What follows belongs to an exercise in optimizing a design on an open flow for small area, a short achievable clock period and few clock cycles; a production flow would make more cautious choices.
RTL that was checked went through simulation tests only; none was proved equivalent to the original.
The series may have gaps, and a smaller design here may also do less where the tests do not look.
Only the layout flow was run in runs 2 to 8; the RTL was not checked for function there.

==> flow/design.v <==
module cordicMagPh
   #(parameter integer N        = 13,  
     parameter integer XY_WIDTH = 18)  
    (input  wire                           clk,
     input  wire                           reset,    
     input  wire                           st,       
     input  wire signed [XY_WIDTH - 1 : 0] xin,      
     input  wire signed [XY_WIDTH - 1 : 0] yin,      
     output reg                            rdy,      
     output wire        [XY_WIDTH - 1 : 0] mag,      
     output wire signed [XY_WIDTH + 1 : 0] ph);      
    localparam integer N_WIDTH = $clog2(N);
    reg signed [XY_WIDTH + 1 : 0] x, y, z;
    reg        [N_WIDTH  - 1 : 0] ni;       
    reg                           qrt;      
    wire signed [XY_WIDTH + 1 : 0] xShift, yShift;
    wire        [XY_WIDTH - 2 : 0] atan;
    reg  signed [XY_WIDTH + 1 : 0] zCnv;
    reg          [XY_WIDTH : 0] a;
    reg  [2 * XY_WIDTH - 1 : 0] r;
    localparam [1 : 0] ST0 = 2'd0, ST1 = 2'd1, ST2 = 2'd2, ST3 = 2'd3;
    reg [1 : 0] state;
    localparam integer PKG_WIDTH = XY_WIDTH + 1;
    function [63:0] atanLUTlong;
        input integer i;
        begin
            case (i)
                0: atanLUTlong = 64'd2305843009213693952;
                1: atanLUTlong = 64'd1361218612134873344;
                2: atanLUTlong = 64'd719230530580881024;
                3: atanLUTlong = 64'd365092647525521984;
                4: atanLUTlong = 64'd183254791493294816;
                5: atanLUTlong = 64'd91716730292036224;
                6: atanLUTlong = 64'd45869556482713136;
                7: atanLUTlong = 64'd22936177926750896;
                8: atanLUTlong = 64'd11468263948075832;
                9: atanLUTlong = 64'd5734153847876408;
                10: atanLUTlong = 64'd2867079658191484;
                11: atanLUTlong = 64'd1433540170878135;
                12: atanLUTlong = 64'd716770128161890;
                13: atanLUTlong = 64'd358385069421298;
                14: atanLUTlong = 64'd179192535378193;
                15: atanLUTlong = 64'd89596267772540;
                16: atanLUTlong = 64'd44798133896700;
                17: atanLUTlong = 64'd22399066949654;
                18: atanLUTlong = 64'd11199533474990;
                19: atanLUTlong = 64'd5599766737515;
                20: atanLUTlong = 64'd2799883368760;
                21: atanLUTlong = 64'd1399941684380;
                22: atanLUTlong = 64'd699970842190;
                23: atanLUTlong = 64'd349985421095;
                24: atanLUTlong = 64'd174992710548;
                25: atanLUTlong = 64'd87496355274;
                26: atanLUTlong = 64'd43748177637;
                27: atanLUTlong = 64'd21874088818;
                28: atanLUTlong = 64'd10937044409;
                29: atanLUTlong = 64'd5468522205;
                30: atanLUTlong = 64'd2734261102;
                31: atanLUTlong = 64'd1367130551;
                32: atanLUTlong = 64'd683565276;
                33: atanLUTlong = 64'd341782638;
                34: atanLUTlong = 64'd170891319;
                35: atanLUTlong = 64'd85445659;
                36: atanLUTlong = 64'd42722830;
                37: atanLUTlong = 64'd21361415;
                38: atanLUTlong = 64'd10680707;
                39: atanLUTlong = 64'd5340354;
                40: atanLUTlong = 64'd2670177;
                41: atanLUTlong = 64'd1335088;
                42: atanLUTlong = 64'd667544;
                43: atanLUTlong = 64'd333772;
                44: atanLUTlong = 64'd166886;
                45: atanLUTlong = 64'd83443;
                46: atanLUTlong = 64'd41722;
                47: atanLUTlong = 64'd20861;
                48: atanLUTlong = 64'd10430;
                49: atanLUTlong = 64'd5215;
                50: atanLUTlong = 64'd2608;
                51: atanLUTlong = 64'd1304;
                52: atanLUTlong = 64'd652;
                53: atanLUTlong = 64'd326;
                54: atanLUTlong = 64'd163;
                55: atanLUTlong = 64'd81;
                56: atanLUTlong = 64'd41;
                57: atanLUTlong = 64'd20;
                58: atanLUTlong = 64'd10;
                59: atanLUTlong = 64'd5;
                60: atanLUTlong = 64'd3;
                61: atanLUTlong = 64'd1;
                62: atanLUTlong = 64'd1;
                63: atanLUTlong = 64'd0;
                default: atanLUTlong = 64'd0;
            endcase
        end
    endfunction
    function [63:0] coefdLUTlong;
        input integer i;
        begin
            case (i)
                0: coefdLUTlong = 64'd3260954456333195264;
                1: coefdLUTlong = 64'd2916686334356757504;
                2: coefdLUTlong = 64'd2829601372552588288;
                3: coefdLUTlong = 64'd2807750841902562304;
                4: coefdLUTlong = 64'd2802282967498353152;
                5: coefdLUTlong = 64'd2800915666627739136;
                6: coefdLUTlong = 64'd2800573820569637376;
                7: coefdLUTlong = 64'd2800488357751430656;
                8: coefdLUTlong = 64'd2800466991965381120;
                9: coefdLUTlong = 64'd2800461650513774592;
                10: coefdLUTlong = 64'd2800460315150554624;
                11: coefdLUTlong = 64'd2800459981309729792;
                12: coefdLUTlong = 64'd2800459897849522176;
                13: coefdLUTlong = 64'd2800459876984470016;
                14: coefdLUTlong = 64'd2800459871768206848;
                15: coefdLUTlong = 64'd2800459870464141312;
                16: coefdLUTlong = 64'd2800459870138124800;
                17: coefdLUTlong = 64'd2800459870056620544;
                18: coefdLUTlong = 64'd2800459870036244480;
                19: coefdLUTlong = 64'd2800459870031150592;
                20: coefdLUTlong = 64'd2800459870029877248;
                21: coefdLUTlong = 64'd2800459870029558784;
                22: coefdLUTlong = 64'd2800459870029479424;
                23: coefdLUTlong = 64'd2800459870029459456;
                24: coefdLUTlong = 64'd2800459870029454336;
                25: coefdLUTlong = 64'd2800459870029453312;
                default: coefdLUTlong = 64'd0;
            endcase
        end
    endfunction
    localparam integer COEFD_LUT_LONG_SIZE = 26;
    function [PKG_WIDTH - 3 : 0] atanLUTshort;
        input integer i;
        reg [63 : 0] v;
        begin
            v = atanLUTlong(i);
            atanLUTshort = v[61 -: PKG_WIDTH - 2];
        end
    endfunction
    function [PKG_WIDTH - 3 : 0] coefdInit;
        input integer dummy;
        reg [63 : 0] v;
        begin
            if (N - 1 > COEFD_LUT_LONG_SIZE - 1)
                v = coefdLUTlong(COEFD_LUT_LONG_SIZE - 1);
            else
                v = coefdLUTlong(N - 1);
            coefdInit = v[61 -: PKG_WIDTH - 2];
        end
    endfunction
    localparam [PKG_WIDTH - 3 : 0] coefd = coefdInit(0);
    function [PKG_WIDTH - 1 : 0] signalSaturate;
        input [PKG_WIDTH - 1 : 0] x;
        begin
            if (x[PKG_WIDTH - 1 : PKG_WIDTH - 2] == 2'b01) begin
                signalSaturate = {2'b01, {(PKG_WIDTH - 2){1'b0}}};
            end else if (x[PKG_WIDTH - 1 : PKG_WIDTH - 2] == 2'b10) begin
                signalSaturate = {2'b11, {(PKG_WIDTH - 2){1'b0}}};
            end else begin
                signalSaturate = x;
            end
        end
    endfunction
    always @(posedge clk or posedge reset)
    if (reset) begin
        rdy   <= 1'b0;
        x     <= {(XY_WIDTH + 2){1'b0}};
        y     <= {(XY_WIDTH + 2){1'b0}};
        z     <= {(XY_WIDTH + 2){1'b0}};
        ni    <= {N_WIDTH{1'b0}};
        qrt   <= 1'b0;
        state <= ST0;
    end else begin
        if (st) begin  
            rdy <= 1'b0;
            ni  <= {N_WIDTH{1'b0}};  
            if (xin < 0) begin
                x   <= -xin;
                qrt <= 1'b1;
            end else begin  
                x   <= xin;
                qrt <= 1'b0;
            end
            y <= yin;
            state <= ST1;
        end else begin
            case (state)
                ST0: begin
                    rdy <= 1'b1;
                end
                ST1: begin
                    if (y == 0) begin  
                        rdy <= 1'b1;
                        if (~qrt) begin  
                            z <= {(XY_WIDTH + 2){1'b0}};
                        end else begin
                            z <= {2'b01, {XY_WIDTH{1'b0}}};  
                        end
                        state <= ST0;  
                    end else begin  
                        if (y < 0) begin
                            x <= x - y;
                            y <= y + x;
                            z <= -atan;
                        end else begin
                            x <= x + y;
                            y <= y - x;
                            z <= atan;
                        end
                        ni    <= ni + 1'd1;
                        state <= ST2;
                    end
                end
                ST2: begin
                    if (y < 0) begin
                        x <= x - yShift;
                        y <= y + xShift;
                        z <= z - atan;
                    end else begin  
                        x <= x + yShift;
                        y <= y - xShift;
                        z <= z + atan;
                    end
                    if (ni < N - 1) begin  
                        ni    <= ni + 1'd1;
                        state <= ST2;
                    end else begin
                        ni    <= {N_WIDTH{1'b0}};
                        state <= ST3;
                    end
                end
                ST3: begin
                    rdy   <= 1'b1;
                    x     <= {1'b0, r[2 * XY_WIDTH - 1 : XY_WIDTH - 1]};
                    z     <= zCnv;
                    state <= ST0;
                end
            endcase
        end
    end
    assign xShift = x >>> ni;
    assign yShift = y >>> ni;
    assign atan   = atanLUTshort(ni);
    always @(*) begin
        if (x >= 0) begin
            a = x[XY_WIDTH : 0];
        end else begin
            a = {(XY_WIDTH + 1){1'b0}};
        end
        r = a * coefd;
    end
    always @(*) begin
        zCnv = {z[XY_WIDTH + 1], signalSaturate(z[XY_WIDTH : 0])};
        if (~qrt) begin  
            zCnv = zCnv;
        end else begin     
            if (zCnv >= 0) begin
                zCnv = {2'b01, {XY_WIDTH{1'b0}}} - zCnv;  
            end else begin
                zCnv = {2'b11, {XY_WIDTH{1'b0}}} - zCnv;  
            end
        end
    end
    assign mag = x[XY_WIDTH - 1 : 0];
    assign ph  = z;
endmodule
==> flow/run.sh <==
#!/bin/bash
# synth_recipe.tcl (not shown) runs the flow's synth.tcl, then flattens the netlist and writes it again
# the make line also repeats each setting of config.mk as NAME=value (left out here)
make -C /OpenROAD-flow-scripts/flow DESIGN_CONFIG=/design/flow/config.mk WORK_HOME=/design/flow/orfs CLKGATE_MAP_FILE= SYNTH_SCRIPT=/design/flow/synth_recipe.tcl finish
==> flow/config.mk <==
export PLATFORM = sky130hd
export DESIGN_NAME = cordicMagPh
export DESIGN_NICKNAME = cordicMagPh
export VERILOG_FILES = /design/flow/design.v
export SDC_FILE = /design/flow/constraint.sdc
export NUM_CORES = 4
export LEC_CHECK = 0
export CAP_MARGIN = 20
export CORE_MARGIN = 2
export CORE_UTILIZATION = 40
export SLEW_MARGIN = 20
==> flow/constraint.sdc <==
create_clock -name core_clock -period 8.0 [get_ports {clk}]
set_input_delay 1.6000 -clock core_clock [delete_from_list [all_inputs] [get_ports {clk}]]
set_output_delay 1.6000 -clock core_clock [all_outputs]
set_load 0.01 [all_outputs]
run_1/m1.png
Drawn at 2 px/um.
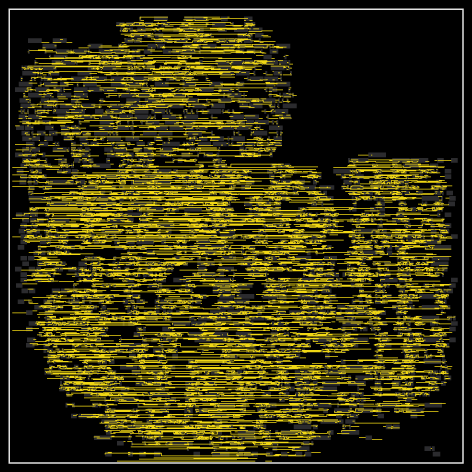
- nets with wire on the layer: 2,688
- longest straight run: 74.5 um

run_1/sizing.png
Drawn at 1.5 px/um.
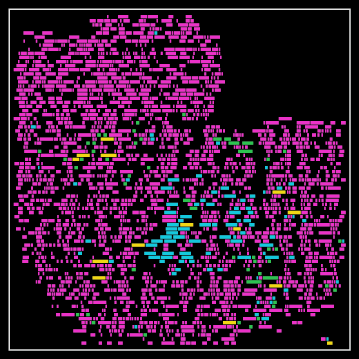
- cyan: x2 (cells 88; share 3.6%)
- magenta: x1 and smaller (cells 2,319; share 94%)
- green: x3 and x4 (cells 50; share 2.0%)
- yellow: x6 and larger (cells 14; share 0.57%)
area grow syn2layout: 8.00%
setup ws final: 778 ps

==> flow_metrics.env, run 1 <==
export IMPL_postCtsHoldBufs=0
export IMPL_tns_ps=0
export IMPL_crit_end="x[18]$_DFFE_PP0P_"
export IMPL_end_kind="flop"
export IMPL_final_common_cell="inv_1"
export IMPL_critPathKind="reg2reg"
export IMPL_syn_nets=2904
export IMPL_synth_edf_count=0
export IMPL_syn_area_per_cell_um2=7.97
export IMPL_hold_class="reg2reg"
export IMPL_port_buffers=77
export IMPL_ctsResizeCount=0
export IMPL_crit_start="x[19]$_DFFE_PP0P_"
export IMPL_multi_input_area_share=0.764
export IMPL_register_area_mm2=0.00171
export IMPL_min_from="z[19]$_DFFE_PP0P_"
export IMPL_crit_buf_inv=6
export IMPL_slew_violations=0
export IMPL_critical_path_slowest_cell="dfrtp_1"
export IMPL_startpoint_type="flop"
export IMPL_drive_gt1_frac=0.0615
export IMPL_rows=81
export IMPL_synth_area_mm2=0.0197
export IMPL_detail_route_iter0_violations=1783
export IMPL_maxCapViolations=0
export IMPL_vias=18800
export IMPL_cts_path_max_buffers=2
export IMPL_dieHeight_um=226
export IMPL_timing_final_crit_share=0.903
export IMPL_multi_input_cells=1985
export IMPL_antenna_found_initial=1
export IMPL_cp_slowest_stage_delay_ps=900
export IMPL_clkCellAreaFrac=0.0150
export IMPL_status="timing/DRC/antenna clean"
export IMPL_cts_tree="yes"
export IMPL_num_nonclk_buffers=119
export IMPL_die_area_mm2=0.0511
export IMPL_synth_flop_cell="dfrtp_1"
export IMPL_ios=78
export IMPL_place_ws_ps=861
export IMPL_postCtsSetupBuffers=0
export IMPL_grt_ovfl_total=0
export IMPL_start_util=0.404
export IMPL_design_core_area_mm2=0.0488
export IMPL_rsz0062_at_grt="no"
Testbench counts for the RTL of run 1, summed over its fixed seeds: cycles 240,000.
run_1/cts.png
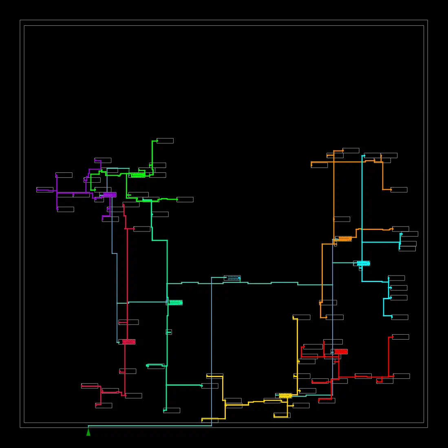
TritonCTS buffer count: 9
clk sinks: 68
H-tree levels: 3
Seq Cell Count: 68
Root Buffer: clkbuf_16

==> run 1: Yosys cell counts, types with 7 or more instances <==
cell	instances	area share
nand4_1	7	0.0022
a222oi_1	10	0.0051
o21a_1	19	0.0072
dfrtp_1	68	0.086
o21bai_1	16	0.0061
a221oi_1	19	0.0084
nor4_1	19	0.0060
or3_1	16	0.0051
o21ai_0	149	0.038
a2111oi_0	8	0.0036
mux2i_1	54	0.027
and2_1	12	0.0038
and3_1	10	0.0032
a21oi_1	199	0.050
a21o_1	39	0.015
nand2_1	176	0.033
fa_1	127	0.13
nand3_1	42	0.011
nand2b_1	40	0.013
buf_1	9	0.0017
a31oi_1	26	0.0082
clkbuf_1	89	0.017
or2_2	8	0.0025
mux2_2	18	0.010
o221ai_1	7	0.0031
a221o_1	9	0.0046
a211oi_1	29	0.011
o22ai_1	19	0.0060
inv_1	280	0.053
xor2_1	66	0.029
nor3_1	45	0.011
nor2_1	193	0.037
o211ai_1	29	0.011
buf_2	14	0.0036
o31ai_1	26	0.0099
ha_1	261	0.17
nor2b_1	30	0.0095
buf_4	24	0.0091
xnor2_1	96	0.043
a22oi_1	10	0.0038
mux4_2	27	0.031
==> run 1: worst min-delay path by stage <==
stage / slack, ps / endpoint
global route: 550 / z[19]$_DFFE_PP0P_
floorplan: 550 / z[19]$_DFFE_PP0P_
CTS: 540 / z[19]$_DFFE_PP0P_
global placement: 520 / z[19]$_DFFE_PP0P_
finish: 540 / z[19]$_DFFE_PP0P_
detailed placement: 530 / z[19]$_DFFE_PP0P_
==> run 1: cells by family (layout without fill, tap and decap cells) <==
kind of cell	after synthesis	count (layout)	share of synthesized area
mux	106	106	0.0744
simple gates	631	631	0.153
fa+ha+maj	388	388	0.294
flops	68	68	0.0862
xor+xnor	162	162	0.0719
buf+inv	424	418	0.0889
compound gates	698	698	0.232
==> run 1: state kept, by name, summed over array words and instances (netlist names) <==
signal,count
ni,4
qrt,1
rdy,1
state,2
x,20
y,20
z,20
==> run 1: worst register-to-register path, delay by kind of cell, from the launching register on <==
family,cells,cell delay [ps]
compound gates,6,1300
fa+ha+maj,7,3270
flops,1,900
buf+inv,6,610
xor+xnor,1,160
simple gates,3,890
==> run 1: per-layer routing <==
metal  up-vias  GRT usage  share of wire
met4         0     0.0957          0.036
met2       729      0.442           0.45
met1      9198      0.364           0.44
li1       8743          -              -
met5         -          0              0
met3       138     0.0494          0.074
run_1/class_map.png
Drawn at 1.5 px/um.
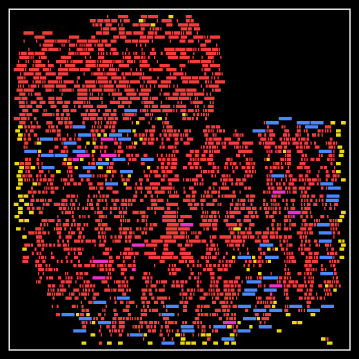

==> run 2, diff against run 1 <==
==> flow/design.v (replaced) <==
module cordicMagPh
   #(parameter integer N        = 13,  
     parameter integer XY_WIDTH = 18)  
    (input  wire                           clk,
     input  wire                           reset,    
     input  wire                           st,       
     input  wire signed [XY_WIDTH - 1 : 0] xin,      
     input  wire signed [XY_WIDTH - 1 : 0] yin,      
     output reg                            rdy,      
     output wire        [XY_WIDTH - 1 : 0] mag,      
     output wire signed [XY_WIDTH + 1 : 0] ph);      
    localparam integer WW = 24;            
    localparam [16 : 0] COEFD = 17'd79593;  
    localparam [18 : 0] ATAN0 = 19'd65536;  
    reg         [18 : 0] x;      
    reg  signed [WW - 1 : 0] w;  
    reg  signed [18 : 0] z;
    reg         [3 : 0]  cnt;    
    reg                  busy;
    reg                  yzp;    
    reg                  qrt;    
    function [15 : 0] atanLUT;
        input [3 : 0] i;
        begin
            case (i)
                4'd1:  atanLUT = 16'd38688;
                4'd2:  atanLUT = 16'd20441;
                4'd3:  atanLUT = 16'd10376;
                4'd4:  atanLUT = 16'd5208;
                4'd5:  atanLUT = 16'd2606;
                4'd6:  atanLUT = 16'd1303;
                4'd7:  atanLUT = 16'd651;
                4'd8:  atanLUT = 16'd325;
                4'd9:  atanLUT = 16'd162;
                4'd10: atanLUT = 16'd81;
                4'd11: atanLUT = 16'd40;
                4'd12: atanLUT = 16'd20;
                default: atanLUT = 16'd0;
            endcase
        end
    endfunction
    wire sx = xin[XY_WIDTH - 1];
    wire sy = yin[XY_WIDTH - 1];
    wire yz = (yin == 0);
    wire [18 : 0] x1 = {1'b0, xin ^ {18{sx}}} + {1'b0, yin ^ {18{sy}}} + sx + sy;
    wire signed [18 : 0] y1 = (sx ^ sy) ? ({yin[17], yin} + {xin[17], xin})
                                        : ({yin[17], yin} - {xin[17], xin});
    wire signed [WW - 1 : 0] w1 = {{(WW - 20){y1[18]}}, y1, 1'b0};
    wire signed [18 : 0] z1 = yz ? 19'sd0 : (sy ? -ATAN0 : ATAN0);
    wire neg = w[WW - 1];                            
    wire pos = ~neg;
    wire signed [WW - 1 : 0] wsh = w >>> {cnt, 1'b0};  
    wire [18 : 0] xinc = wsh[18 : 0] ^ {19{neg}};
    wire [18 : 0] xn = x + xinc + neg;                
    wire [18 : 0] xm = x & ({19{1'b1}} << cnt);       
    wire signed [WW - 1 : 0] xmw = {{(WW - 19){1'b0}}, xm};
    wire signed [WW - 1 : 0] ws = w + (xmw ^ {WW{pos}}) + pos;  
    wire signed [WW - 1 : 0] wn = {ws[WW - 2 : 0], 1'b0};
    wire [15 : 0] at = atanLUT(cnt);
    wire signed [18 : 0] zn = z + ({3'b000, at} ^ {19{neg}}) + neg;
    wire [35 : 0] xe = {17'd0, x};
    wire [35 : 0] prod = (xe << 16) + (xe << 14) - (xe << 11) - (xe << 8) - (xe << 5)
                       + (xe << 3) + xe + (neg ? {19'd0, COEFD} : 36'd0);
    wire last = (cnt == 4'd12);
    always @(posedge clk or posedge reset)
    if (reset) begin
        rdy  <= 1'b0;
        busy <= 1'b0;
        yzp  <= 1'b0;
    end else begin
        if (st) begin
            rdy  <= 1'b0;
            busy <= ~yz;
            yzp  <= yz;
        end else begin
            yzp <= 1'b0;
            if (yzp | (busy & last))
                rdy <= 1'b1;
            if (last)
                busy <= 1'b0;
        end
    end
    always @(posedge clk) begin
        if (st) begin
            x   <= x1;
            w   <= w1;
            z   <= z1;
            cnt <= 4'd1;
            qrt <= sx;
        end else begin
            w   <= wn;
            cnt <= cnt + 4'd1;
            if (busy) begin
                z <= zn;
                x <= last ? {1'b0, prod[34 : 17]} : xn;
            end
        end
    end
    reg signed [19 : 0] zc;
    always @(*) begin
        if (z[18 : 17] == 2'b01)
            zc = {3'b001, 17'd0};
        else if (z[18 : 17] == 2'b10)
            zc = {3'b111, 17'd0};
        else
            zc = {z[18], z};
        if (qrt) begin
            if (zc >= 0)
                zc = {2'b01, 18'd0} - zc;
            else
                zc = {2'b11, 18'd0} - zc;
        end
    end
    assign mag = x[XY_WIDTH - 1 : 0];
    assign ph  = zc;
endmodule
run_2/class_map.png
Drawn at 2 px/um.
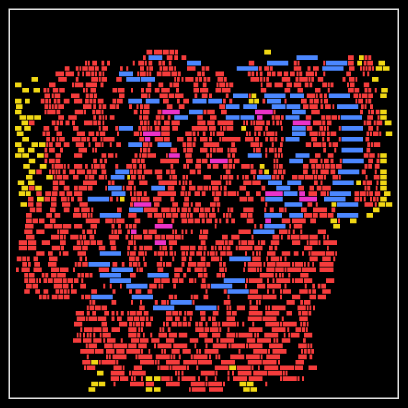
- magenta: clock drivers and dummy loads (cells 16)
- red: remaining logic cells (cells 1,550)
- blue: registers (cells 85)
- yellow: remaining buffers and delay cells (cells 90)
core area: 0.0355 mm2
Std-Cell Rows: 69
sequential cell area share: 0.133
final core utilization: 0.445

==> flow_metrics.env, run 2 <==
export IMPL_status="timing/DRC/antenna clean"
export IMPL_end_kind="flop"
export IMPL_synth_area_mm2=0.0144
export IMPL_synth_top_cell_area_share=0.189
export IMPL_holdPathEnd="rdy$_DFFE_PP0P_"
export IMPL_tritoncts_num_buffers=9
export IMPL_regMostFlops="w"
export IMPL_synthSimpleGateAreaFrac=0.131
export IMPL_hold_class="reg2reg"
export IMPL_synth_top_family_by_area="adder cells"
export IMPL_grt_ovfl_total=0
export IMPL_syn_area_per_cell_um2=8.43
export IMPL_synth_flop_cell="dfxtp_1"
export IMPL_timing_final_crit_share=0.749
export IMPL_syn_to_final_growth_pct=9.60
export IMPL_synth_edf_count=39
export IMPL_netlist_top_cells_area="ha_1, fa_1, edfxtp_1"
export IMPL_cts_tree="yes"
export IMPL_synth_xor_area_share=0.126
export IMPL_rsz0062_at_grt="no"
export IMPL_place_ws_ps=1670
export IMPL_detail_route_iter0_violations=694
export IMPL_critPathKind="in2reg"
export IMPL_final_common_cell="ha_1"
export IMPL_ios=78
export IMPL_postCtsHoldBufs=0
export IMPL_drive_gt1_frac=0.0368
export IMPL_skew_ps=15.8
export IMPL_min_from="yzp$_DFF_PP0_"
export IMPL_reg_top3="w: 23 flops, x: 19 flops, z: 19 flops"
export IMPL_startpoint_type="primary input"
export IMPL_vias=12000
export IMPL_postCtsSetupBuffers=0
export IMPL_crit_start="yin[17]"
export IMPL_syn_nets=2049
export IMPL_port_buffers=77
export IMPL_die_area_mm2=0.0376
export IMPL_synth_most_common_cell="ha_1"
export IMPL_ctsRootBufferMaster="clkbuf_16"
export IMPL_slew_violations=0
export IMPL_cts_max_level=3
export IMPL_maxCapViolations=0
export IMPL_largest_reg_flops=23
export IMPL_dieHeight_um=194
run_2/cts.png
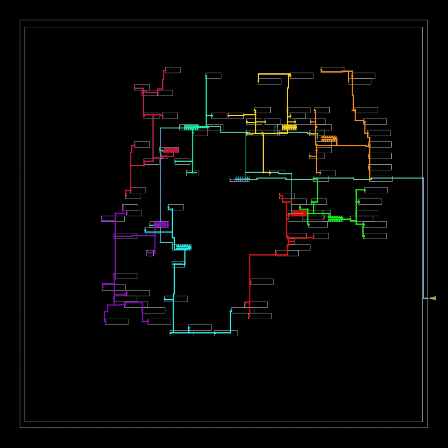
Seq Cell Count: 85
clk sinks: 85

## run 2: how the worst max path moves through the flow
stage               depth (start not counted)        endpoint
floorplan                                  20  x[8]$_DFFE_PP_
global placement                           15   w[23]$_DFF_P_
detailed placement                         15   w[21]$_DFF_P_
CTS                                        15   w[21]$_DFF_P_
global route                               15   w[21]$_DFF_P_
finish                                     15   w[21]$_DFF_P_
## run 2: cells by family after synthesis
| logic type | after synthesis |
|---|---|
| xor+xnor | 208 |
| compound gates | 407 |
| flops | 85 |
| buf+inv | 278 |
| fa+ha+maj | 300 |
| simple gates | 397 |
| mux | 35 |
## run 2: routing by layer
metal / wire length (um) / GRT usage / part of all wire / vias up
met3: 1510 / 0.0214 / 0.040 / 42
met2: 18000 / 0.344 / 0.48 / 275
li1: - / - / - / 5984
met1: 17600 / 0.270 / 0.47 / 5695
met4: 736 / 0.0483 / 0.019 / 0
met5: 0 / 0 / 0 / -
## run 2: critical path: stages
cell,delay [ps]
clkdlybuf4s50_1,390
buf_4,230
xnor2_1,590
o21ai_0,300
fa_1,480
a21o_1,170
a21oi_1,220
nor2b_1,120
o41ai_2,370
o21ai_1,200
o41ai_2,330
o311a_1,280
mux2i_1,90
a311oi_1,610
o21ai_0,200
## run 2: metrics by stage
| stage | cell area, um2 | util | cells | hold slack, ps |
|---|---|---|---|---|
| final | 15800 | 0.445 | 2202 | 483 |
| after global routing | 15800 | 0.445 | 2202 | 520 |
| after CTS | 15800 | 0.445 | 2201 | 488 |
| after detailed placement | 15500 | 0.437 | 2185 | 471 |
| after global placement | 15500 | 0.437 | 2185 | 458 |
| after floorplan | 14400 | - | 1710 | 448 |
## run 2: layout make-up
cell class              count  area [um2]
clock buffers               9         225
clock inverters             7        76.3
fillers                  3493       19700
inverters                 203         762
multi-input cells        1347       11200
flip-flops and latches     85        2110
well taps                 461         577
repair buffers             90         863
run_2/sizing.png
Drawn at 2 px/um.
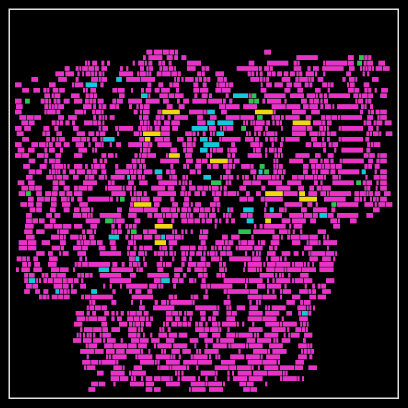

## Run 3: files that changed since run 2, shown whole
==> flow/design.v <==
module cordicMagPh
   #(parameter integer N        = 13,  
     parameter integer XY_WIDTH = 18)  
    (input  wire                           clk,
     input  wire                           reset,    
     input  wire                           st,       
     input  wire signed [XY_WIDTH - 1 : 0] xin,      
     input  wire signed [XY_WIDTH - 1 : 0] yin,      
     output reg                            rdy,      
     output wire        [XY_WIDTH - 1 : 0] mag,      
     output wire signed [XY_WIDTH + 1 : 0] ph);      
    reg         [18 : 0] x;      
    reg         [20 : 0] w;      
    reg         [18 : 0] z;      
    reg         [3 : 0]  cnt;    
    reg                  busy;
    reg                  yzp;    
    reg                  qrt;    
    wire sx = xin[17];
    wire sy = yin[17];
    wire yz = (yin == 18'd0);
    wire [17 : 0] ax = xin ^ {18{sx}};
    wire [17 : 0] ay = yin ^ {18{sy}};
    wire [17 : 0] hs = ax ^ ay;
    wire [17 : 0] hc = ax & ay;
    wire [18 : 0] x1;
    cordicAdd #(19) addx1 (.a({1'b0, hs}), .b({hc, sx}), .cin(sy), .s(x1));
    wire sub1 = ~(sx ^ sy);
    wire [18 : 0] y1;
    cordicAdd #(19) addy1 (.a({yin[17], yin}), .b({xin[17], xin} ^ {19{sub1}}),
                           .cin(sub1), .s(y1));
    wire [18 : 0] z1 = yz ? 19'd0 : ((sx ^ sy) ? 19'h70000 : 19'h10000);
    wire neg = w[20];                       
    wire pos = ~neg;
    reg  [18 : 0] ysh;                      
    reg  [18 : 0] xmk;                      
    reg  [15 : 0] at;                       
    always @(*) begin
        case (cnt)
            4'd1: begin
                ysh = {w[20], w[19], w[18], w[17], w[16], w[15], w[14], w[13], w[12], w[11], w[10], w[9], w[8], w[7], w[6], w[5], w[4], w[3], w[2]};
                xmk = {{18{1'b1}}, 1'd0};
                at  = 16'd38688;
            end
            4'd2: begin
                ysh = {w[20], w[20], w[20], w[19], w[18], w[17], w[16], w[15], w[14], w[13], w[12], w[11], w[10], w[9], w[8], w[7], w[6], w[5], w[4]};
                xmk = {{17{1'b1}}, 2'd0};
                at  = 16'd20441;
            end
            4'd3: begin
                ysh = {w[20], w[20], w[20], w[20], w[20], w[19], w[18], w[17], w[16], w[15], w[14], w[13], w[12], w[11], w[10], w[9], w[8], w[7], w[6]};
                xmk = {{16{1'b1}}, 3'd0};
                at  = 16'd10376;
            end
            4'd4: begin
                ysh = {w[20], w[20], w[20], w[20], w[20], w[20], w[20], w[19], w[18], w[17], w[16], w[15], w[14], w[13], w[12], w[11], w[10], w[9], w[8]};
                xmk = {{15{1'b1}}, 4'd0};
                at  = 16'd5208;
            end
            4'd5: begin
                ysh = {w[20], w[20], w[20], w[20], w[20], w[20], w[20], w[20], w[20], w[19], w[18], w[17], w[16], w[15], w[14], w[13], w[12], w[11], w[10]};
                xmk = {{14{1'b1}}, 5'd0};
                at  = 16'd2606;
            end
            4'd6: begin
                ysh = {w[20], w[20], w[20], w[20], w[20], w[20], w[20], w[20], w[20], w[20], w[20], w[19], w[18], w[17], w[16], w[15], w[14], w[13], w[12]};
                xmk = {{13{1'b1}}, 6'd0};
                at  = 16'd1303;
            end
            4'd7: begin
                ysh = {w[20], w[20], w[20], w[20], w[20], w[20], w[20], w[20], w[20], w[20], w[20], w[20], w[20], w[19], w[18], w[17], w[16], w[15], w[14]};
                xmk = {{12{1'b1}}, 7'd0};
                at  = 16'd651;
            end
            4'd8: begin
                ysh = {w[20], w[20], w[20], w[20], w[20], w[20], w[20], w[20], w[20], w[20], w[20], w[20], w[20], w[20], w[20], w[19], w[18], w[17], w[16]};
                xmk = {{11{1'b1}}, 8'd0};
                at  = 16'd325;
            end
            4'd9: begin
                ysh = {w[20], w[20], w[20], w[20], w[20], w[20], w[20], w[20], w[20], w[20], w[20], w[20], w[20], w[20], w[20], w[20], w[20], w[19], w[18]};
                xmk = {{10{1'b1}}, 9'd0};
                at  = 16'd162;
            end
            default: begin
                ysh = 19'd0;
                xmk = 19'd0;
                at  = 16'd0;
            end
        endcase
    end
    wire [18 : 0] xn;
    cordicAdd #(19) addx (.a(x), .b(ysh ^ {19{neg}}), .cin(neg), .s(xn));
    wire [20 : 0] xm = {2'b00, x & xmk};
    wire [20 : 0] ws;
    cordicAdd #(21) addw (.a(w), .b(xm ^ {21{pos}}), .cin(pos), .s(ws));
    wire [20 : 0] wn = {ws[19 : 0], 1'b0};
    wire n10 = neg;
    wire [11 : 0] y10 = {w[20], w[20 : 10]};
    wire [11 : 0] a10 = {3'b000, x[18 : 10]};
    wire [11 : 0] y11;
    cordicAdd #(12) addy11 (.a(y10), .b(a10 ^ {12{~n10}}), .cin(~n10), .s(y11));
    wire n11 = y11[11];
    wire [11 : 0] a11 = {4'b0000, x[18 : 11]} + (n10 & (&x[10 : 0]));
    wire [11 : 0] y12;
    cordicAdd #(12) addy12 (.a(y11), .b(a11 ^ {12{~n11}}), .cin(~n11), .s(y12));
    wire n12 = y12[11];
    wire [1 : 0] s3 = {1'b0, n10} + {1'b0, n11} + {1'b0, n12};    
    wire [17 : 0] gmag;
    cordicGain gain (.x(x), .s(s3), .mag(gmag));
    reg [8 : 0] kt;
    always @(*) begin
        case ({qrt, n10, n11, n12})
            4'b0000: kt = 9'sd141;
            4'b0001: kt = 9'sd101;
            4'b0010: kt = 9'sd61;
            4'b0011: kt = 9'sd21;
            4'b0100: kt = -9'sd21;
            4'b0101: kt = -9'sd61;
            4'b0110: kt = -9'sd101;
            4'b0111: kt = -9'sd141;
            4'b1000: kt = -9'sd141;
            4'b1001: kt = -9'sd101;
            4'b1010: kt = -9'sd61;
            4'b1011: kt = -9'sd21;
            4'b1100: kt = 9'sd21;
            4'b1101: kt = 9'sd61;
            4'b1110: kt = 9'sd101;
            4'b1111: kt = 9'sd141;
        endcase
    end
    wire last = (cnt == 4'd10);
    wire zneg = neg ^ qrt;
    wire [18 : 0] zb = last ? {{10{kt[8]}}, kt} : ({3'b000, at} ^ {19{zneg}});
    wire [18 : 0] zn;
    cordicAdd #(19) addz (.a(z), .b(zb), .cin(~last & zneg), .s(zn));
    always @(posedge clk or posedge reset)
    if (reset) begin
        rdy  <= 1'b0;
        busy <= 1'b0;
        yzp  <= 1'b0;
    end else begin
        if (st) begin
            rdy  <= 1'b0;
            busy <= ~yz;
            yzp  <= yz;
        end else begin
            yzp <= 1'b0;
            if (yzp | (busy & last))
                rdy <= 1'b1;
            if (last)
                busy <= 1'b0;
        end
    end
    always @(posedge clk) begin
        if (st) begin
            x   <= x1;
            w   <= {y1[18], y1, 1'b0};
            z   <= z1;
            cnt <= 4'd1;
            qrt <= sx;
        end else begin
            w   <= wn;
            cnt <= cnt + 4'd1;
            if (busy) begin
                z <= zn;
                x <= last ? {1'b0, gmag} : xn;
            end
        end
    end
    wire [18 : 0] zs = (z[18 : 17] == 2'b01) ? 19'h20000 :
                       (z[18 : 17] == 2'b10) ? 19'h60000 : z;
    wire zs0 = (zs == 19'd0);
    wire [1 : 0] top = ~qrt ? {zs[18], zs[18]} : (zs0 ? 2'b01 : (zs[18] ? 2'b00 : 2'b11));
    assign ph  = {top, zs[17 : 0]};
    assign mag = x[17 : 0];
endmodule
module cordicGain (input wire [18 : 0] x, input wire [1 : 0] s, output wire [17 : 0] mag);
    wire m1 = x[16] ^ x[13];
    wire m2 = x[16] & x[13];
    wire m3 = x[17] ^ x[14] ^ ~x[12];
    wire m4 = (x[17] & x[14]) | (x[17] & ~x[12]) | (x[14] & ~x[12]);
    wire m5 = x[18] ^ x[15] ^ ~x[13];
    wire m6 = (x[18] & x[15]) | (x[18] & ~x[13]) | (x[15] & ~x[13]);
    wire m7 = x[16] ^ ~x[14];
    wire m8 = x[16] & ~x[14];
    wire m9 = x[17] ^ ~x[15];
    wire m10 = x[17] & ~x[15];
    wire m11 = x[18] ^ ~x[16];
    wire m12 = x[18] & ~x[16];
    wire m13 = x[11] ^ x[8];
    wire m14 = x[11] & x[8];
    wire m15 = x[12] ^ x[9] ^ ~x[7];
    wire m16 = (x[12] & x[9]) | (x[12] & ~x[7]) | (x[9] & ~x[7]);
    wire m17 = x[13] ^ x[10] ^ ~x[8];
    wire m18 = (x[13] & x[10]) | (x[13] & ~x[8]) | (x[10] & ~x[8]);
    wire m19 = x[14] ^ x[11] ^ ~x[9];
    wire m20 = (x[14] & x[11]) | (x[14] & ~x[9]) | (x[11] & ~x[9]);
    wire m21 = ~x[6] ^ ~x[3];
    wire m22 = ~x[6] & ~x[3];
    wire m23 = x[15] ^ x[12] ^ ~x[10];
    wire m24 = (x[15] & x[12]) | (x[15] & ~x[10]) | (x[12] & ~x[10]);
    wire m25 = ~x[7] ^ ~x[4] ^ x[1];
    wire m26 = (~x[7] & ~x[4]) | (~x[7] & x[1]) | (~x[4] & x[1]);
    wire m27 = ~x[11] ^ ~x[8] ^ ~x[5];
    wire m28 = (~x[11] & ~x[8]) | (~x[11] & ~x[5]) | (~x[8] & ~x[5]);
    wire m29 = x[2] ^ x[0] ^ m1;
    wire m30 = (x[2] & x[0]) | (x[2] & m1) | (x[0] & m1);
    wire m31 = ~x[9] ^ ~x[6] ^ x[3];
    wire m32 = (~x[9] & ~x[6]) | (~x[9] & x[3]) | (~x[6] & x[3]);
    wire m33 = x[1] ^ m3 ^ m2;
    wire m34 = (x[1] & m3) | (x[1] & m2) | (m3 & m2);
    wire m35 = ~x[10] ^ ~x[7] ^ x[4];
    wire m36 = (~x[10] & ~x[7]) | (~x[10] & x[4]) | (~x[7] & x[4]);
    wire m37 = x[2] ^ m5 ^ m4;
    wire m38 = (x[2] & m5) | (x[2] & m4) | (m5 & m4);
    wire m39 = ~x[11] ^ ~x[8] ^ x[5];
    wire m40 = (~x[11] & ~x[8]) | (~x[11] & x[5]) | (~x[8] & x[5]);
    wire m41 = x[3] ^ m7 ^ m6;
    wire m42 = (x[3] & m7) | (x[3] & m6) | (m7 & m6);
    wire m43 = ~x[12] ^ ~x[9] ^ x[6];
    wire m44 = (~x[12] & ~x[9]) | (~x[12] & x[6]) | (~x[9] & x[6]);
    wire m45 = x[4] ^ m9 ^ m8;
    wire m46 = (x[4] & m9) | (x[4] & m8) | (m9 & m8);
    wire m47 = ~x[13] ^ ~x[10] ^ x[7];
    wire m48 = (~x[13] & ~x[10]) | (~x[13] & x[7]) | (~x[10] & x[7]);
    wire m49 = x[5] ^ m11 ^ m10;
    wire m50 = (x[5] & m11) | (x[5] & m10) | (m11 & m10);
    wire m51 = ~x[17] ^ ~x[14] ^ ~x[11];
    wire m52 = (~x[17] & ~x[14]) | (~x[17] & ~x[11]) | (~x[14] & ~x[11]);
    wire m53 = x[8] ^ x[6] ^ m12;
    wire m54 = (x[8] & x[6]) | (x[8] & m12) | (x[6] & m12);
    wire m55 = ~x[18] ^ ~x[15] ^ ~x[12];
    wire m56 = (~x[18] & ~x[15]) | (~x[18] & ~x[12]) | (~x[15] & ~x[12]);
    wire m57 = x[9] ^ x[7];
    wire m58 = x[9] & x[7];
    wire m59 = ~x[16] ^ ~x[13] ^ x[10];
    wire m60 = (~x[16] & ~x[13]) | (~x[16] & x[10]) | (~x[13] & x[10]);
    wire m61 = ~x[17] ^ ~x[14];
    wire m62 = ~x[17] & ~x[14];
    wire m63 = ~x[18] ^ ~x[15];
    wire m64 = ~x[18] & ~x[15];
    wire m65 = x[8] ^ x[5];
    wire m66 = x[8] & x[5];
    wire m67 = x[9] ^ x[6] ^ ~x[4];
    wire m68 = (x[9] & x[6]) | (x[9] & ~x[4]) | (x[6] & ~x[4]);
    wire m69 = x[10] ^ x[7] ^ ~x[5];
    wire m70 = (x[10] & x[7]) | (x[10] & ~x[5]) | (x[7] & ~x[5]);
    wire m71 = ~x[6] ^ ~x[3] ^ ~x[0];
    wire m72 = (~x[6] & ~x[3]) | (~x[6] & ~x[0]) | (~x[3] & ~x[0]);
    wire m73 = ~x[4] ^ ~x[1] ^ m15;
    wire m74 = (~x[4] & ~x[1]) | (~x[4] & m15) | (~x[1] & m15);
    wire m75 = ~x[5] ^ ~x[2] ^ m17;
    wire m76 = (~x[5] & ~x[2]) | (~x[5] & m17) | (~x[2] & m17);
    wire m77 = x[0] ^ m19 ^ m21;
    wire m78 = (x[0] & m19) | (x[0] & m21) | (m19 & m21);
    wire m79 = m23 ^ m25 ^ m20;
    wire m80 = (m23 & m25) | (m23 & m20) | (m25 & m20);
    wire m81 = m27 ^ m29 ^ m24;
    wire m82 = (m27 & m29) | (m27 & m24) | (m29 & m24);
    wire m83 = m31 ^ m33 ^ m28;
    wire m84 = (m31 & m33) | (m31 & m28) | (m33 & m28);
    wire m85 = m35 ^ m37 ^ m32;
    wire m86 = (m35 & m37) | (m35 & m32) | (m37 & m32);
    wire m87 = m39 ^ m41 ^ m36;
    wire m88 = (m39 & m41) | (m39 & m36) | (m41 & m36);
    wire m89 = m43 ^ m45 ^ m40;
    wire m90 = (m43 & m45) | (m43 & m40) | (m45 & m40);
    wire m91 = m47 ^ m49 ^ m44;
    wire m92 = (m47 & m49) | (m47 & m44) | (m49 & m44);
    wire m93 = m51 ^ m53 ^ m48;
    wire m94 = (m51 & m53) | (m51 & m48) | (m53 & m48);
    wire m95 = m55 ^ m57 ^ m52;
    wire m96 = (m55 & m57) | (m55 & m52) | (m57 & m52);
    wire m97 = x[8] ^ m59 ^ m56;
    wire m98 = (x[8] & m59) | (x[8] & m56) | (m59 & m56);
    wire m99 = x[11] ^ x[9] ^ m61;
    wire m100 = (x[11] & x[9]) | (x[11] & m61) | (x[9] & m61);
    wire m101 = x[12] ^ x[10] ^ m63;
    wire m102 = (x[12] & x[10]) | (x[12] & m63) | (x[10] & m63);
    wire m103 = ~x[16] ^ x[13] ^ x[11];
    wire m104 = (~x[16] & x[13]) | (~x[16] & x[11]) | (x[13] & x[11]);
    wire m105 = ~x[17] ^ x[14];
    wire m106 = ~x[17] & x[14];
    wire m107 = ~x[18] ^ x[15];
    wire m108 = ~x[18] & x[15];
    wire m109 = x[5] ^ x[2];
    wire m110 = x[5] & x[2];
    wire m111 = x[6] ^ x[3] ^ ~x[1];
    wire m112 = (x[6] & x[3]) | (x[6] & ~x[1]) | (x[3] & ~x[1]);
    wire m113 = x[7] ^ x[4] ^ ~x[2];
    wire m114 = (x[7] & x[4]) | (x[7] & ~x[2]) | (x[4] & ~x[2]);
    wire m115 = ~x[3] ^ ~x[0] ^ m65;
    wire m116 = (~x[3] & ~x[0]) | (~x[3] & m65) | (~x[0] & m65);
    wire m117 = ~x[1] ^ m67 ^ m66;
    wire m118 = (~x[1] & m67) | (~x[1] & m66) | (m67 & m66);
    wire m119 = ~x[2] ^ m69 ^ m68;
    wire m120 = (~x[2] & m69) | (~x[2] & m68) | (m69 & m68);
    wire m121 = m13 ^ m71 ^ m70;
    wire m122 = (m13 & m71) | (m13 & m70) | (m71 & m70);
    wire m123 = m14 ^ m73 ^ m72;
    wire m124 = (m14 & m73) | (m14 & m72) | (m73 & m72);
    wire m125 = m16 ^ m75 ^ m74;
    wire m126 = (m16 & m75) | (m16 & m74) | (m75 & m74);
    wire m127 = m18 ^ m77 ^ m76;
    wire m128 = (m18 & m77) | (m18 & m76) | (m77 & m76);
    wire m129 = m22 ^ m79 ^ m78;
    wire m130 = (m22 & m79) | (m22 & m78) | (m79 & m78);
    wire m131 = m26 ^ m81 ^ m80;
    wire m132 = (m26 & m81) | (m26 & m80) | (m81 & m80);
    wire m133 = m30 ^ m83 ^ m82;
    wire m134 = (m30 & m83) | (m30 & m82) | (m83 & m82);
    wire m135 = m34 ^ m85 ^ m84;
    wire m136 = (m34 & m85) | (m34 & m84) | (m85 & m84);
    wire m137 = m38 ^ m87 ^ m86;
    wire m138 = (m38 & m87) | (m38 & m86) | (m87 & m86);
    wire m139 = m42 ^ m89 ^ m88;
    wire m140 = (m42 & m89) | (m42 & m88) | (m89 & m88);
    wire m141 = m46 ^ m91 ^ m90;
    wire m142 = (m46 & m91) | (m46 & m90) | (m91 & m90);
    wire m143 = m50 ^ m93 ^ m92;
    wire m144 = (m50 & m93) | (m50 & m92) | (m93 & m92);
    wire m145 = m54 ^ m95 ^ m94;
    wire m146 = (m54 & m95) | (m54 & m94) | (m95 & m94);
    wire m147 = m58 ^ m97 ^ m96;
    wire m148 = (m58 & m97) | (m58 & m96) | (m97 & m96);
    wire m149 = m60 ^ m99 ^ m98;
    wire m150 = (m60 & m99) | (m60 & m98) | (m99 & m98);
    wire m151 = m62 ^ m101 ^ m100;
    wire m152 = (m62 & m101) | (m62 & m100) | (m101 & m100);
    wire m153 = m64 ^ m103 ^ m102;
    wire m154 = (m64 & m103) | (m64 & m102) | (m103 & m102);
    wire m155 = x[12] ^ m105 ^ m104;
    wire m156 = (x[12] & m105) | (x[12] & m104) | (m105 & m104);
    wire m157 = x[13] ^ m107 ^ m106;
    wire m158 = (x[13] & m107) | (x[13] & m106) | (m107 & m106);
    wire m159 = x[16] ^ x[14] ^ m108;
    wire m160 = (x[16] & x[14]) | (x[16] & m108) | (x[14] & m108);
    wire m161 = x[17] ^ x[15];
    wire m162 = x[17] & x[15];
    wire m163 = x[18] ^ x[16];
    wire m164 = x[18] & x[16];
    wire m165 = (s == 2'd1) | (s == 2'd3);
    wire m166 = (s == 2'd2) | (s == 2'd3);
    wire m167 = (s == 2'd1) | (s == 2'd3);
    wire m168 = (s == 2'd2) | (s == 2'd3);
    wire m169 = (s == 2'd0) | (s == 2'd2);
    wire m170 = (s == 2'd2) | (s == 2'd3);
    wire m171 = (s == 2'd2) | (s == 2'd3);
    wire m172 = (s == 2'd0) | (s == 2'd3);
    wire m173 = (s == 2'd2);
    wire m174 = (s == 2'd2) | (s == 2'd3);
    wire m175 = (s == 2'd0) | (s == 2'd3);
    wire m176 = (s == 2'd2);
    wire m177 = (s == 2'd2) | (s == 2'd3);
    wire m178 = (s == 2'd1) | (s == 2'd2);
    wire m179 = (s == 2'd3);
    wire m180 = (s == 2'd1) | (s == 2'd3);
    wire m181 = (s == 2'd2) | (s == 2'd3);
    wire m182 = x[3] ^ x[0];
    wire m183 = x[3] & x[0];
    wire m184 = x[4] ^ x[1] ^ m168;
    wire m185 = (x[4] & x[1]) | (x[4] & m168) | (x[1] & m168);
    wire m186 = ~x[0] ^ m109 ^ m169;
    wire m187 = (~x[0] & m109) | (~x[0] & m169) | (m109 & m169);
    wire m188 = m111 ^ m110 ^ m170;
    wire m189 = (m111 & m110) | (m111 & m170) | (m110 & m170);
    wire m190 = m113 ^ m112 ^ m171;
    wire m191 = (m113 & m112) | (m113 & m171) | (m112 & m171);
    wire m192 = m115 ^ m114 ^ m172;
    wire m193 = (m115 & m114) | (m115 & m172) | (m114 & m172);
    wire m194 = m117 ^ m116 ^ m173;
    wire m195 = (m117 & m116) | (m117 & m173) | (m116 & m173);
    wire m196 = m119 ^ m118 ^ m174;
    wire m197 = (m119 & m118) | (m119 & m174) | (m118 & m174);
    wire m198 = m121 ^ m120 ^ m175;
    wire m199 = (m121 & m120) | (m121 & m175) | (m120 & m175);
    wire m200 = m123 ^ m122 ^ m176;
    wire m201 = (m123 & m122) | (m123 & m176) | (m122 & m176);
    wire m202 = m125 ^ m124 ^ m177;
    wire m203 = (m125 & m124) | (m125 & m177) | (m124 & m177);
    wire m204 = m127 ^ m126 ^ m178;
    wire m205 = (m127 & m126) | (m127 & m178) | (m126 & m178);
    wire m206 = m129 ^ m128 ^ m179;
    wire m207 = (m129 & m128) | (m129 & m179) | (m128 & m179);
    wire m208 = m131 ^ m130 ^ m180;
    wire m209 = (m131 & m130) | (m131 & m180) | (m130 & m180);
    wire m210 = m133 ^ m132 ^ m181;
    wire m211 = (m133 & m132) | (m133 & m181) | (m132 & m181);
    wire m212 = m135 ^ m134;
    wire m213 = m135 & m134;
    wire m214 = m137 ^ m136;
    wire m215 = m137 & m136;
    wire m216 = m139 ^ m138;
    wire m217 = m139 & m138;
    wire m218 = m141 ^ m140;
    wire m219 = m141 & m140;
    wire m220 = m143 ^ m142;
    wire m221 = m143 & m142;
    wire m222 = m145 ^ m144;
    wire m223 = m145 & m144;
    wire m224 = m147 ^ m146 ^ 1'b1;
    wire m225 = (m147 & m146) | (m147 & 1'b1) | (m146 & 1'b1);
    wire m226 = m149 ^ m148 ^ 1'b1;
    wire m227 = (m149 & m148) | (m149 & 1'b1) | (m148 & 1'b1);
    wire m228 = m151 ^ m150 ^ 1'b1;
    wire m229 = (m151 & m150) | (m151 & 1'b1) | (m150 & 1'b1);
    wire m230 = m153 ^ m152;
    wire m231 = m153 & m152;
    wire m232 = m155 ^ m154 ^ 1'b1;
    wire m233 = (m155 & m154) | (m155 & 1'b1) | (m154 & 1'b1);
    wire m234 = m157 ^ m156 ^ 1'b1;
    wire m235 = (m157 & m156) | (m157 & 1'b1) | (m156 & 1'b1);
    wire m236 = m159 ^ m158;
    wire m237 = m159 & m158;
    wire m238 = m161 ^ m160 ^ 1'b1;
    wire m239 = (m161 & m160) | (m161 & 1'b1) | (m160 & 1'b1);
    wire m240 = m163 ^ m162 ^ 1'b1;
    wire m241 = (m163 & m162) | (m163 & 1'b1) | (m162 & 1'b1);
    wire m242 = x[17] ^ m164 ^ 1'b1;
    wire m243 = (x[17] & m164) | (x[17] & 1'b1) | (m164 & 1'b1);
    wire m244 = x[18] ^ 1'b1;
    wire m245 = x[18] & 1'b1;
    wire [34 : 0] ra = {m244, m242, m240, m238, m236, m234, m232, m230, m228, m226, m224, m222, m220, m218, m216, m214, m212, m210, m208, m206, m204, m202, m200, m198, m196, m194, m192, m190, m188, m186, m184, m167, x[2], x[1], x[0]};
    wire [34 : 0] rb = {m243, m241, m239, m237, m235, m233, m231, m229, m227, m225, m223, m221, m219, m217, m215, m213, m211, m209, m207, m205, m203, m201, m199, m197, m195, m193, m191, m189, m187, m185, m183, m182, 1'b0, m166, m165};
    wire [34 : 0] sum;
    cordicAdd #(35) fin (.a(ra), .b(rb), .cin(1'b0), .s(sum));
    assign mag = sum[34 : 17];
endmodule
module cordicAdd #(parameter integer W = 19)
    (input wire [W - 1 : 0] a, input wire [W - 1 : 0] b, input wire cin,
     output wire [W - 1 : 0] s);
    localparam integer L = $clog2(W);
    wire [W - 1 : 0] p = a ^ b;
    wire [W - 1 : 0] g0 = a & b;
    wire [W - 1 : 0] gg [0 : L];
    wire [W - 1 : 0] pp [0 : L];
    assign gg[0] = {g0[W - 1 : 1], g0[0] | (p[0] & cin)};
    assign pp[0] = p;
    genvar l, i;
    generate
        for (l = 0; l < L; l = l + 1) begin : lv
            for (i = 0; i < W; i = i + 1) begin : bt
                if ((i >> l) & 1) begin : cmb
                    localparam integer J = ((i >> l) << l) - 1;
                    assign gg[l + 1][i] = gg[l][i] | (pp[l][i] & gg[l][J]);
                    assign pp[l + 1][i] = pp[l][i] & pp[l][J];
                end else begin : pas
                    assign gg[l + 1][i] = gg[l][i];
                    assign pp[l + 1][i] = pp[l][i];
                end
            end
        end
    endgenerate
    assign s = p ^ {gg[L][W - 2 : 0], cin};
endmodule
run_3/sizing.png
Drawn at 2 px/um.
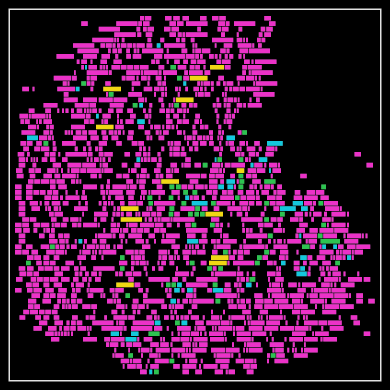
- green: x3 and x4 (cells 67; share 4.2%)
- magenta: x1 and smaller (cells 1,459; share 92%)
- cyan: x2 (cells 45; share 2.8%)
- yellow: x6 and larger (cells 13; share 0.82%)
setup ws final: 389 ps
area grow syn2layout: 14.5%
nonclk buf count: 139

run_3/clock_wires.png
Drawn at 2 px/um.
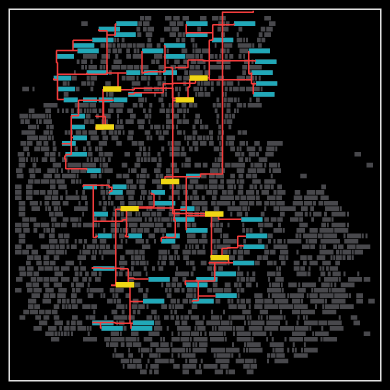
- red: clock wires (length 1,250 um)
- yellow: clock-net drivers (count 9)
- cyan: flip-flops (count 66)
- routed clock nets: 10
skew final: 10.4 ps

==> flow_metrics.env, run 3 <==
export IMPL_startpoint_type="flop"
export IMPL_finalNetCount=1928
export IMPL_postCtsHoldBufs=0
export IMPL_synth_flop_cell="edfxtp_1"
export IMPL_hold_class="reg2reg"
export IMPL_ctsRootBufferMaster="clkbuf_16"
export IMPL_regMostFlops="w"
export IMPL_dieHeight_um=185
export IMPL_rows=66
export IMPL_crit_buf_inv=3
export IMPL_port_buffers=77
export IMPL_async_reset_ff_frac=0.0455
export IMPL_use_met2=0.390
export IMPL_min_from="cnt[0]$_SDFF_PP1_"
export IMPL_use_met3=0.0297
export IMPL_design_core_area_mm2=0.0324
export IMPL_syn_nets=1840
export IMPL_critical_path_slowest_cell="fa_2"
export IMPL_cp_slowest_stage_delay_ps=550
export IMPL_netlist_top_cells_area="ha_1, fa_1, edfxtp_1"
export IMPL_critPathMostFrequentCell="a21o_1"
export IMPL_r2r_start="x[10]$_DFFE_PP_"
export IMPL_busiest_layer="met2"
export IMPL_cts_max_level=3
export IMPL_reg_top3="w: 20 flops, x: 19 flops, z: 19 flops"
export IMPL_ios=78
export IMPL_largest_reg_flops=20
export IMPL_slew_violations=0
export IMPL_status="timing/DRC/antenna clean"
export IMPL_end_kind="flop"
export IMPL_timing_final_crit_share=0.951
export IMPL_tritoncts_num_buffers=9
export IMPL_grt_met1_usage=0.313
export IMPL_cp_top_family="compound AO/OA/AOI/OAI gates"
export IMPL_grt_ovfl_total=0
export IMPL_numClockSinks=66
export IMPL_holdPathEnd="cnt[0]$_SDFF_PP1_"
export IMPL_detail_route_iter0_violations=857
export IMPL_place_ws_ps=75.3
export IMPL_syn_area_per_cell_um2=8.79
export IMPL_synth_edf_count=39
export IMPL_required_ps=8070
export IMPL_critPathKind="reg2reg"
export IMPL_synth_most_common_cell="ha_1"
export IMPL_drive_gt1_frac=0.0789
export IMPL_maxCapViolations=0
export IMPL_vias=11100
export IMPL_synth_area_mm2=0.0131
-- run 3: cell count changes in the layout (fill, tap and decap cells not counted), sizes merged, moves of 22 or more --
cell,delta
nor2,-35
and2,+22
buf,+50
fa,+28
xor2,-30
nand2,-39
-- run 3: per-stage QoR --
step / TNS (ps) / std cells / utilization / hold slack (ps) / cell area [um2]
after floorplan: 0 / 1491 / - / 413 / 13100
after global placement: 0 / 1991 / 0.448 / 432 / 14500
after detailed placement: 0 / 1991 / 0.448 / 440 / 14500
after CTS: 0 / 2007 / 0.457 / 456 / 14800
after global routing: -84.7 / 2026 / 0.463 / 485 / 15000
final: 0 / 2026 / 0.463 / 456 / 15000
-- run 3: cells by family after synthesis --
group / after synthesis / synth area share
buffers and inverters: 255 / 0.0762
DFF: 66 / 0.132
AOI/OAI and AO/OA: 331 / 0.170
muxes: 21 / 0.0172
and+or+nand+nor: 321 / 0.121
adders and majority gates: 310 / 0.359
xor gates and xnor gates: 187 / 0.125
-- run 3: worst max path at each step --
stage / slack [ps] / cells past startpoint / start / endpoint
detailed placement: 80 / 30 / x[10]$_DFFE_PP_ / x[15]$_DFFE_PP_
finish: 390 / 33 / x[10]$_DFFE_PP_ / x[15]$_DFFE_PP_
floorplan: 90 / 31 / w[20]$_DFF_P_ / x[15]$_DFFE_PP_
CTS: 10 / 30 / x[10]$_DFFE_PP_ / x[15]$_DFFE_PP_
global placement: 190 / 30 / x[10]$_DFFE_PP_ / x[15]$_DFFE_PP_
global route: -60 / 34 / x[10]$_DFFE_PP_ / x[15]$_DFFE_PP_
-- run 3: area by class of cell --
cell class                 instances  area, um2
inverter                         193        724
fill                            3227      17400
tap                              442        553
sequential                        66       1730
clock inverter                     6       63.8
timing repair buffer             139       1240
multi-input combinational       1170      10400
clock buffer                      10        250
-- run 3: what timing repair did --
item	in CTS	in global routing
endpoints found under the setup margin	0	16
buffers inserted	0	17
gates resized for setup	0	14
-- run 3: layer usage --
layer,vias up,part of all wire
met2,389,0.47
met5,-,0
met4,0,0.034
met3,82,0.059
li1,5300,-
met1,5357,0.44
run_3/cts.png
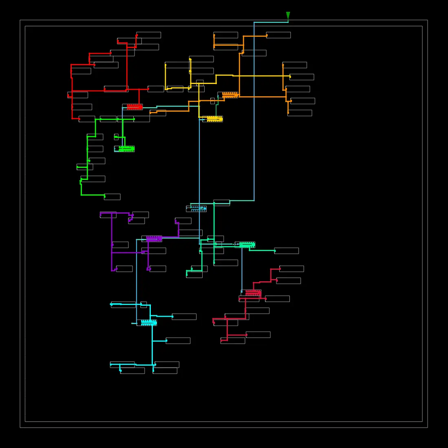

==> run 4, diff against run 3 <==
--- a/flow/design.v
+++ b/flow/design.v
@@ -83,4 +83,9 @@
                 at  = 16'd162;
             end
+            4'd11: begin  
+                ysh = {1'b0, w[17 : 0]};
+                xmk = 19'd0;
+                at  = 16'd0;
+            end
             default: begin
                 ysh = 19'd0;
@@ -90,6 +95,8 @@
         endcase
     end
+    wire fin = (cnt == 4'd11);
+    wire negx = neg & ~fin;
     wire [18 : 0] xn;
-    cordicAdd #(19) addx (.a(x), .b(ysh ^ {19{neg}}), .cin(neg), .s(xn));
+    cordicAdd #(19) addx (.a(x), .b(ysh ^ {19{negx}}), .cin(fin ? w[18] : neg), .s(xn));
     wire [20 : 0] xm = {2'b00, x & xmk};
     wire [20 : 0] ws;
@@ -98,15 +105,24 @@
     wire n10 = neg;
     wire [11 : 0] y10 = {w[20], w[20 : 10]};
-    wire [11 : 0] a10 = {3'b000, x[18 : 10]};
+    wire [11 : 0] a10 = {3'b000, x[18 : 10]} ^ {12{~n10}};
     wire [11 : 0] y11;
-    cordicAdd #(12) addy11 (.a(y10), .b(a10 ^ {12{~n10}}), .cin(~n10), .s(y11));
+    cordicAdd #(12) addy11 (.a(y10), .b(a10), .cin(~n10), .s(y11));
     wire n11 = y11[11];
-    wire [11 : 0] a11 = {4'b0000, x[18 : 11]} + (n10 & (&x[10 : 0]));
-    wire [11 : 0] y12;
-    cordicAdd #(12) addy12 (.a(y11), .b(a11 ^ {12{~n11}}), .cin(~n11), .s(y12));
-    wire n12 = y12[11];
+    wire [11 : 0] b11 = {4'b0000, x[18 : 11]};
+    wire e11 = n10 & (&x[10 : 0]);
+    wire [11 : 0] bm = ~b11;
+    wire [11 : 0] sm = y10 ^ a10 ^ bm;
+    wire [11 : 0] cm = (y10 & a10) | (y10 & bm) | (a10 & bm);
+    wire [11 : 0] tm;
+    cordicAdd #(12) addm (.a(sm), .b({cm[10 : 0], ~n10}), .cin(~e11), .s(tm));
+    wire [11 : 0] sp = y10 ^ a10 ^ b11;
+    wire [11 : 0] cp = (y10 & a10) | (y10 & b11) | (a10 & b11);
+    wire [11 : 0] tp;
+    cordicAdd #(12) addp (.a(sp), .b({cp[10 : 0], ~n10}), .cin(e11), .s(tp));
+    wire n12 = n11 ? tp[11] : tm[11];
     wire [1 : 0] s3 = {1'b0, n10} + {1'b0, n11} + {1'b0, n12};    
-    wire [17 : 0] gmag;
-    cordicGain gain (.x(x), .s(s3), .mag(gmag));
+    wire [17 : 0] gha, ghb;
+    wire gcy;
+    cordicGain gain (.x(x), .s(s3), .ha(gha), .hb(ghb), .cy(gcy));
     reg [8 : 0] kt;
     always @(*) begin
@@ -147,7 +163,7 @@
         end else begin
             yzp <= 1'b0;
-            if (yzp | (busy & last))
+            if (yzp | (busy & fin))
                 rdy <= 1'b1;
-            if (last)
+            if (fin)
                 busy <= 1'b0;
         end
@@ -161,9 +177,10 @@
             qrt <= sx;
         end else begin
-            w   <= wn;
+            w   <= last ? {2'b00, gcy, ghb} : wn;
             cnt <= cnt + 4'd1;
             if (busy) begin
-                z <= zn;
-                x <= last ? {1'b0, gmag} : xn;
+                if (~fin)
+                    z <= zn;
+                x <= last ? {1'b0, gha} : xn;
             end
         end
@@ -176,5 +193,6 @@
     assign mag = x[17 : 0];
 endmodule
-module cordicGain (input wire [18 : 0] x, input wire [1 : 0] s, output wire [17 : 0] mag);
+module cordicGain (input wire [18 : 0] x, input wire [1 : 0] s,
+                   output wire [17 : 0] ha, output wire [17 : 0] hb, output wire cy);
     wire m1 = x[16] ^ x[13];
     wire m2 = x[16] & x[13];
@@ -424,7 +442,9 @@
     wire [34 : 0] ra = {m244, m242, m240, m238, m236, m234, m232, m230, m228, m226, m224, m222, m220, m218, m216, m214, m212, m210, m208, m206, m204, m202, m200, m198, m196, m194, m192, m190, m188, m186, m184, m167, x[2], x[1], x[0]};
     wire [34 : 0] rb = {m243, m241, m239, m237, m235, m233, m231, m229, m227, m225, m223, m221, m219, m217, m215, m213, m211, m209, m207, m205, m203, m201, m199, m197, m195, m193, m191, m189, m187, m185, m183, m182, 1'b0, m166, m165};
-    wire [34 : 0] sum;
-    cordicAdd #(35) fin (.a(ra), .b(rb), .cin(1'b0), .s(sum));
-    assign mag = sum[34 : 17];
+    wire [17 : 0] lo;
+    cordicAdd #(18) low (.a({1'b0, ra[16 : 0]}), .b({1'b0, rb[16 : 0]}), .cin(1'b0), .s(lo));
+    assign ha = ra[34 : 17];
+    assign hb = rb[34 : 17];
+    assign cy = lo[17];
 endmodule
 module cordicAdd #(parameter integer W = 19)
run_4/cts.png
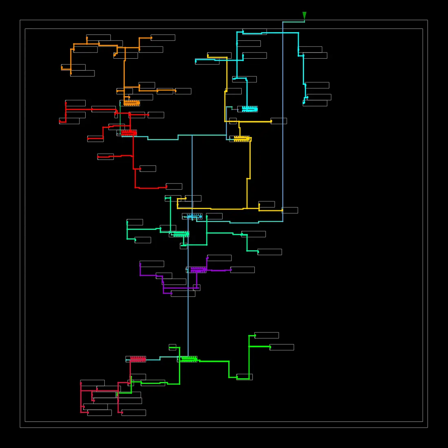
Seq Cell Count: 67
clk sinks: 67

run_4/m1.png
Drawn at 3 px/um.
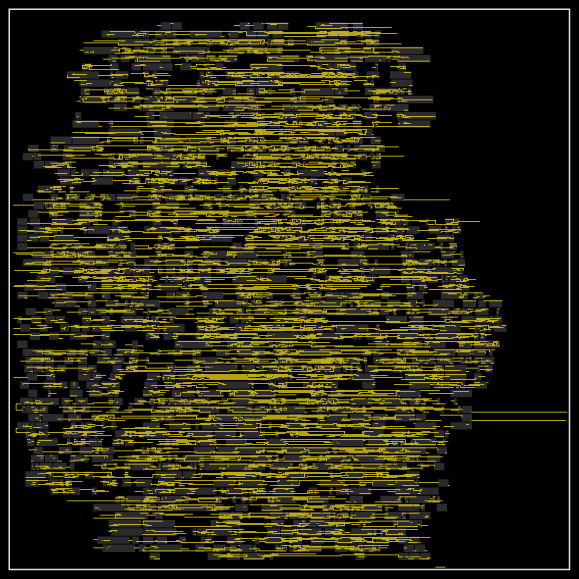
Routed WL: 42,300 um
via count: 11,300
met1 usage: 0.339

==> flow_metrics.env, run 4 <==
export IMPL_crit_start="w[20]$_DFF_P_"
export IMPL_cts_max_level=3
export IMPL_status="timing/DRC/antenna clean"
export IMPL_synthSimpleGateAreaFrac=0.122
export IMPL_synth_flop_cell="edfxtp_1"
export IMPL_async_reset_ff_frac=0.0448
export IMPL_maxCapViolations=0
export IMPL_port_buffers=77
export IMPL_required_ps=8070
export IMPL_wl_met2_um=19100
export IMPL_r2r_start="w[20]$_DFF_P_"
export IMPL_detail_route_iter0_violations=1148
export IMPL_clkCellAreaFrac=0.0205
export IMPL_dieHeight_um=186
export IMPL_multi_input_area_share=0.705
export IMPL_highest_layer="met5"
export IMPL_synth_xor_area_share=0.104
export IMPL_inv_count=221
export IMPL_layout_nonclk_buf_frac=0.0612
export IMPL_regMostFlops="w"
export IMPL_multi_input_area_mm2=0.0104
export IMPL_netlist_top_cells_area="fa_1, ha_1, edfxtp_1"
export IMPL_rows=66
export IMPL_reg_top3="w: 21 flops, x: 19 flops, z: 19 flops"
export IMPL_use_met2=0.406
export IMPL_tritoncts_num_buffers=9
export IMPL_synth_top_family_by_area="adder cells"
export IMPL_synth_compound_area_share=0.177
export IMPL_end_kind="flop"
export IMPL_postCtsSetupBuffers=0
export IMPL_ctsRootBufferMaster="clkbuf_16"
export IMPL_finalNetCount=1922
export IMPL_num_nonclk_buffers=95
export IMPL_grt_ovfl_total=0
export IMPL_synth_edf_count=39
export IMPL_tns_ps=0
export IMPL_setup_ws_ps=1470
export IMPL_synth_area_mux_share=0.00462
export IMPL_crit_end="z[17]$_DFFE_PP_"
export IMPL_drive_gt1_frac=0.0414
export IMPL_synth_fa_ha_area_frac=0.371
export IMPL_register_area_mm2=0.00175
export IMPL_critPathKind="reg2reg"
export IMPL_num_clock_buffers=9
export IMPL_dr_wl_met3_um=3180
export IMPL_busiest_layer="met2"
export IMPL_syn_area_per_cell_um2=8.65
export IMPL_die_x_um=186
export IMPL_synth_area_mm2=0.0133
export IMPL_use_met3=0.0428
export IMPL_sh_seq_area=0.119
export IMPL_postCtsHoldBufs=0
export IMPL_timing_final_crit_share=0.817
export IMPL_drt_met1_wl_um=18200
export IMPL_design_core_area_mm2=0.0326
-- run 4: cell count changes in the layout (fill, tap and decap cells not counted), moves of 13 or more --
cell / previous run / this run
nor3_1: 20 / 37
xnor2_1: 107 / 86
inv_1: 188 / 218
mux2i_1: 18 / 5
nor2_1: 78 / 105
fa_1: 108 / 124
buf_4: 59 / 19
a22oi_1: 12 / 25
-- run 4: worst min-delay path by stage --
stage / from / to / slack, ps / depth (start not counted)
3_5_place_dp: cnt[0]$_SDFF_PP1_ / cnt[0]$_SDFF_PP1_ / 440 / 1
6_report: cnt[0]$_SDFF_PP1_ / cnt[0]$_SDFF_PP1_ / 450 / 1
5_1_grt: cnt[0]$_SDFF_PP1_ / cnt[0]$_SDFF_PP1_ / 480 / 1
4_1_cts: cnt[0]$_SDFF_PP1_ / cnt[0]$_SDFF_PP1_ / 450 / 1
3_3_place_gp: cnt[0]$_SDFF_PP1_ / cnt[0]$_SDFF_PP1_ / 420 / 1
2_1_floorplan: cnt[0]$_SDFF_PP1_ / cnt[0]$_SDFF_PP1_ / 400 / 1
-- run 4: critical path: stages (launching register included) --
cell and delay [ps]:
dfxtp_1 780, xnor2_1 220, inv_1 130, fa_1 590, inv_1 50, ha_1 190
a2111oi_0 380, o31a_1 200, a31oi_1 160, nor3_1 240, a21oi_1 150, ha_1 210
o311ai_0 460, o21ai_0 180, ha_1 350, o21a_1 140, o21ai_0 110, a21oi_1 380
a41o_1 360, o41ai_4 100, nor2b_1 140, nor2_1 70, fa_1 400, xor2_1 160
o21ai_0 90
-- run 4: per-stage QoR --
stage	cell area (um2)	util	hold slack, ps	cells
2_1_floorplan	13300	-	403	1536
3_3_place_gp	14400	0.441	422	1995
3_5_place_dp	14400	0.441	436	1995
4_1_cts	14700	0.450	452	2011
5_1_grt	14700	0.450	480	2011
6_report	14700	0.450	450	2011
-- run 4: logic make-up after synthesis --
logic type      after synthesis
flops                        67
compound gates              344
fa+ha+maj                   319
simple gates                343
buf+inv                     299
xor+xnor                    158
mux                           6
run_4/class_map.png
Drawn at 2 px/um.
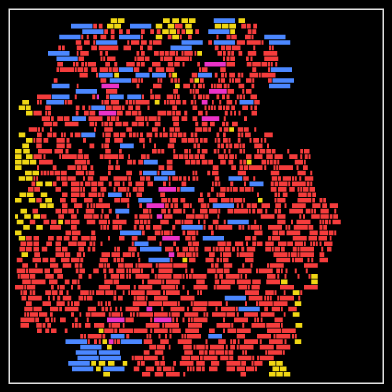

==> run 5, diff against run 4 <==
--- a/flow/config.mk
+++ b/flow/config.mk
@@ -9,3 +9,4 @@
 export CORE_MARGIN = 2
 export CORE_UTILIZATION = 40
+export SETUP_SLACK_MARGIN = 3.0
 export SLEW_MARGIN = 20
run_5/class_map.png
Drawn at 2 px/um.
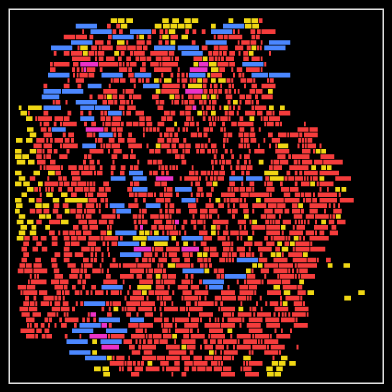
core area: 0.0326 mm2
final core utilization: 0.494
sequential cell area share: 0.110

==> flow_metrics.env, run 5 <==
export IMPL_status="timing/DRC/antenna clean"
export IMPL_layout_common_cells="inv_1, ha_1, fa_1"
export IMPL_cp_slowest_stage_delay_ps=570
export IMPL_end_kind="flop"
export IMPL_tns_ps=0
export IMPL_postCtsHoldBufs=0
export IMPL_use_met2=0.419
export IMPL_holdWs_ps=460
export IMPL_timing_final_crit_share=0.662
export IMPL_dp_cells=1995
export IMPL_busiest_layer="met2"
export IMPL_synth_edf_count=39
export IMPL_netlist_top_cells_area="fa_1, ha_1, edfxtp_1"
export IMPL_ctsRootBufferMaster="clkbuf_16"
export IMPL_required_ps=8110
export IMPL_grt_met1_usage=0.361
export IMPL_port_buffers=77
export IMPL_tritoncts_num_buffers=9
export IMPL_instances_no_fill=2100
export IMPL_reg_top3="w: 21 flops, x: 19 flops, z: 19 flops"
export IMPL_cts_max_level=3
export IMPL_numClockSinks=67
export IMPL_regMostFlops="w"
export IMPL_dieHeight_um=186
export IMPL_setup_ws_ps=2710
export IMPL_critical_path_slowest_cell="fa_1"
export IMPL_synth_area_mm2=0.0133
export IMPL_use_met3=0.0386
export IMPL_dpl_cell_area_mm2=0.0145
export IMPL_multi_input_area_mm2=0.0109
export IMPL_rows=66
export IMPL_final_common_cell="inv_1"
export IMPL_async_reset_ff_frac=0.0448
export IMPL_grt_ovfl_total=0
export IMPL_finalInstanceArea_mm2=0.0161
export IMPL_finalNetCount=2011
export IMPL_maxCapViolations=0
export IMPL_vias=11900
export IMPL_routed_wl_um=45000
export IMPL_die_x_um=186
export IMPL_fillers=3115
export IMPL_register_area_mm2=0.00178
export IMPL_synth_top_cell_area_share=0.187
export IMPL_cts_tree="yes"
export IMPL_syn_area_per_cell_um2=8.65
export IMPL_detail_route_iter0_violations=1225
export IMPL_synth_flop_cell="edfxtp_1"
run_5/cts.png
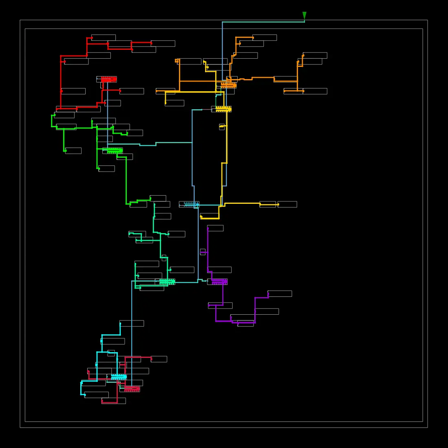

-- run 5: cell counts after synthesis --
No cell type changed its count.
-- run 5: worst paths after layout --
path	endpoint	slack, ps	startpoint	cells past startpoint
max in group asynchronous	busy$_DFFE_PP0P_	6460	reset	2
setup reg to reg	z[11]$_SDFFCE_PP0P_	2710	w[20]$_DFF_P_	28
hold / removal	cnt[0]$_SDFF_PP1_	460	cnt[0]$_SDFF_PP1_	1
min in group asynchronous	rdy$_DFFE_PP0P_	1400	reset	2
hold reg to reg	cnt[0]$_SDFF_PP1_	460	cnt[0]$_SDFF_PP1_	1
setup / recovery	z[11]$_SDFFCE_PP0P_	2710	w[20]$_DFF_P_	28
-- run 5: area by class of cell --
| cell class | count | share of cell area |
|---|---|---|
| timing repair buffer | 184 | 0.106 |
| clock buffer | 11 | 0.0151 |
| sequential | 67 | 0.110 |
| multi-input combinational | 1170 | 0.679 |
| inverter | 221 | 0.0532 |
| clock inverter | 5 | 0.00217 |
| tap | 442 | 0.0343 |
-- run 5: worst max-delay path: cells and delay by family, from the launching register on --
| family | cells | cell delay [ps] |
|---|---|---|
| and+or+nand+nor | 3 | 460 |
| AOI/OAI and AO/OA | 12 | 1710 |
| muxes | 1 | 310 |
| xor gates and xnor gates | 1 | 170 |
| DFF | 1 | 370 |
| adders and majority gates | 4 | 1250 |
| buffers and inverters | 7 | 740 |
-- run 5: cell families after synthesis --
kind of cell               synth area share
AOI/OAI and AO/OA                     0.177
xor gates and xnor gates              0.104
adders and majority gates             0.371
buffers and inverters                0.0902
DFF                                   0.131
muxes                               0.00462
and+or+nand+nor                       0.122
-- run 5: metal layers --
layer,vias up,wire length (um)
li1,5443,-
met1,5803,19000
met2,576,20500
met3,102,3720
met4,0,1750
met5,-,0
-- run 5: repair_timing --
action	in CTS	in global routing
gates cloned	1	2
buffers inserted	48	38
pin swaps	48	46
gates resized for setup	108	64
endpoints found under the setup margin	33	17
endpoints found under the hold margin	0	0
==> run 6, diff against run 5 <==
--- a/flow/config.mk
+++ b/flow/config.mk
@@ -6,4 +6,5 @@
 export NUM_CORES = 4
 export LEC_CHECK = 0
+export ABC_CLOCK_PERIOD_IN_PS = 5000
 export CAP_MARGIN = 20
 export CORE_MARGIN = 2
run_6/sizing.png
Drawn at 2 px/um.
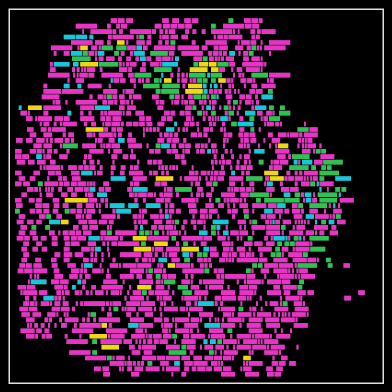
nonclk buf count: 184
fin area: 0.0161 mm2

==> flow_metrics.env, run 6 <==
export IMPL_r2r_end="z[11]$_SDFFCE_PP0P_"
export IMPL_timing_reg2reg_setup_slack_ps=2710
export IMPL_yosys_register_bits=67
export IMPL_final_common_cell="inv_1"
export IMPL_holdPathEnd="cnt[0]$_SDFF_PP1_"
export IMPL_wl_met2_um=20500
export IMPL_crit_fanout=7
export IMPL_holdWs_ps=460
export IMPL_first_pass_iters=6
export IMPL_instances_no_fill=2100
export IMPL_dr_wl_met3_um=3720
export IMPL_finalNetCount=2011
export IMPL_tns_ps=0
export IMPL_ctsRootBufferMaster="clkbuf_16"
export IMPL_hold_path_depth=1
export IMPL_required_ps=8110
export IMPL_r2r_start="w[20]$_DFF_P_"
export IMPL_postCtsHoldBufs=0
export IMPL_tritoncts_num_buffers=9
export IMPL_rows=66
export IMPL_antenna_left=0
export IMPL_die_x_um=186
export IMPL_highest_layer="met4"
export IMPL_die_area_mm2=0.0347
export IMPL_grt_max_degree=58
export IMPL_synth_top_cell_area_share=0.187
export IMPL_hold_violations=0
export IMPL_largest_reg_flops=21
export IMPL_critical_path_slowest_cell="fa_1"
export IMPL_detail_route_iter0_violations=1225
export IMPL_antenna_cells=0
export IMPL_reg_top3="w: 21 flops, x: 19 flops, z: 19 flops"
export IMPL_antenna_found_initial=0
export IMPL_cp_arrival_ps=5400
export IMPL_dieHeight_um=186
export IMPL_clk_pin_slew_worst_paths_ps=70
export IMPL_netlist_top_cells_area="fa_1, ha_1, edfxtp_1"
export IMPL_synth_edf_count=39
export IMPL_numClockSinks=67
export IMPL_end_kind="flop"
export IMPL_grt_pass1_wl_um=68100
export IMPL_cts_tree="yes"
export IMPL_critPathKind="reg2reg"
export IMPL_syn_to_final_growth_pct=21.4
export IMPL_via_per_inst=5.68
export IMPL_ios=78
export IMPL_status="timing/DRC/antenna clean"
export IMPL_cp_slowest_stage_delay_ps=570
export IMPL_cts_max_level=3
export IMPL_skew_ps=12.9
export IMPL_yosysWarnings=5
export IMPL_ys_types=83
export IMPL_period_minus_slack_ps=5290
export IMPL_synth_area_mm2=0.0133
export IMPL_design_core_area_mm2=0.0326
export IMPL_layout_common_cells="inv_1, ha_1, fa_1"
export IMPL_drc=0
export IMPL_maxCapViolations=0
export IMPL_globalplace_congestion=0.994
export IMPL_r2r_cells=28
export IMPL_grt_ovfl_total=0
export IMPL_min_from="cnt[0]$_SDFF_PP1_"
export IMPL_synth_most_common_cell="inv_1"
export IMPL_regMostFlops="w"
export IMPL_start_util=0.407
export IMPL_synth_commonest_cells="inv_1, ha_1, fa_1, nor2_1, a21oi_1"
export IMPL_port_buffers=77
export IMPL_startpoint_type="flop"
export IMPL_syn_area_per_cell_um2=8.65
export IMPL_cts_path_max_buffers=2
export IMPL_async_reset_ff_frac=0.0448
export IMPL_wl_per_cell_um=21.4
export IMPL_dp_cells=1995
export IMPL_drt_met1_wl_um=19000
export IMPL_synth_area_leader_cell="fa_1"
export IMPL_max_freq_mhz=189
export IMPL_timing_final_crit_share=0.662
export IMPL_synth_flop_cell="edfxtp_1"
export IMPL_rsz0062_at_grt="yes"
export IMPL_syn_nets=1894
export IMPL_grt_pass1_vias=11600
export IMPL_setup_viol=0
run_6/m1.png
Drawn at 3 px/um.
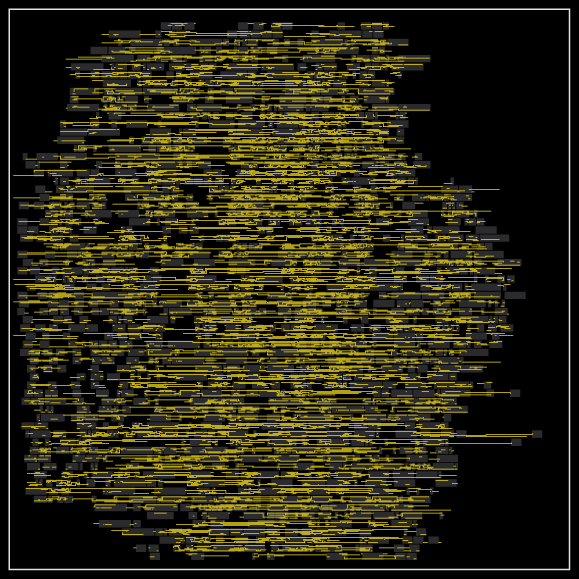
met1 usage: 0.361
via count: 11,900
Routed WL: 45,000 um

==> run 6: cell counts after synthesis <==
Identical to the previous run, type by type.
==> run 6: logic make-up after synthesis <==
| family | Yosys count | share of synthesized area |
|---|---|---|
| AOI/OAI and AO/OA | 344 | 0.177 |
| xor gates and xnor gates | 158 | 0.104 |
| adders and majority gates | 319 | 0.371 |
| buffers and inverters | 299 | 0.0902 |
| DFF | 67 | 0.131 |
| muxes | 6 | 0.00462 |
| and+or+nand+nor | 343 | 0.122 |
==> run 6: worst max-delay path, delay by kind of cell (launching register included) <==
| family | cells | cell delay [ps] |
|---|---|---|
| fa+ha+maj | 4 | 1250 |
| xor+xnor | 1 | 170 |
| simple gates | 3 | 460 |
| flops | 1 | 370 |
| compound gates | 12 | 1710 |
| buf+inv | 7 | 740 |
| mux | 1 | 310 |
==> run 6: routing by layer <==
| layer | up-vias | GRT usage |
|---|---|---|
| li1 | 5443 | - |
| met5 | - | 0 |
| met4 | 0 | 0.0995 |
| met1 | 5803 | 0.361 |
| met2 | 576 | 0.419 |
| met3 | 102 | 0.0386 |
==> run 6: worst max path at each step <==
stage | start | end | slack [ps]
floorplan | x[15]$_DFFE_PP_ | z[16]$_DFFE_PP_ | 2920
global placement | yin[17] | x[17]$_DFFE_PP_ | 1890
detailed placement | yin[17] | w[18]$_DFF_P_ | 1860
CTS | x[17]$_DFFE_PP_ | z[16]$_DFFE_PP_ | 2620
global route | x[11]$_DFFE_PP_ | z[17]$_DFFE_PP_ | 2400
finish | w[20]$_DFF_P_ | z[11]$_SDFFCE_PP0P_ | 2710
==> run 6: layout make-up <==
cell class,instances,area [um2]
repair buffers,184,1710
clock buffers,11,243
flip-flops and latches,67,1780
multi-input cells,1170,10900
inverters,221,858
fillers,3115,16500
well taps,442,553
clock inverters,5,35.0
==> run 6: stage by stage <==
step / utilization / setup slack [ps] / instance area (um2)
2_1_floorplan: - / 2920 / 13400
3_3_place_gp: 0.444 / 1890 / 14500
3_5_place_dp: 0.444 / 1860 / 14500
4_1_cts: 0.477 / 2620 / 15600
5_1_grt: 0.494 / 2400 / 16100
6_report: 0.494 / 2710 / 16100
==> run 6: repair_timing <==
item,CTS,global route
setup buffers,48,38
pin swaps,48,46
gates cloned,1,2
gates resized for setup,108,64
setup endpoints to repair,33,17
run_6/clock_wires.png
Drawn at 2 px/um.
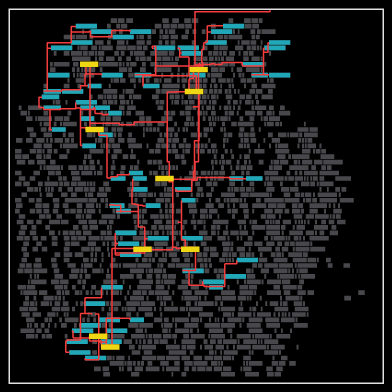

==> run 7, diff against run 6 <==
--- a/flow/design.v
+++ b/flow/design.v
@@ -24,10 +24,5 @@
     wire [17 : 0] hs = ax ^ ay;
     wire [17 : 0] hc = ax & ay;
-    wire [18 : 0] x1;
-    cordicAdd #(19) addx1 (.a({1'b0, hs}), .b({hc, sx}), .cin(sy), .s(x1));
     wire sub1 = ~(sx ^ sy);
-    wire [18 : 0] y1;
-    cordicAdd #(19) addy1 (.a({yin[17], yin}), .b({xin[17], xin} ^ {19{sub1}}),
-                           .cin(sub1), .s(y1));
     wire [18 : 0] z1 = yz ? 19'd0 : ((sx ^ sy) ? 19'h70000 : 19'h10000);
     wire neg = w[20];                       
@@ -83,4 +78,9 @@
                 at  = 16'd162;
             end
+            4'd10: begin  
+                ysh = 19'd0;
+                xmk = 19'd0;
+                at  = 16'd81;
+            end
             4'd11: begin  
                 ysh = {1'b0, w[17 : 0]};
@@ -98,8 +98,11 @@
     wire negx = neg & ~fin;
     wire [18 : 0] xn;
-    cordicAdd #(19) addx (.a(x), .b(ysh ^ {19{negx}}), .cin(fin ? w[18] : neg), .s(xn));
+    cordicAdd #(19) addx (.a(st ? {1'b0, hs} : x), .b(st ? {hc, sx} : (ysh ^ {19{negx}})),
+                          .cin(st ? sy : (fin ? w[18] : neg)), .s(xn));
     wire [20 : 0] xm = {2'b00, x & xmk};
     wire [20 : 0] ws;
-    cordicAdd #(21) addw (.a(w), .b(xm ^ {21{pos}}), .cin(pos), .s(ws));
+    cordicAdd #(21) addw (.a(st ? {{3{yin[17]}}, yin} : w),
+                          .b(st ? ({{3{xin[17]}}, xin} ^ {21{sub1}}) : (xm ^ {21{pos}})),
+                          .cin(st ? sub1 : pos), .s(ws));
     wire [20 : 0] wn = {ws[19 : 0], 1'b0};
     wire n10 = neg;
@@ -125,30 +128,22 @@
     wire gcy;
     cordicGain gain (.x(x), .s(s3), .ha(gha), .hb(ghb), .cy(gcy));
-    reg [8 : 0] kt;
+    reg [6 : 0] kt;
     always @(*) begin
-        case ({qrt, n10, n11, n12})
-            4'b0000: kt = 9'sd141;
-            4'b0001: kt = 9'sd101;
-            4'b0010: kt = 9'sd61;
-            4'b0011: kt = 9'sd21;
-            4'b0100: kt = -9'sd21;
-            4'b0101: kt = -9'sd61;
-            4'b0110: kt = -9'sd101;
-            4'b0111: kt = -9'sd141;
-            4'b1000: kt = -9'sd141;
-            4'b1001: kt = -9'sd101;
-            4'b1010: kt = -9'sd61;
-            4'b1011: kt = -9'sd21;
-            4'b1100: kt = 9'sd21;
-            4'b1101: kt = 9'sd61;
-            4'b1110: kt = 9'sd101;
-            4'b1111: kt = 9'sd141;
+        case ({qrt, w[20], w[19]})
+            3'b000: kt = 7'sd60;
+            3'b001: kt = 7'sd20;
+            3'b010: kt = -7'sd20;
+            3'b011: kt = -7'sd60;
+            3'b100: kt = -7'sd60;
+            3'b101: kt = -7'sd20;
+            3'b110: kt = 7'sd20;
+            3'b111: kt = 7'sd60;
         endcase
     end
     wire last = (cnt == 4'd10);
     wire zneg = neg ^ qrt;
-    wire [18 : 0] zb = last ? {{10{kt[8]}}, kt} : ({3'b000, at} ^ {19{zneg}});
+    wire [18 : 0] zb = fin ? {{12{kt[6]}}, kt} : ({3'b000, at} ^ {19{zneg}});
     wire [18 : 0] zn;
-    cordicAdd #(19) addz (.a(z), .b(zb), .cin(~last & zneg), .s(zn));
+    cordicAdd #(19) addz (.a(z), .b(zb), .cin(~fin & zneg), .s(zn));
     always @(posedge clk or posedge reset)
     if (reset) begin
@@ -171,15 +166,14 @@
     always @(posedge clk) begin
         if (st) begin
-            x   <= x1;
-            w   <= {y1[18], y1, 1'b0};
+            x   <= xn;
+            w   <= wn;
             z   <= z1;
             cnt <= 4'd1;
             qrt <= sx;
         end else begin
-            w   <= last ? {2'b00, gcy, ghb} : wn;
+            w   <= last ? {n11, n12, gcy, ghb} : wn;
             cnt <= cnt + 4'd1;
             if (busy) begin
-                if (~fin)
-                    z <= zn;
+                z <= zn;
                 x <= last ? {1'b0, gha} : xn;
             end
--- a/flow/config.mk
+++ b/flow/config.mk
@@ -6,8 +6,7 @@
 export NUM_CORES = 4
 export LEC_CHECK = 0
-export ABC_CLOCK_PERIOD_IN_PS = 5000
 export CAP_MARGIN = 20
 export CORE_MARGIN = 2
 export CORE_UTILIZATION = 40
-export SETUP_SLACK_MARGIN = 3.0
+export SETUP_SLACK_MARGIN = 3.6
 export SLEW_MARGIN = 20
run_7/clock_wires.png
Drawn at 3 px/um.
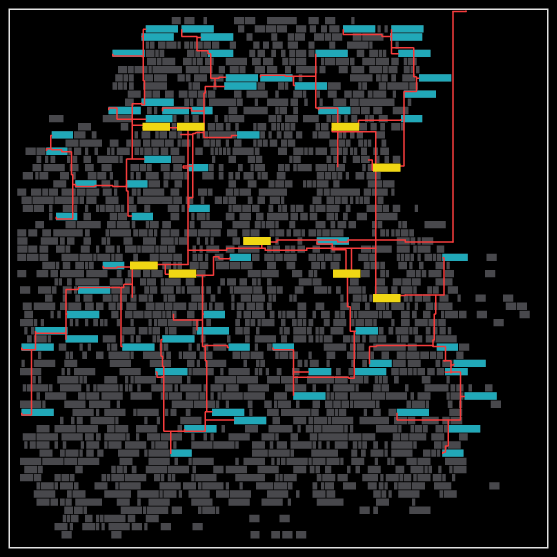
- cyan: flip-flops (count 67)
- yellow: clock-net drivers (count 9)
- red: clock wires (length 1,460 um)
- routed clock nets: 10

run_7/class_map.png
Drawn at 2 px/um.
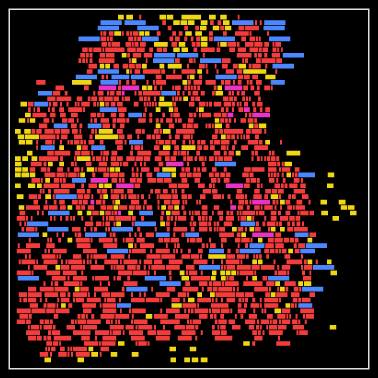
final core utilization: 0.502
fin area: 0.0152 mm2
Std-Cell Rows: 64

==> flow_metrics.env, run 7 <==
export IMPL_crit_fanout=5
export IMPL_syn_nets=1782
export IMPL_critPathKind="reg2reg"
export IMPL_design_core_area_mm2=0.0303
export IMPL_syn_to_final_growth_pct=24.3
export IMPL_async_reset_ff_frac=0.0448
export IMPL_die_area_mm2=0.0320
export IMPL_wl_per_cell_um=21.1
export IMPL_largest_reg_flops=21
export IMPL_rsz0062_at_grt="yes"
export IMPL_max_freq_mhz=192
export IMPL_skew_ps=12.0
export IMPL_status="timing/DRC/antenna clean"
export IMPL_synth_top_cell_area_share=0.186
export IMPL_yosys_register_bits=67
export IMPL_setup_viol=0
export IMPL_place_ws_ps=1360
export IMPL_synth_edf_count=39
export IMPL_postCtsHoldBufs=0
export IMPL_cts_path_max_buffers=2
export IMPL_hold_path_depth=1
export IMPL_synth_area_leader_cell="fa_1"
export IMPL_ios=78
export IMPL_netlist_top_cells_area="fa_1, ha_1, edfxtp_1"
export IMPL_holdWs_ps=465
export IMPL_synth_commonest_cells="inv_1, ha_1, nand2_1, fa_1, nor2_1"
export IMPL_reg_top3="w: 21 flops, x: 19 flops, z: 19 flops"
export IMPL_synth_flop_cell="edfxtp_1"
export IMPL_timing_final_crit_share=0.650
export IMPL_dpl_cell_area_mm2=0.0135
export IMPL_antenna_left=0
export IMPL_period_minus_slack_ps=5200
export IMPL_detail_route_iter0_violations=1168
export IMPL_register_area_mm2=0.00176
export IMPL_grt_max_degree=67
export IMPL_finalNetCount=1900
export IMPL_start_util=0.404
export IMPL_hold_violations=0
export IMPL_instances_no_fill=1988
export IMPL_clk_pin_slew_worst_paths_ps=70
export IMPL_cts_tree="yes"
run 7: path summary, 6_finish.rpt:
path | from | to | slack, ps
max | w[20]$_DFF_P_ | w[18]$_DFF_P_ | 2800
min | cnt[0]$_SDFF_PP1_ | cnt[0]$_SDFF_PP1_ | 460
max reg2reg | w[20]$_DFF_P_ | w[18]$_DFF_P_ | 2800
min reg2reg | cnt[0]$_SDFF_PP1_ | cnt[0]$_SDFF_PP1_ | 460
max in group asynchronous | reset | rdy$_DFFE_PP0P_ | 6430
min in group asynchronous | reset | busy$_DFFE_PP0P_ | 1410
run 7: repair_timing:
item / in CTS / in global routing
pin swaps: 38 / 42
cloned: 3 / 2
gates resized for setup: 147 / 60
endpoints found under the setup margin: 47 / 16
setup buffers: 46 / 37
run 7: cell type report:
| class | count | area share |
|---|---|---|
| clock inverter | 7 | 0.00476 |
| sequential | 67 | 0.116 |
| clock buffer | 9 | 0.0148 |
| timing repair buffer | 190 | 0.123 |
| tap | 396 | 0.0325 |
| multi-input combinational | 1122 | 0.659 |
| timing repair inverter | 1 | 0.000329 |
| inverter | 196 | 0.0503 |
run 7: metal layers:
layer  up-vias  wire length (um)  global-route usage
met4         0              1680              0.0908
met5         -                 0                   0
met3        98              3570              0.0592
met2       510             18900               0.418
li1       5178                 -                   -
met1      5383             17800               0.358
run 7: worst max-delay path: stages (launching register included):
cell      delay (ps)
dfxtp_4          390
buf_12           160
xnor2_4          180
inv_2             70
fa_2             560
inv_2             50
ha_4             230
a21oi_2          110
a21oi_1           80
o311a_1          340
o21ai_1          140
nand2_1           80
o21a_4           230
fa_2             490
ha_4             190
fa_1             520
ha_4             290
nand3_1           80
nor2_2           140
nand3_1          100
o211ai_1         190
nand3_1          100
a31oi_1          140
o21ai_1           80
a31oi_1          140
run 7: cells by family after synthesis:
kind of cell | count (synthesis) | share of synthesized area
adders and majority gates | 274 | 0.350
and+or+nand+nor | 352 | 0.130
AOI/OAI and AO/OA | 339 | 0.174
muxes | 17 | 0.0145
xor gates and xnor gates | 140 | 0.101
buffers and inverters | 280 | 0.0883
DFF | 67 | 0.143
run_7/sizing.png
Drawn at 2 px/um.
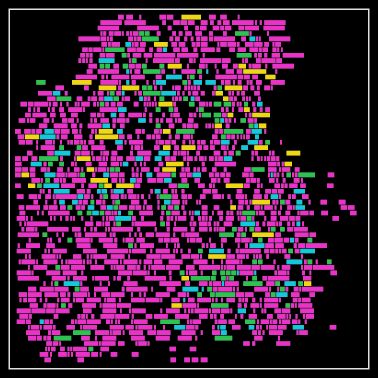

==> run 8, diff against run 7 <==
--- a/flow/config.mk
+++ b/flow/config.mk
@@ -9,4 +9,4 @@
 export CORE_MARGIN = 2
 export CORE_UTILIZATION = 40
-export SETUP_SLACK_MARGIN = 3.6
+export SETUP_SLACK_MARGIN = 3.0
 export SLEW_MARGIN = 20
run_8/sizing.png
Drawn at 2 px/um.
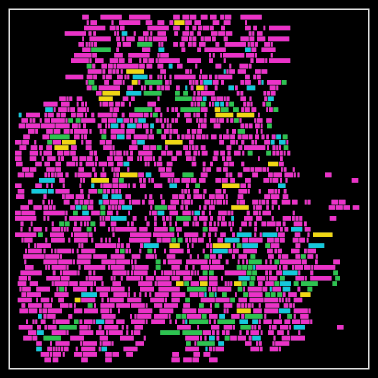
setup ws final: 2830 ps
nonclk buf count: 169

==> flow_metrics.env, run 8 <==
export IMPL_routed_wl_um=41300
export IMPL_use_met3=0.0486
export IMPL_max_freq_mhz=193
export IMPL_timing_reg2reg_setup_slack_ps=2830
export IMPL_timing_final_crit_share=0.646
export IMPL_setup_viol=0
export IMPL_critPathKind="reg2reg"
export IMPL_grt_max_degree=63
export IMPL_layout_common_cells="inv_1, ha_1, nand2_1"
export IMPL_slew_violations=0
export IMPL_tns_ps=0
export IMPL_maxCapViolations=0
export IMPL_regMostFlops="w"
export IMPL_largest_reg_flops=21
export IMPL_antenna_left=0
export IMPL_design_core_area_mm2=0.0303
export IMPL_netlist_top_cells_area="fa_1, ha_1, edfxtp_1"
export IMPL_synth_commonest_cells="inv_1, ha_1, nand2_1, fa_1, nor2_1"
export IMPL_yosysSeqAreaShare=0.143
export IMPL_r2r_start="w[20]$_DFF_P_"
export IMPL_ctsRootBufferMaster="clkbuf_16"
export IMPL_port_buffers=77
export IMPL_cts_path_max_buffers=2
export IMPL_cp_arrival_ps=5450
export IMPL_postCtsHoldBufs=0
export IMPL_place_ws_ps=1480
export IMPL_rows=64
export IMPL_dieHeight_um=179
export IMPL_highest_layer="met4"
export IMPL_busiest_layer="met2"
export IMPL_required_ps=8280
export IMPL_die_x_um=179
export IMPL_grt_pass1_vias=10700
export IMPL_hold_violations=0
export IMPL_ctsResizeCount=74
export IMPL_synth_top_cell_area_share=0.186
export IMPL_synth_flop_cell="edfxtp_1"
export IMPL_worstMarginPinSlew_ps=1010
export IMPL_antenna_found_initial=0
export IMPL_period_minus_slack_ps=5170
export IMPL_clk_pin_slew_worst_paths_ps=60
export IMPL_grt_met1_usage=0.362
export IMPL_postCtsSetupBuffers=48
export IMPL_end_kind="flop"
export IMPL_async_reset_ff_frac=0.0448
export IMPL_drt_met1_wl_um=17900
export IMPL_ys_types=71
export IMPL_r2r_end="w[18]$_DFF_P_"
export IMPL_grt_total_usage=0.262
export IMPL_finalInstanceArea_mm2=0.0148
export IMPL_rsz0062_at_grt="yes"
export IMPL_crit_end="w[18]$_DFF_P_"
export IMPL_finalNetCount=1878
export IMPL_reg_top3="w: 21 flops, x: 19 flops, z: 19 flops"
export IMPL_wl_met2_um=18400
export IMPL_netlist_instances=1469
export IMPL_wl_per_cell_um=21.0
export IMPL_tritoncts_num_buffers=9
export IMPL_synth_most_common_cell="inv_1"
export IMPL_crit_start="w[20]$_DFF_P_"
export IMPL_globalplace_congestion=0.908
export IMPL_numClockSinks=67
export IMPL_die_area_mm2=0.0320
export IMPL_synth_area_leader_cell="fa_1"
export IMPL_antenna_cells=0
export IMPL_use_met2=0.406
export IMPL_final_common_cell="inv_1"
export IMPL_synth_area_mm2=0.0123
export IMPL_syn_area_per_cell_um2=8.34
export IMPL_via_per_inst=5.63
export IMPL_cts_max_level=3
export IMPL_syn_nets=1782
export IMPL_synth_edf_count=39
export IMPL_crit_fanout=7
export IMPL_syn_to_final_growth_pct=20.6
export IMPL_grt_pass1_wl_um=62700
export IMPL_vias=11100
export IMPL_final_util=0.487
export IMPL_first_pass_iters=8
export IMPL_grt_ovfl_total=0
export IMPL_dr_wl_met3_um=3210
export IMPL_ios=78
export IMPL_r2r_cells=23
export IMPL_place_detailed_hpwl_um=30700
export IMPL_drc=0
export IMPL_detail_route_iter0_violations=1344
export IMPL_yosys_register_bits=67
export IMPL_dpl_cell_area_mm2=0.0134
export IMPL_status="timing/DRC/antenna clean"
export IMPL_hold_class="reg2reg"
export IMPL_cts_tree="yes"
export IMPL_skew_ps=8.80
export IMPL_slew_headroom=0.320
export IMPL_drive_gt1_frac=0.138
export IMPL_yosysWarnings=5
export IMPL_startpoint_type="flop"
export IMPL_start_util=0.404
run_8/clock_wires.png
Drawn at 3 px/um.
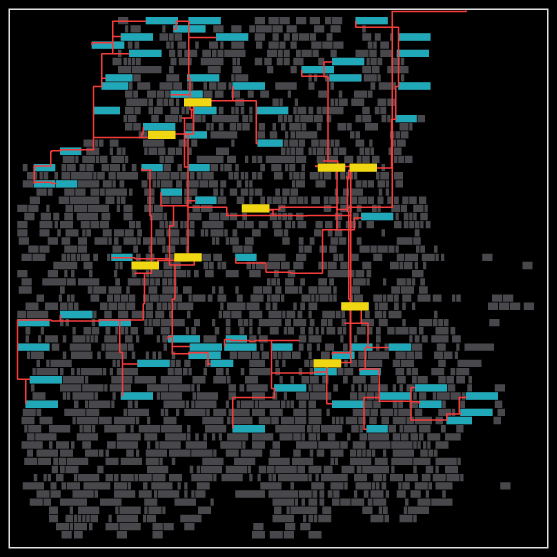
- yellow: clock-net drivers (count 9)
- red: clock wires (length 1,470 um)
- cyan: flip-flops (count 67)
- routed clock nets: 10
- flops lie: all over the die
Clk Latency, worst-skew pair: 360 ps

==> run 8: area by class of cell <==
| type | count | area (um2) |
|---|---|---|
| fill | 2896 | 15600 |
| multi-input combinational | 1122 | 9890 |
| sequential | 67 | 1760 |
| timing repair buffer | 169 | 1600 |
| inverter | 196 | 757 |
| tap | 396 | 495 |
| clock buffer | 10 | 229 |
| clock inverter | 6 | 41.3 |
==> run 8: kinds of logic (layout without fill, tap and decap cells) <==
logic type	after synthesis	count (layout)	share of synthesized area
AOI/OAI and AO/OA	339	339	0.174
xor gates and xnor gates	140	140	0.101
adders and majority gates	274	274	0.350
buffers and inverters	280	381	0.0883
DFF	67	67	0.143
muxes	17	17	0.0145
and+or+nand+nor	352	352	0.130
==> run 8: how the worst min path moves through the flow <==
stage                      start           endpoint  slack (ps)  cells after the start
2_1_floorplan  cnt[0]$_SDFF_PP1_  cnt[0]$_SDFF_PP1_         410                      1
3_3_place_gp   cnt[0]$_SDFF_PP1_  cnt[0]$_SDFF_PP1_         430                      1
3_5_place_dp   cnt[0]$_SDFF_PP1_  cnt[0]$_SDFF_PP1_         440                      1
4_1_cts        cnt[0]$_SDFF_PP1_  cnt[0]$_SDFF_PP1_         460                      1
5_1_grt        cnt[0]$_SDFF_PP1_  cnt[0]$_SDFF_PP1_         470                      1
6_report       cnt[0]$_SDFF_PP1_  cnt[0]$_SDFF_PP1_         450                      1
==> run 8: stage by stage <==
step | cells | hold slack (ps)
global route | 1966 | 469
CTS | 1944 | 460
global placement | 1880 | 431
floorplan | 1469 | 413
detailed placement | 1880 | 443
finish | 1966 | 450
==> run 8: critical path: stages (launching register included) <==
cell and delay (ps):
dfxtp_4 390, buf_4 150, xnor2_2 150, inv_2 60
fa_2 570, inv_1 50, ha_1 290, nor2b_1 130
o311a_1 330, o21ai_1 130, nand2_1 80, o21a_4 230
fa_2 490, ha_4 190, fa_1 510, ha_4 300
nand3_2 60, nor2_2 120, nand3_1 80, o211ai_1 190
nand3_1 130, a31oi_2 160, o21ai_2 120, a31oi_1 170
run_8/cts.png
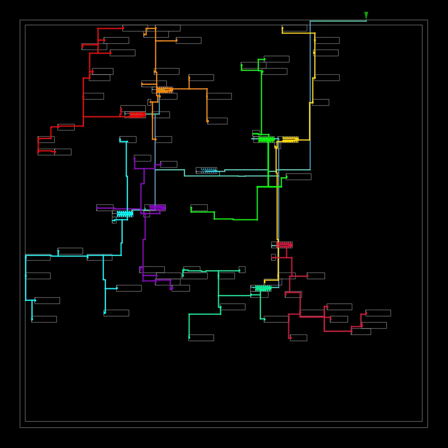

==> run 9, diff against run 8 <==
--- a/flow/design.v
+++ b/flow/design.v
@@ -14,5 +14,4 @@
     reg         [18 : 0] z;      
     reg         [3 : 0]  cnt;    
-    reg                  busy;
     reg                  yzp;    
     reg                  qrt;    
@@ -124,8 +123,7 @@
     cordicAdd #(12) addp (.a(sp), .b({cp[10 : 0], ~n10}), .cin(e11), .s(tp));
     wire n12 = n11 ? tp[11] : tm[11];
-    wire [1 : 0] s3 = {1'b0, n10} + {1'b0, n11} + {1'b0, n12};    
     wire [17 : 0] gha, ghb;
     wire gcy;
-    cordicGain gain (.x(x), .s(s3), .ha(gha), .hb(ghb), .cy(gcy));
+    cordicGain gain (.x(x), .n({n12, n11, n10}), .ha(gha), .hb(ghb), .cy(gcy));
     reg [6 : 0] kt;
     always @(*) begin
@@ -148,18 +146,18 @@
     always @(posedge clk or posedge reset)
     if (reset) begin
-        rdy  <= 1'b0;
-        busy <= 1'b0;
-        yzp  <= 1'b0;
+        rdy <= 1'b0;
+        yzp <= 1'b0;
+        cnt <= 4'd12;
     end else begin
         if (st) begin
-            rdy  <= 1'b0;
-            busy <= ~yz;
-            yzp  <= yz;
+            rdy <= 1'b0;
+            yzp <= yz;
+            cnt <= yz ? 4'd12 : 4'd1;
         end else begin
             yzp <= 1'b0;
-            if (yzp | (busy & fin))
+            if (yzp | fin)
                 rdy <= 1'b1;
-            if (fin)
-                busy <= 1'b0;
+            if (cnt != 4'd12)
+                cnt <= cnt + 4'd1;
         end
     end
@@ -169,13 +167,9 @@
             w   <= wn;
             z   <= z1;
-            cnt <= 4'd1;
             qrt <= sx;
         end else begin
             w   <= last ? {n11, n12, gcy, ghb} : wn;
-            cnt <= cnt + 4'd1;
-            if (busy) begin
-                z <= zn;
-                x <= last ? {1'b0, gha} : xn;
-            end
+            z   <= zn;
+            x   <= last ? {1'b0, gha} : xn;
         end
     end
@@ -187,5 +181,5 @@
     assign mag = x[17 : 0];
 endmodule
-module cordicGain (input wire [18 : 0] x, input wire [1 : 0] s,
+module cordicGain (input wire [18 : 0] x, input wire [2 : 0] n,
                    output wire [17 : 0] ha, output wire [17 : 0] hb, output wire cy);
     wire m1 = x[16] ^ x[13];
@@ -353,21 +347,21 @@
     wire m163 = x[18] ^ x[16];
     wire m164 = x[18] & x[16];
-    wire m165 = (s == 2'd1) | (s == 2'd3);
-    wire m166 = (s == 2'd2) | (s == 2'd3);
-    wire m167 = (s == 2'd1) | (s == 2'd3);
-    wire m168 = (s == 2'd2) | (s == 2'd3);
-    wire m169 = (s == 2'd0) | (s == 2'd2);
-    wire m170 = (s == 2'd2) | (s == 2'd3);
-    wire m171 = (s == 2'd2) | (s == 2'd3);
-    wire m172 = (s == 2'd0) | (s == 2'd3);
-    wire m173 = (s == 2'd2);
-    wire m174 = (s == 2'd2) | (s == 2'd3);
-    wire m175 = (s == 2'd0) | (s == 2'd3);
-    wire m176 = (s == 2'd2);
-    wire m177 = (s == 2'd2) | (s == 2'd3);
-    wire m178 = (s == 2'd1) | (s == 2'd2);
-    wire m179 = (s == 2'd3);
-    wire m180 = (s == 2'd1) | (s == 2'd3);
-    wire m181 = (s == 2'd2) | (s == 2'd3);
+    wire m165 = n[2] ? ((~n[0] & ~n[1]) | (n[0] & n[1])) : ((n[0] ^ n[1]));
+    wire m166 = n[2] ? ((n[0] ^ n[1]) | (n[0] & n[1])) : ((n[0] & n[1]));
+    wire m167 = n[2] ? ((~n[0] & ~n[1]) | (n[0] & n[1])) : ((n[0] ^ n[1]));
+    wire m168 = n[2] ? ((n[0] ^ n[1]) | (n[0] & n[1])) : ((n[0] & n[1]));
+    wire m169 = n[2] ? ((n[0] ^ n[1])) : ((~n[0] & ~n[1]) | (n[0] & n[1]));
+    wire m170 = n[2] ? ((n[0] ^ n[1]) | (n[0] & n[1])) : ((n[0] & n[1]));
+    wire m171 = n[2] ? ((n[0] ^ n[1]) | (n[0] & n[1])) : ((n[0] & n[1]));
+    wire m172 = n[2] ? ((n[0] & n[1])) : ((~n[0] & ~n[1]));
+    wire m173 = n[2] ? ((n[0] ^ n[1])) : ((n[0] & n[1]));
+    wire m174 = n[2] ? ((n[0] ^ n[1]) | (n[0] & n[1])) : ((n[0] & n[1]));
+    wire m175 = n[2] ? ((n[0] & n[1])) : ((~n[0] & ~n[1]));
+    wire m176 = n[2] ? ((n[0] ^ n[1])) : ((n[0] & n[1]));
+    wire m177 = n[2] ? ((n[0] ^ n[1]) | (n[0] & n[1])) : ((n[0] & n[1]));
+    wire m178 = n[2] ? ((~n[0] & ~n[1]) | (n[0] ^ n[1])) : ((n[0] ^ n[1]) | (n[0] & n[1]));
+    wire m179 = n[2] ? ((n[0] & n[1])) : (1'b0);
+    wire m180 = n[2] ? ((~n[0] & ~n[1]) | (n[0] & n[1])) : ((n[0] ^ n[1]));
+    wire m181 = n[2] ? ((n[0] ^ n[1]) | (n[0] & n[1])) : ((n[0] & n[1]));
     wire m182 = x[3] ^ x[0];
     wire m183 = x[3] & x[0];
run_9/cts.png
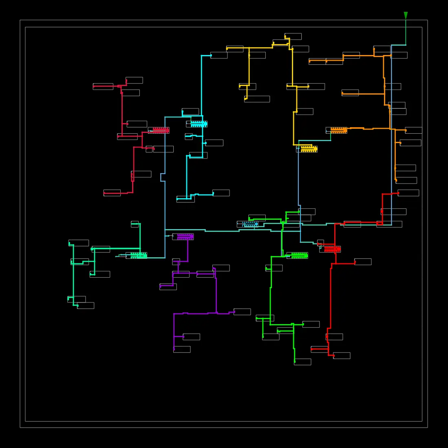
clk sinks: 66
Seq Cell Count: 66

==> flow_metrics.env, run 9 <==
export IMPL_use_met3=0.0477
export IMPL_synth_top_cell_area_share=0.189
export IMPL_insertion_delay_ps=360
export IMPL_synth_edf_count=1
export IMPL_port_buffers=77
export IMPL_cts_path_max_buffers=2
export IMPL_clk_pin_slew_worst_paths_ps=70
export IMPL_rows=63
export IMPL_slew_violations=0
export IMPL_synth_fa_ha_area_frac=0.357
export IMPL_critical_path_slowest_cell="fa_1"
export IMPL_critPathKind="reg2reg"
export IMPL_yosys_register_bits=66
export IMPL_status="timing/DRC/antenna clean"
export IMPL_netlist_top_cells_area="fa_1, ha_1, dfxtp_1"
export IMPL_synth_top_family_by_area="adder cells"
export IMPL_yosysSeqAreaShare=0.114
export IMPL_syn_area_per_cell_um2=8.12
export IMPL_die_x_um=177
export IMPL_synth_commonest_cells="inv_1, ha_1, nand2_1, fa_1, o21ai_0"
export IMPL_setup_viol=0
export IMPL_die_area_mm2=0.0314
export IMPL_hold_class="reg2reg"
export IMPL_grt_total_usage=0.257
export IMPL_final_common_cell="inv_1"
export IMPL_fillers=2843
export IMPL_ctsRootBufferMaster="clkbuf_16"
export IMPL_netlist_instances=1477
export IMPL_cp_top_family="adder cells"
export IMPL_first_pass_iters=6
export IMPL_regMostFlops="w"
export IMPL_finalNetCount=1857
export IMPL_grt_pass1_wl_um=60600
export IMPL_worstMarginPinSlew_ps=811
export IMPL_maxCapViolations=0
export IMPL_tns_ps=0
export IMPL_place_detailed_hpwl_um=30700
export IMPL_routed_wl_um=40300
export IMPL_postCtsSetupBuffers=9
export IMPL_crit_chain="buf_12 > buf_12 > xor2_4 > fa_1 > ha_1 > o31a_1 > o2111ai_1 > a21oi_1 > o21ai_1 > mux2_4 > mux2i_4 > inv_2 > fa_1 > ha_1 > a21o_1 > a21o_1 > a21o_1 > a21o_1 > a21oi_2 > o21ai_2 > nor4_1 > a21oi_1"
export IMPL_synth_area_mm2=0.0120
export IMPL_dieHeight_um=177
export IMPL_startpoint_type="flop"
export IMPL_async_reset_ff_frac=0.0909
export IMPL_detail_route_iter0_violations=1115
export IMPL_tritoncts_num_buffers=9
export IMPL_antenna_found_initial=1
Testbench counts for the RTL of run 9, summed over its fixed seeds: cycles 192,000.
run_9/sizing.png
Drawn at 2 px/um.
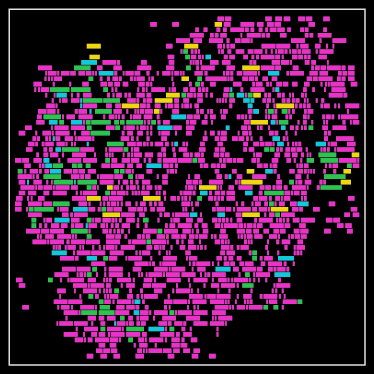
nonclk buf count: 140
setup ws final: 3020 ps

## run 9: worst register-to-register path: cells and delay by family (launching register included)
kind / cells / cell delay (ps)
buffers and inverters: 3 / 370
flip-flops: 1 / 360
AND/OR/NAND/NOR: 1 / 290
multiplexers: 2 / 550
AO/OA/AOI/OAI: 11 / 1510
adder cells (fa/ha/maj): 4 / 1620
XOR/XNOR: 1 / 180
## run 9: final timing paths
kind                                    start                 end  slack (ps)  depth (start not counted)
max in group asynchronous               reset  cnt[2]$_DFFE_PP1P_        6300                          2
worst min register to register  yzp$_DFF_PP0_     rdy$_DFFE_PP0P_         520                          2
worst max register to register  w[20]$_DFF_P_       w[18]$_DFF_P_        3020                         22
worst min-delay path            yzp$_DFF_PP0_     rdy$_DFFE_PP0P_         520                          2
min in group asynchronous               reset  cnt[1]$_DFFE_PP0P_        1450                          2
worst max-delay path            w[20]$_DFF_P_       w[18]$_DFF_P_        3020                         22
## run 9: cell families after synthesis
kind of cell,after synthesis
buffers and inverters,288
multiplexers,28
AO/OA/AOI/OAI,328
flip-flops,66
AND/OR/NAND/NOR,347
XOR/XNOR,146
adder cells (fa/ha/maj),274
## run 9: area by class of cell
type,count,share of cell area
multi-input cells,1123,0.695
flip-flops and latches,66,0.0992
repair buffers,140,0.0929
inverters,204,0.0561
diodes,1,0.000176
well taps,390,0.0344
clock buffers,10,0.0176
clock inverters,6,0.00503
## run 9: routing by layer
layer | vias up | part of all wire | wire, um
li1 | 5032 | - | -
met1 | 5115 | 0.44 | 17800
met2 | 447 | 0.45 | 18100
met3 | 77 | 0.079 | 3170
met4 | 0 | 0.032 | 1270
met5 | - | 0 | 0
## run 9: stage by stage
step	cells	setup WS [ps]	utilization	area, um2	hold slack, ps
floorplan	1477	2980	-	12100	489
global placement	1882	1900	0.444	13100	503
detailed placement	1882	1800	0.444	13100	521
CTS	1907	2970	0.460	13600	537
global route	1940	2860	0.480	14200	553
finish	1940	3020	0.480	14200	524
run_9/class_map.png
Drawn at 2 px/um.
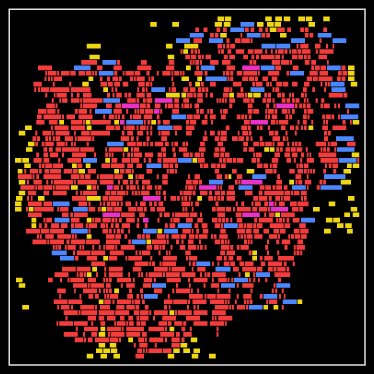

==> run 10, diff against run 9 <==
--- a/flow/config.mk
+++ b/flow/config.mk
@@ -6,4 +6,5 @@
 export NUM_CORES = 4
 export LEC_CHECK = 0
+export ABC_AREA = 1
 export CAP_MARGIN = 20
 export CORE_MARGIN = 2
run_10/class_map.png
Drawn at 2 px/um.
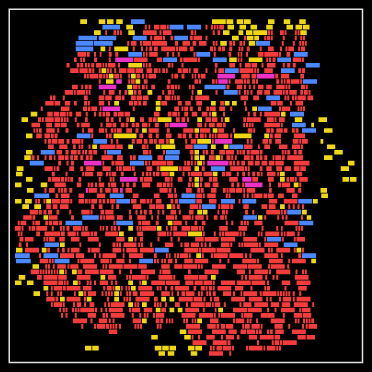
- blue: registers (cells 66)
- magenta: clock drivers and dummy loads (cells 16)
- yellow: remaining buffers and delay cells (cells 180)
- red: remaining logic cells (cells 1,451)

==> flow_metrics.env, run 10 <==
export IMPL_status="timing/DRC/antenna clean"
export IMPL_die_x_um=176
export IMPL_holdWs_ps=530
export IMPL_port_buffers=77
export IMPL_hold_violations=0
export IMPL_place_ws_ps=1400
export IMPL_finalNetCount=2021
export IMPL_regMostFlops="w"
export IMPL_syn_nets=1883
export IMPL_antenna_cells=0
export IMPL_cts_path_max_buffers=2
export IMPL_timing_reg2reg_setup_slack_ps=3130
export IMPL_r2r_start="cnt[0]$_DFFE_PP0P_"
export IMPL_worstMarginPinSlew_ps=754
export IMPL_vias=11100
export IMPL_grt_max_degree=73
export IMPL_synth_edf_count=1
export IMPL_grt_pass1_wl_um=60800
export IMPL_numClockSinks=66
export IMPL_syn_area_per_cell_um2=7.52
export IMPL_layout_common_cells="inv_1, nand2_1, ha_1"
export IMPL_hold_path_depth=2
export IMPL_first_pass_iters=6
export IMPL_cts_tree="yes"
export IMPL_worst_path_stages=26
export IMPL_cp_slowest_stage_delay_ps=380
export IMPL_hold_class="reg2reg"
export IMPL_die_area_mm2=0.0309
export IMPL_cp_arrival_ps=5140
export IMPL_rows=62
export IMPL_synth_commonest_cells="inv_1, nand2_1, ha_1, nor2_1, fa_1"
export IMPL_tritoncts_num_buffers=9
export IMPL_finalInstanceArea_mm2=0.0144
export IMPL_slew_violations=0
export IMPL_dp_cells=1996
export IMPL_setup_ws_ps=3120
export IMPL_synth_area_mm2=0.0118
export IMPL_final_common_cell="inv_1"
export IMPL_antenna_found_initial=0
export IMPL_synth_most_common_cell="inv_1"
export IMPL_period_minus_slack_ps=4880
export IMPL_r2r_cells=29
export IMPL_antenna_left=0
export IMPL_place_detailed_hpwl_um=30600
export IMPL_yosysWarnings=5
export IMPL_start_util=0.409
export IMPL_synth_top_cell_area_share=0.192
export IMPL_routed_wl_um=39900
export IMPL_crit_start="yin[17]"
export IMPL_critical_path_slowest_cell="fa_2"
export IMPL_maxCapViolations=0
export IMPL_tns_ps=0
export IMPL_yosys_register_bits=66
export IMPL_netlist_instances=1570
export IMPL_instances_no_fill=2097
export IMPL_drc=0
export IMPL_critPathMostFrequentCell="nand2_2"
export IMPL_clk_pin_slew_worst_paths_ps=70
export IMPL_setup_viol=0
export IMPL_ctsRootBufferMaster="clkbuf_16"
export IMPL_async_reset_ff_frac=0.0909
export IMPL_r2r_end="x[17]$_DFF_P_"
export IMPL_crit_end="x[17]$_DFF_P_"
export IMPL_startpoint_type="primary input"
export IMPL_detail_route_iter0_violations=1058
export IMPL_slew_headroom=0.496
export IMPL_grt_total_usage=0.258
export IMPL_dpl_cell_area_mm2=0.0129
export IMPL_final_util=0.498
export IMPL_yosysSeqAreaShare=0.115
export IMPL_critPathKind="in2reg"
export IMPL_netlist_top_cells_area="fa_1, ha_1, dfxtp_1"
export IMPL_dieHeight_um=176
export IMPL_insertion_delay_ps=360
export IMPL_wl_per_cell_um=19.0
export IMPL_grt_pass1_vias=10700
export IMPL_timing_final_crit_share=0.610
export IMPL_cp_top_family="adder cells"
run_10/m1.png
Drawn at 3 px/um.
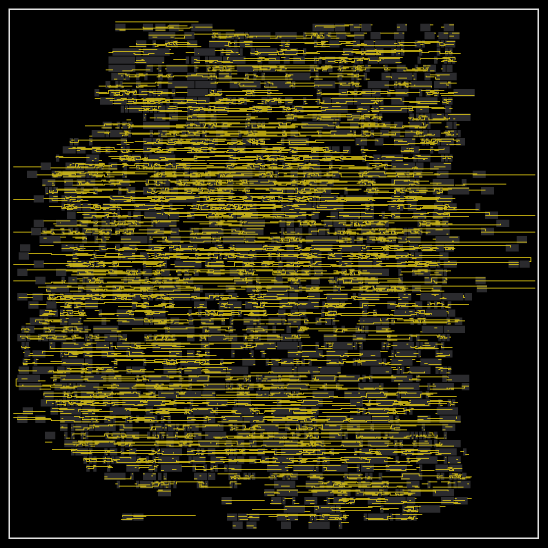
- wire length on this layer: 17,600 um
- longest straight run: 56.6 um
- nets with wire on the layer: 1,886

-- run 10: per-layer routing --
layer,vias to the layer above,wire length (um),global-route usage
li1,5281,-,-
met1,5275,17600,0.351
met2,426,17900,0.410
met3,89,2960,0.0506
met4,2,1260,0.0826
met5,-,90,0.0224
-- run 10: cell families (layout without fill, tap and decap cells) --
kind of cell,Yosys count,in the layout,synth area share
DFF,66,66,0.115
xor gates and xnor gates,104,104,0.0771
and+or+nand+nor,466,466,0.168
adders and majority gates,274,274,0.362
AOI/OAI and AO/OA,294,294,0.151
muxes,7,7,0.00593
buffers and inverters,359,502,0.120
-- run 10: layout make-up --
class,count,area [um2]
clock buffer,13,282
tap,384,480
multi-input combinational,1145,9260
sequential,66,1390
fill,2887,14500
clock inverter,3,43.8
inverter,305,1190
timing repair inverter,1,5.00
timing repair buffer,180,1730
-- run 10: worst min path at each step --
stage,end,startpoint
after floorplan,rdy$_DFFE_PP0P_,yzp$_DFF_PP0_
after global placement,rdy$_DFFE_PP0P_,yzp$_DFF_PP0_
after detailed placement,rdy$_DFFE_PP0P_,yzp$_DFF_PP0_
after CTS,rdy$_DFFE_PP0P_,yzp$_DFF_PP0_
after global routing,rdy$_DFFE_PP0P_,yzp$_DFF_PP0_
final,rdy$_DFFE_PP0P_,yzp$_DFF_PP0_
-- run 10: tightest hold or removal path, cell delays in order, from the launching register on --
cell and delay, ps:
dfrtp_1 320, nor2_1 30, a21oi_1 130
-- run 10: what timing repair did --
| action | 4_1_cts | 5_1_grt |
|---|---|---|
| resized for setup | 43 | 95 |
| gates cloned | 1 | 3 |
| pin swaps | 3 | 27 |
| setup buffers | 24 | 56 |
| endpoints found under the setup margin | 29 | 15 |

## Gallery

Clock distribution.
shot_01.png
Drawn at 2 px/um.
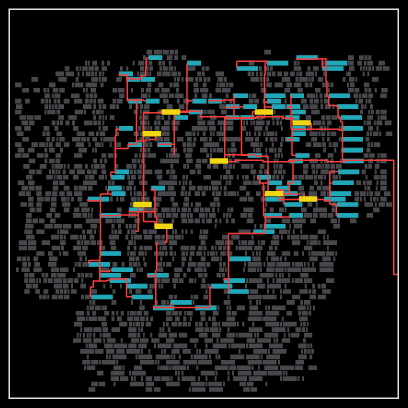
shot_02.png
Drawn at 2 px/um.
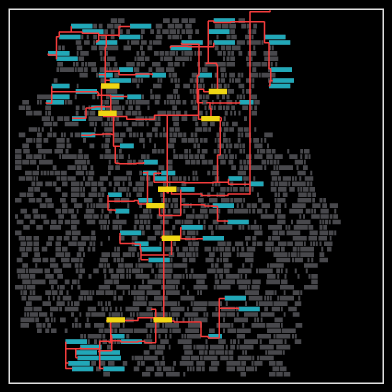
shot_03.png
Drawn at 2 px/um.
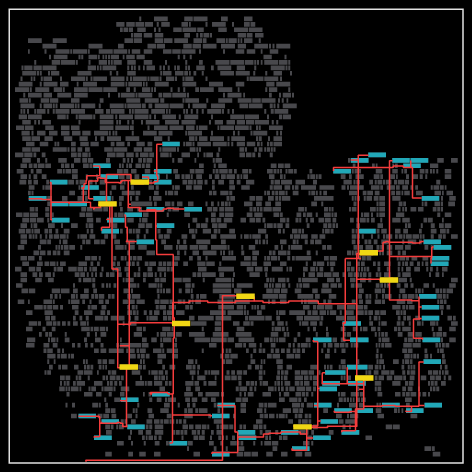
shot_04.png
Drawn at 3 px/um.
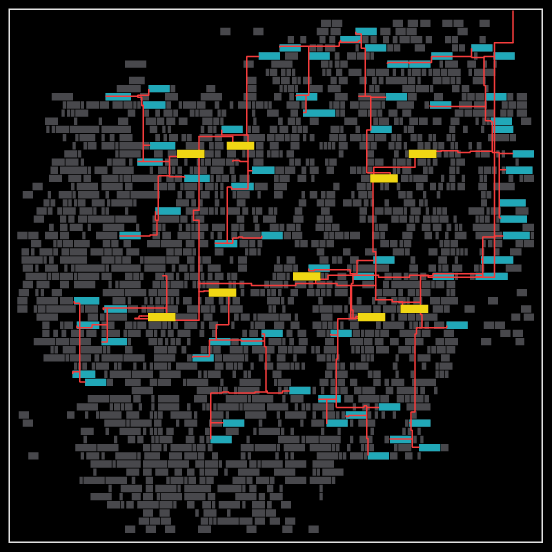
shot_05.png
Drawn at 3 px/um.
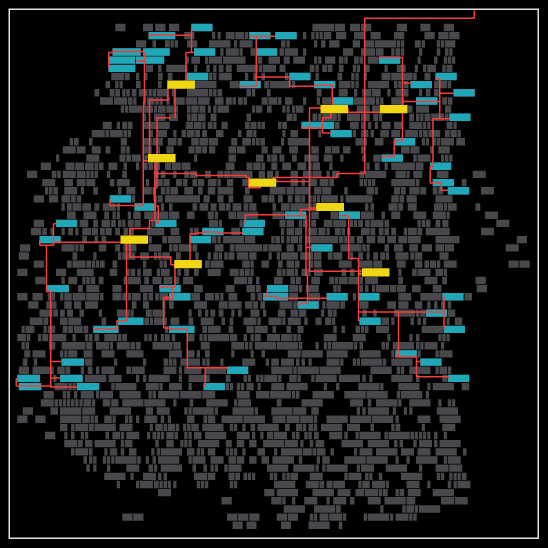
shot_04.png: run 9
shot_05.png: run 10
shot_02.png: run 4
shot_03.png: run 1
shot_01.png: run 2
Of these, largest die: shot_03.png
Of these, most sequential cells: shot_01.png


==> gallery <==
M1 wires.
Drawn at 3 px/um.
Plate I
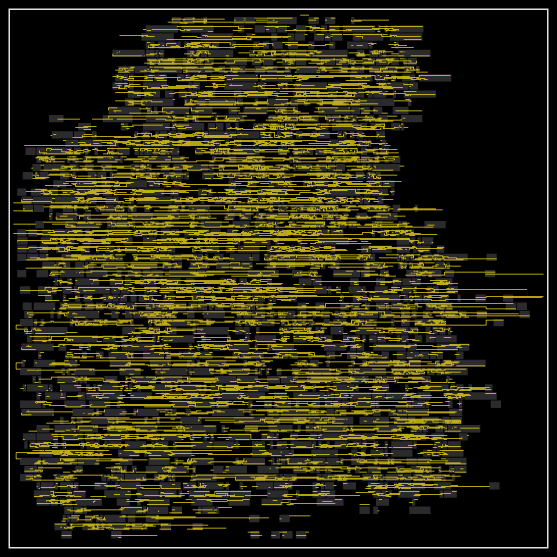
Plate II
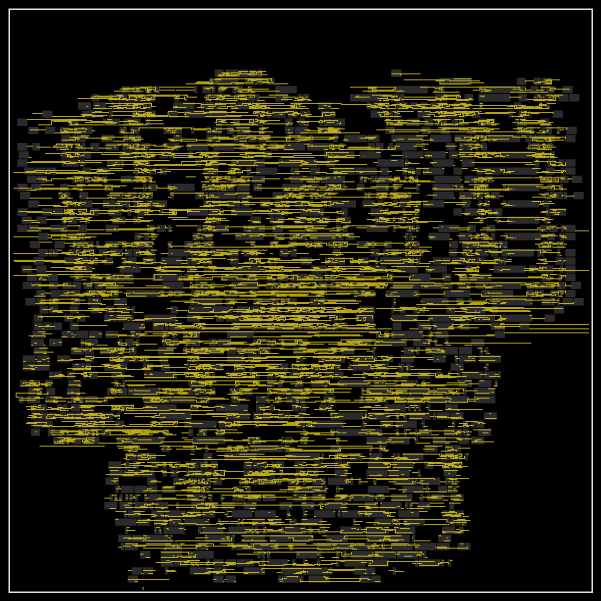
- largest die: Plate II
| picture | from |
|---|---|
| Plate I | run 7 |
| Plate II | run 2 |

Key to Plate I:
- nets with wire on the layer: 1,745
- main direction: horizontal
- share of all routed wire: 42%

-- what the ideal ports hide --
Ports are ideal in the flow. The routed layouts listed here were re-timed in OpenROAD. Step 1, drivers: a clkbuf_16 drives clk and a buf_2 each remaining input, both assumed. Step 2 adds t to the input delays and takes it off the output delays; t is the mean of the earliest and latest rising clock arrival at the registers after step 1. Input paths then give back, and output paths get back, about the clock's delay inside the block. Three values: ideal, step 1, step 2; two values: the first two.
run	t, ns	setup slack, ns	worst hold slack (ns)	worst register clock-pin slew, ns	cell pins on the clock port's net
run 1	0.428	0.778 / 0.778 / 0.778	0.538 / 0.538 / 0.538	0.08 / 0.08	1
run 2	0.396	2.011 / 2.036 / 1.640	0.483 / 0.483 / 0.483	0.08 / 0.08	1
run 3	0.395	0.389 / 0.389 / 0.389	0.456 / 0.456 / 0.456	0.07 / 0.07	1
run 4	0.400	1.467 / 1.467 / 1.467	0.450 / 0.450 / 0.450	0.07 / 0.07	1
run 5	0.400	2.706 / 2.706 / 2.706	0.460 / 0.460 / 0.460	0.07 / 0.07	1
run 6	0.400	2.706 / 2.706 / 2.706	0.460 / 0.460 / 0.460	0.07 / 0.07	1
run 7	0.399	2.801 / 2.801 / 2.777	0.465 / 0.465 / 0.465	0.07 / 0.07	1
run 8	0.401	2.832 / 2.832 / 2.647	0.450 / 0.450 / 0.450	0.07 / 0.07	1
run 9	0.408	3.019 / 3.019 / 2.746	0.524 / 0.524 / 0.524	0.07 / 0.07	1
run 10	0.400	3.121 / 3.112 / 2.711	0.530 / 0.530 / 0.530	0.07 / 0.07	1
After both steps every run listed still meets setup and hold. The setup slack of run 10, which loses most, moves by -0.009 ns with the drivers and by -0.410 ns with both steps.
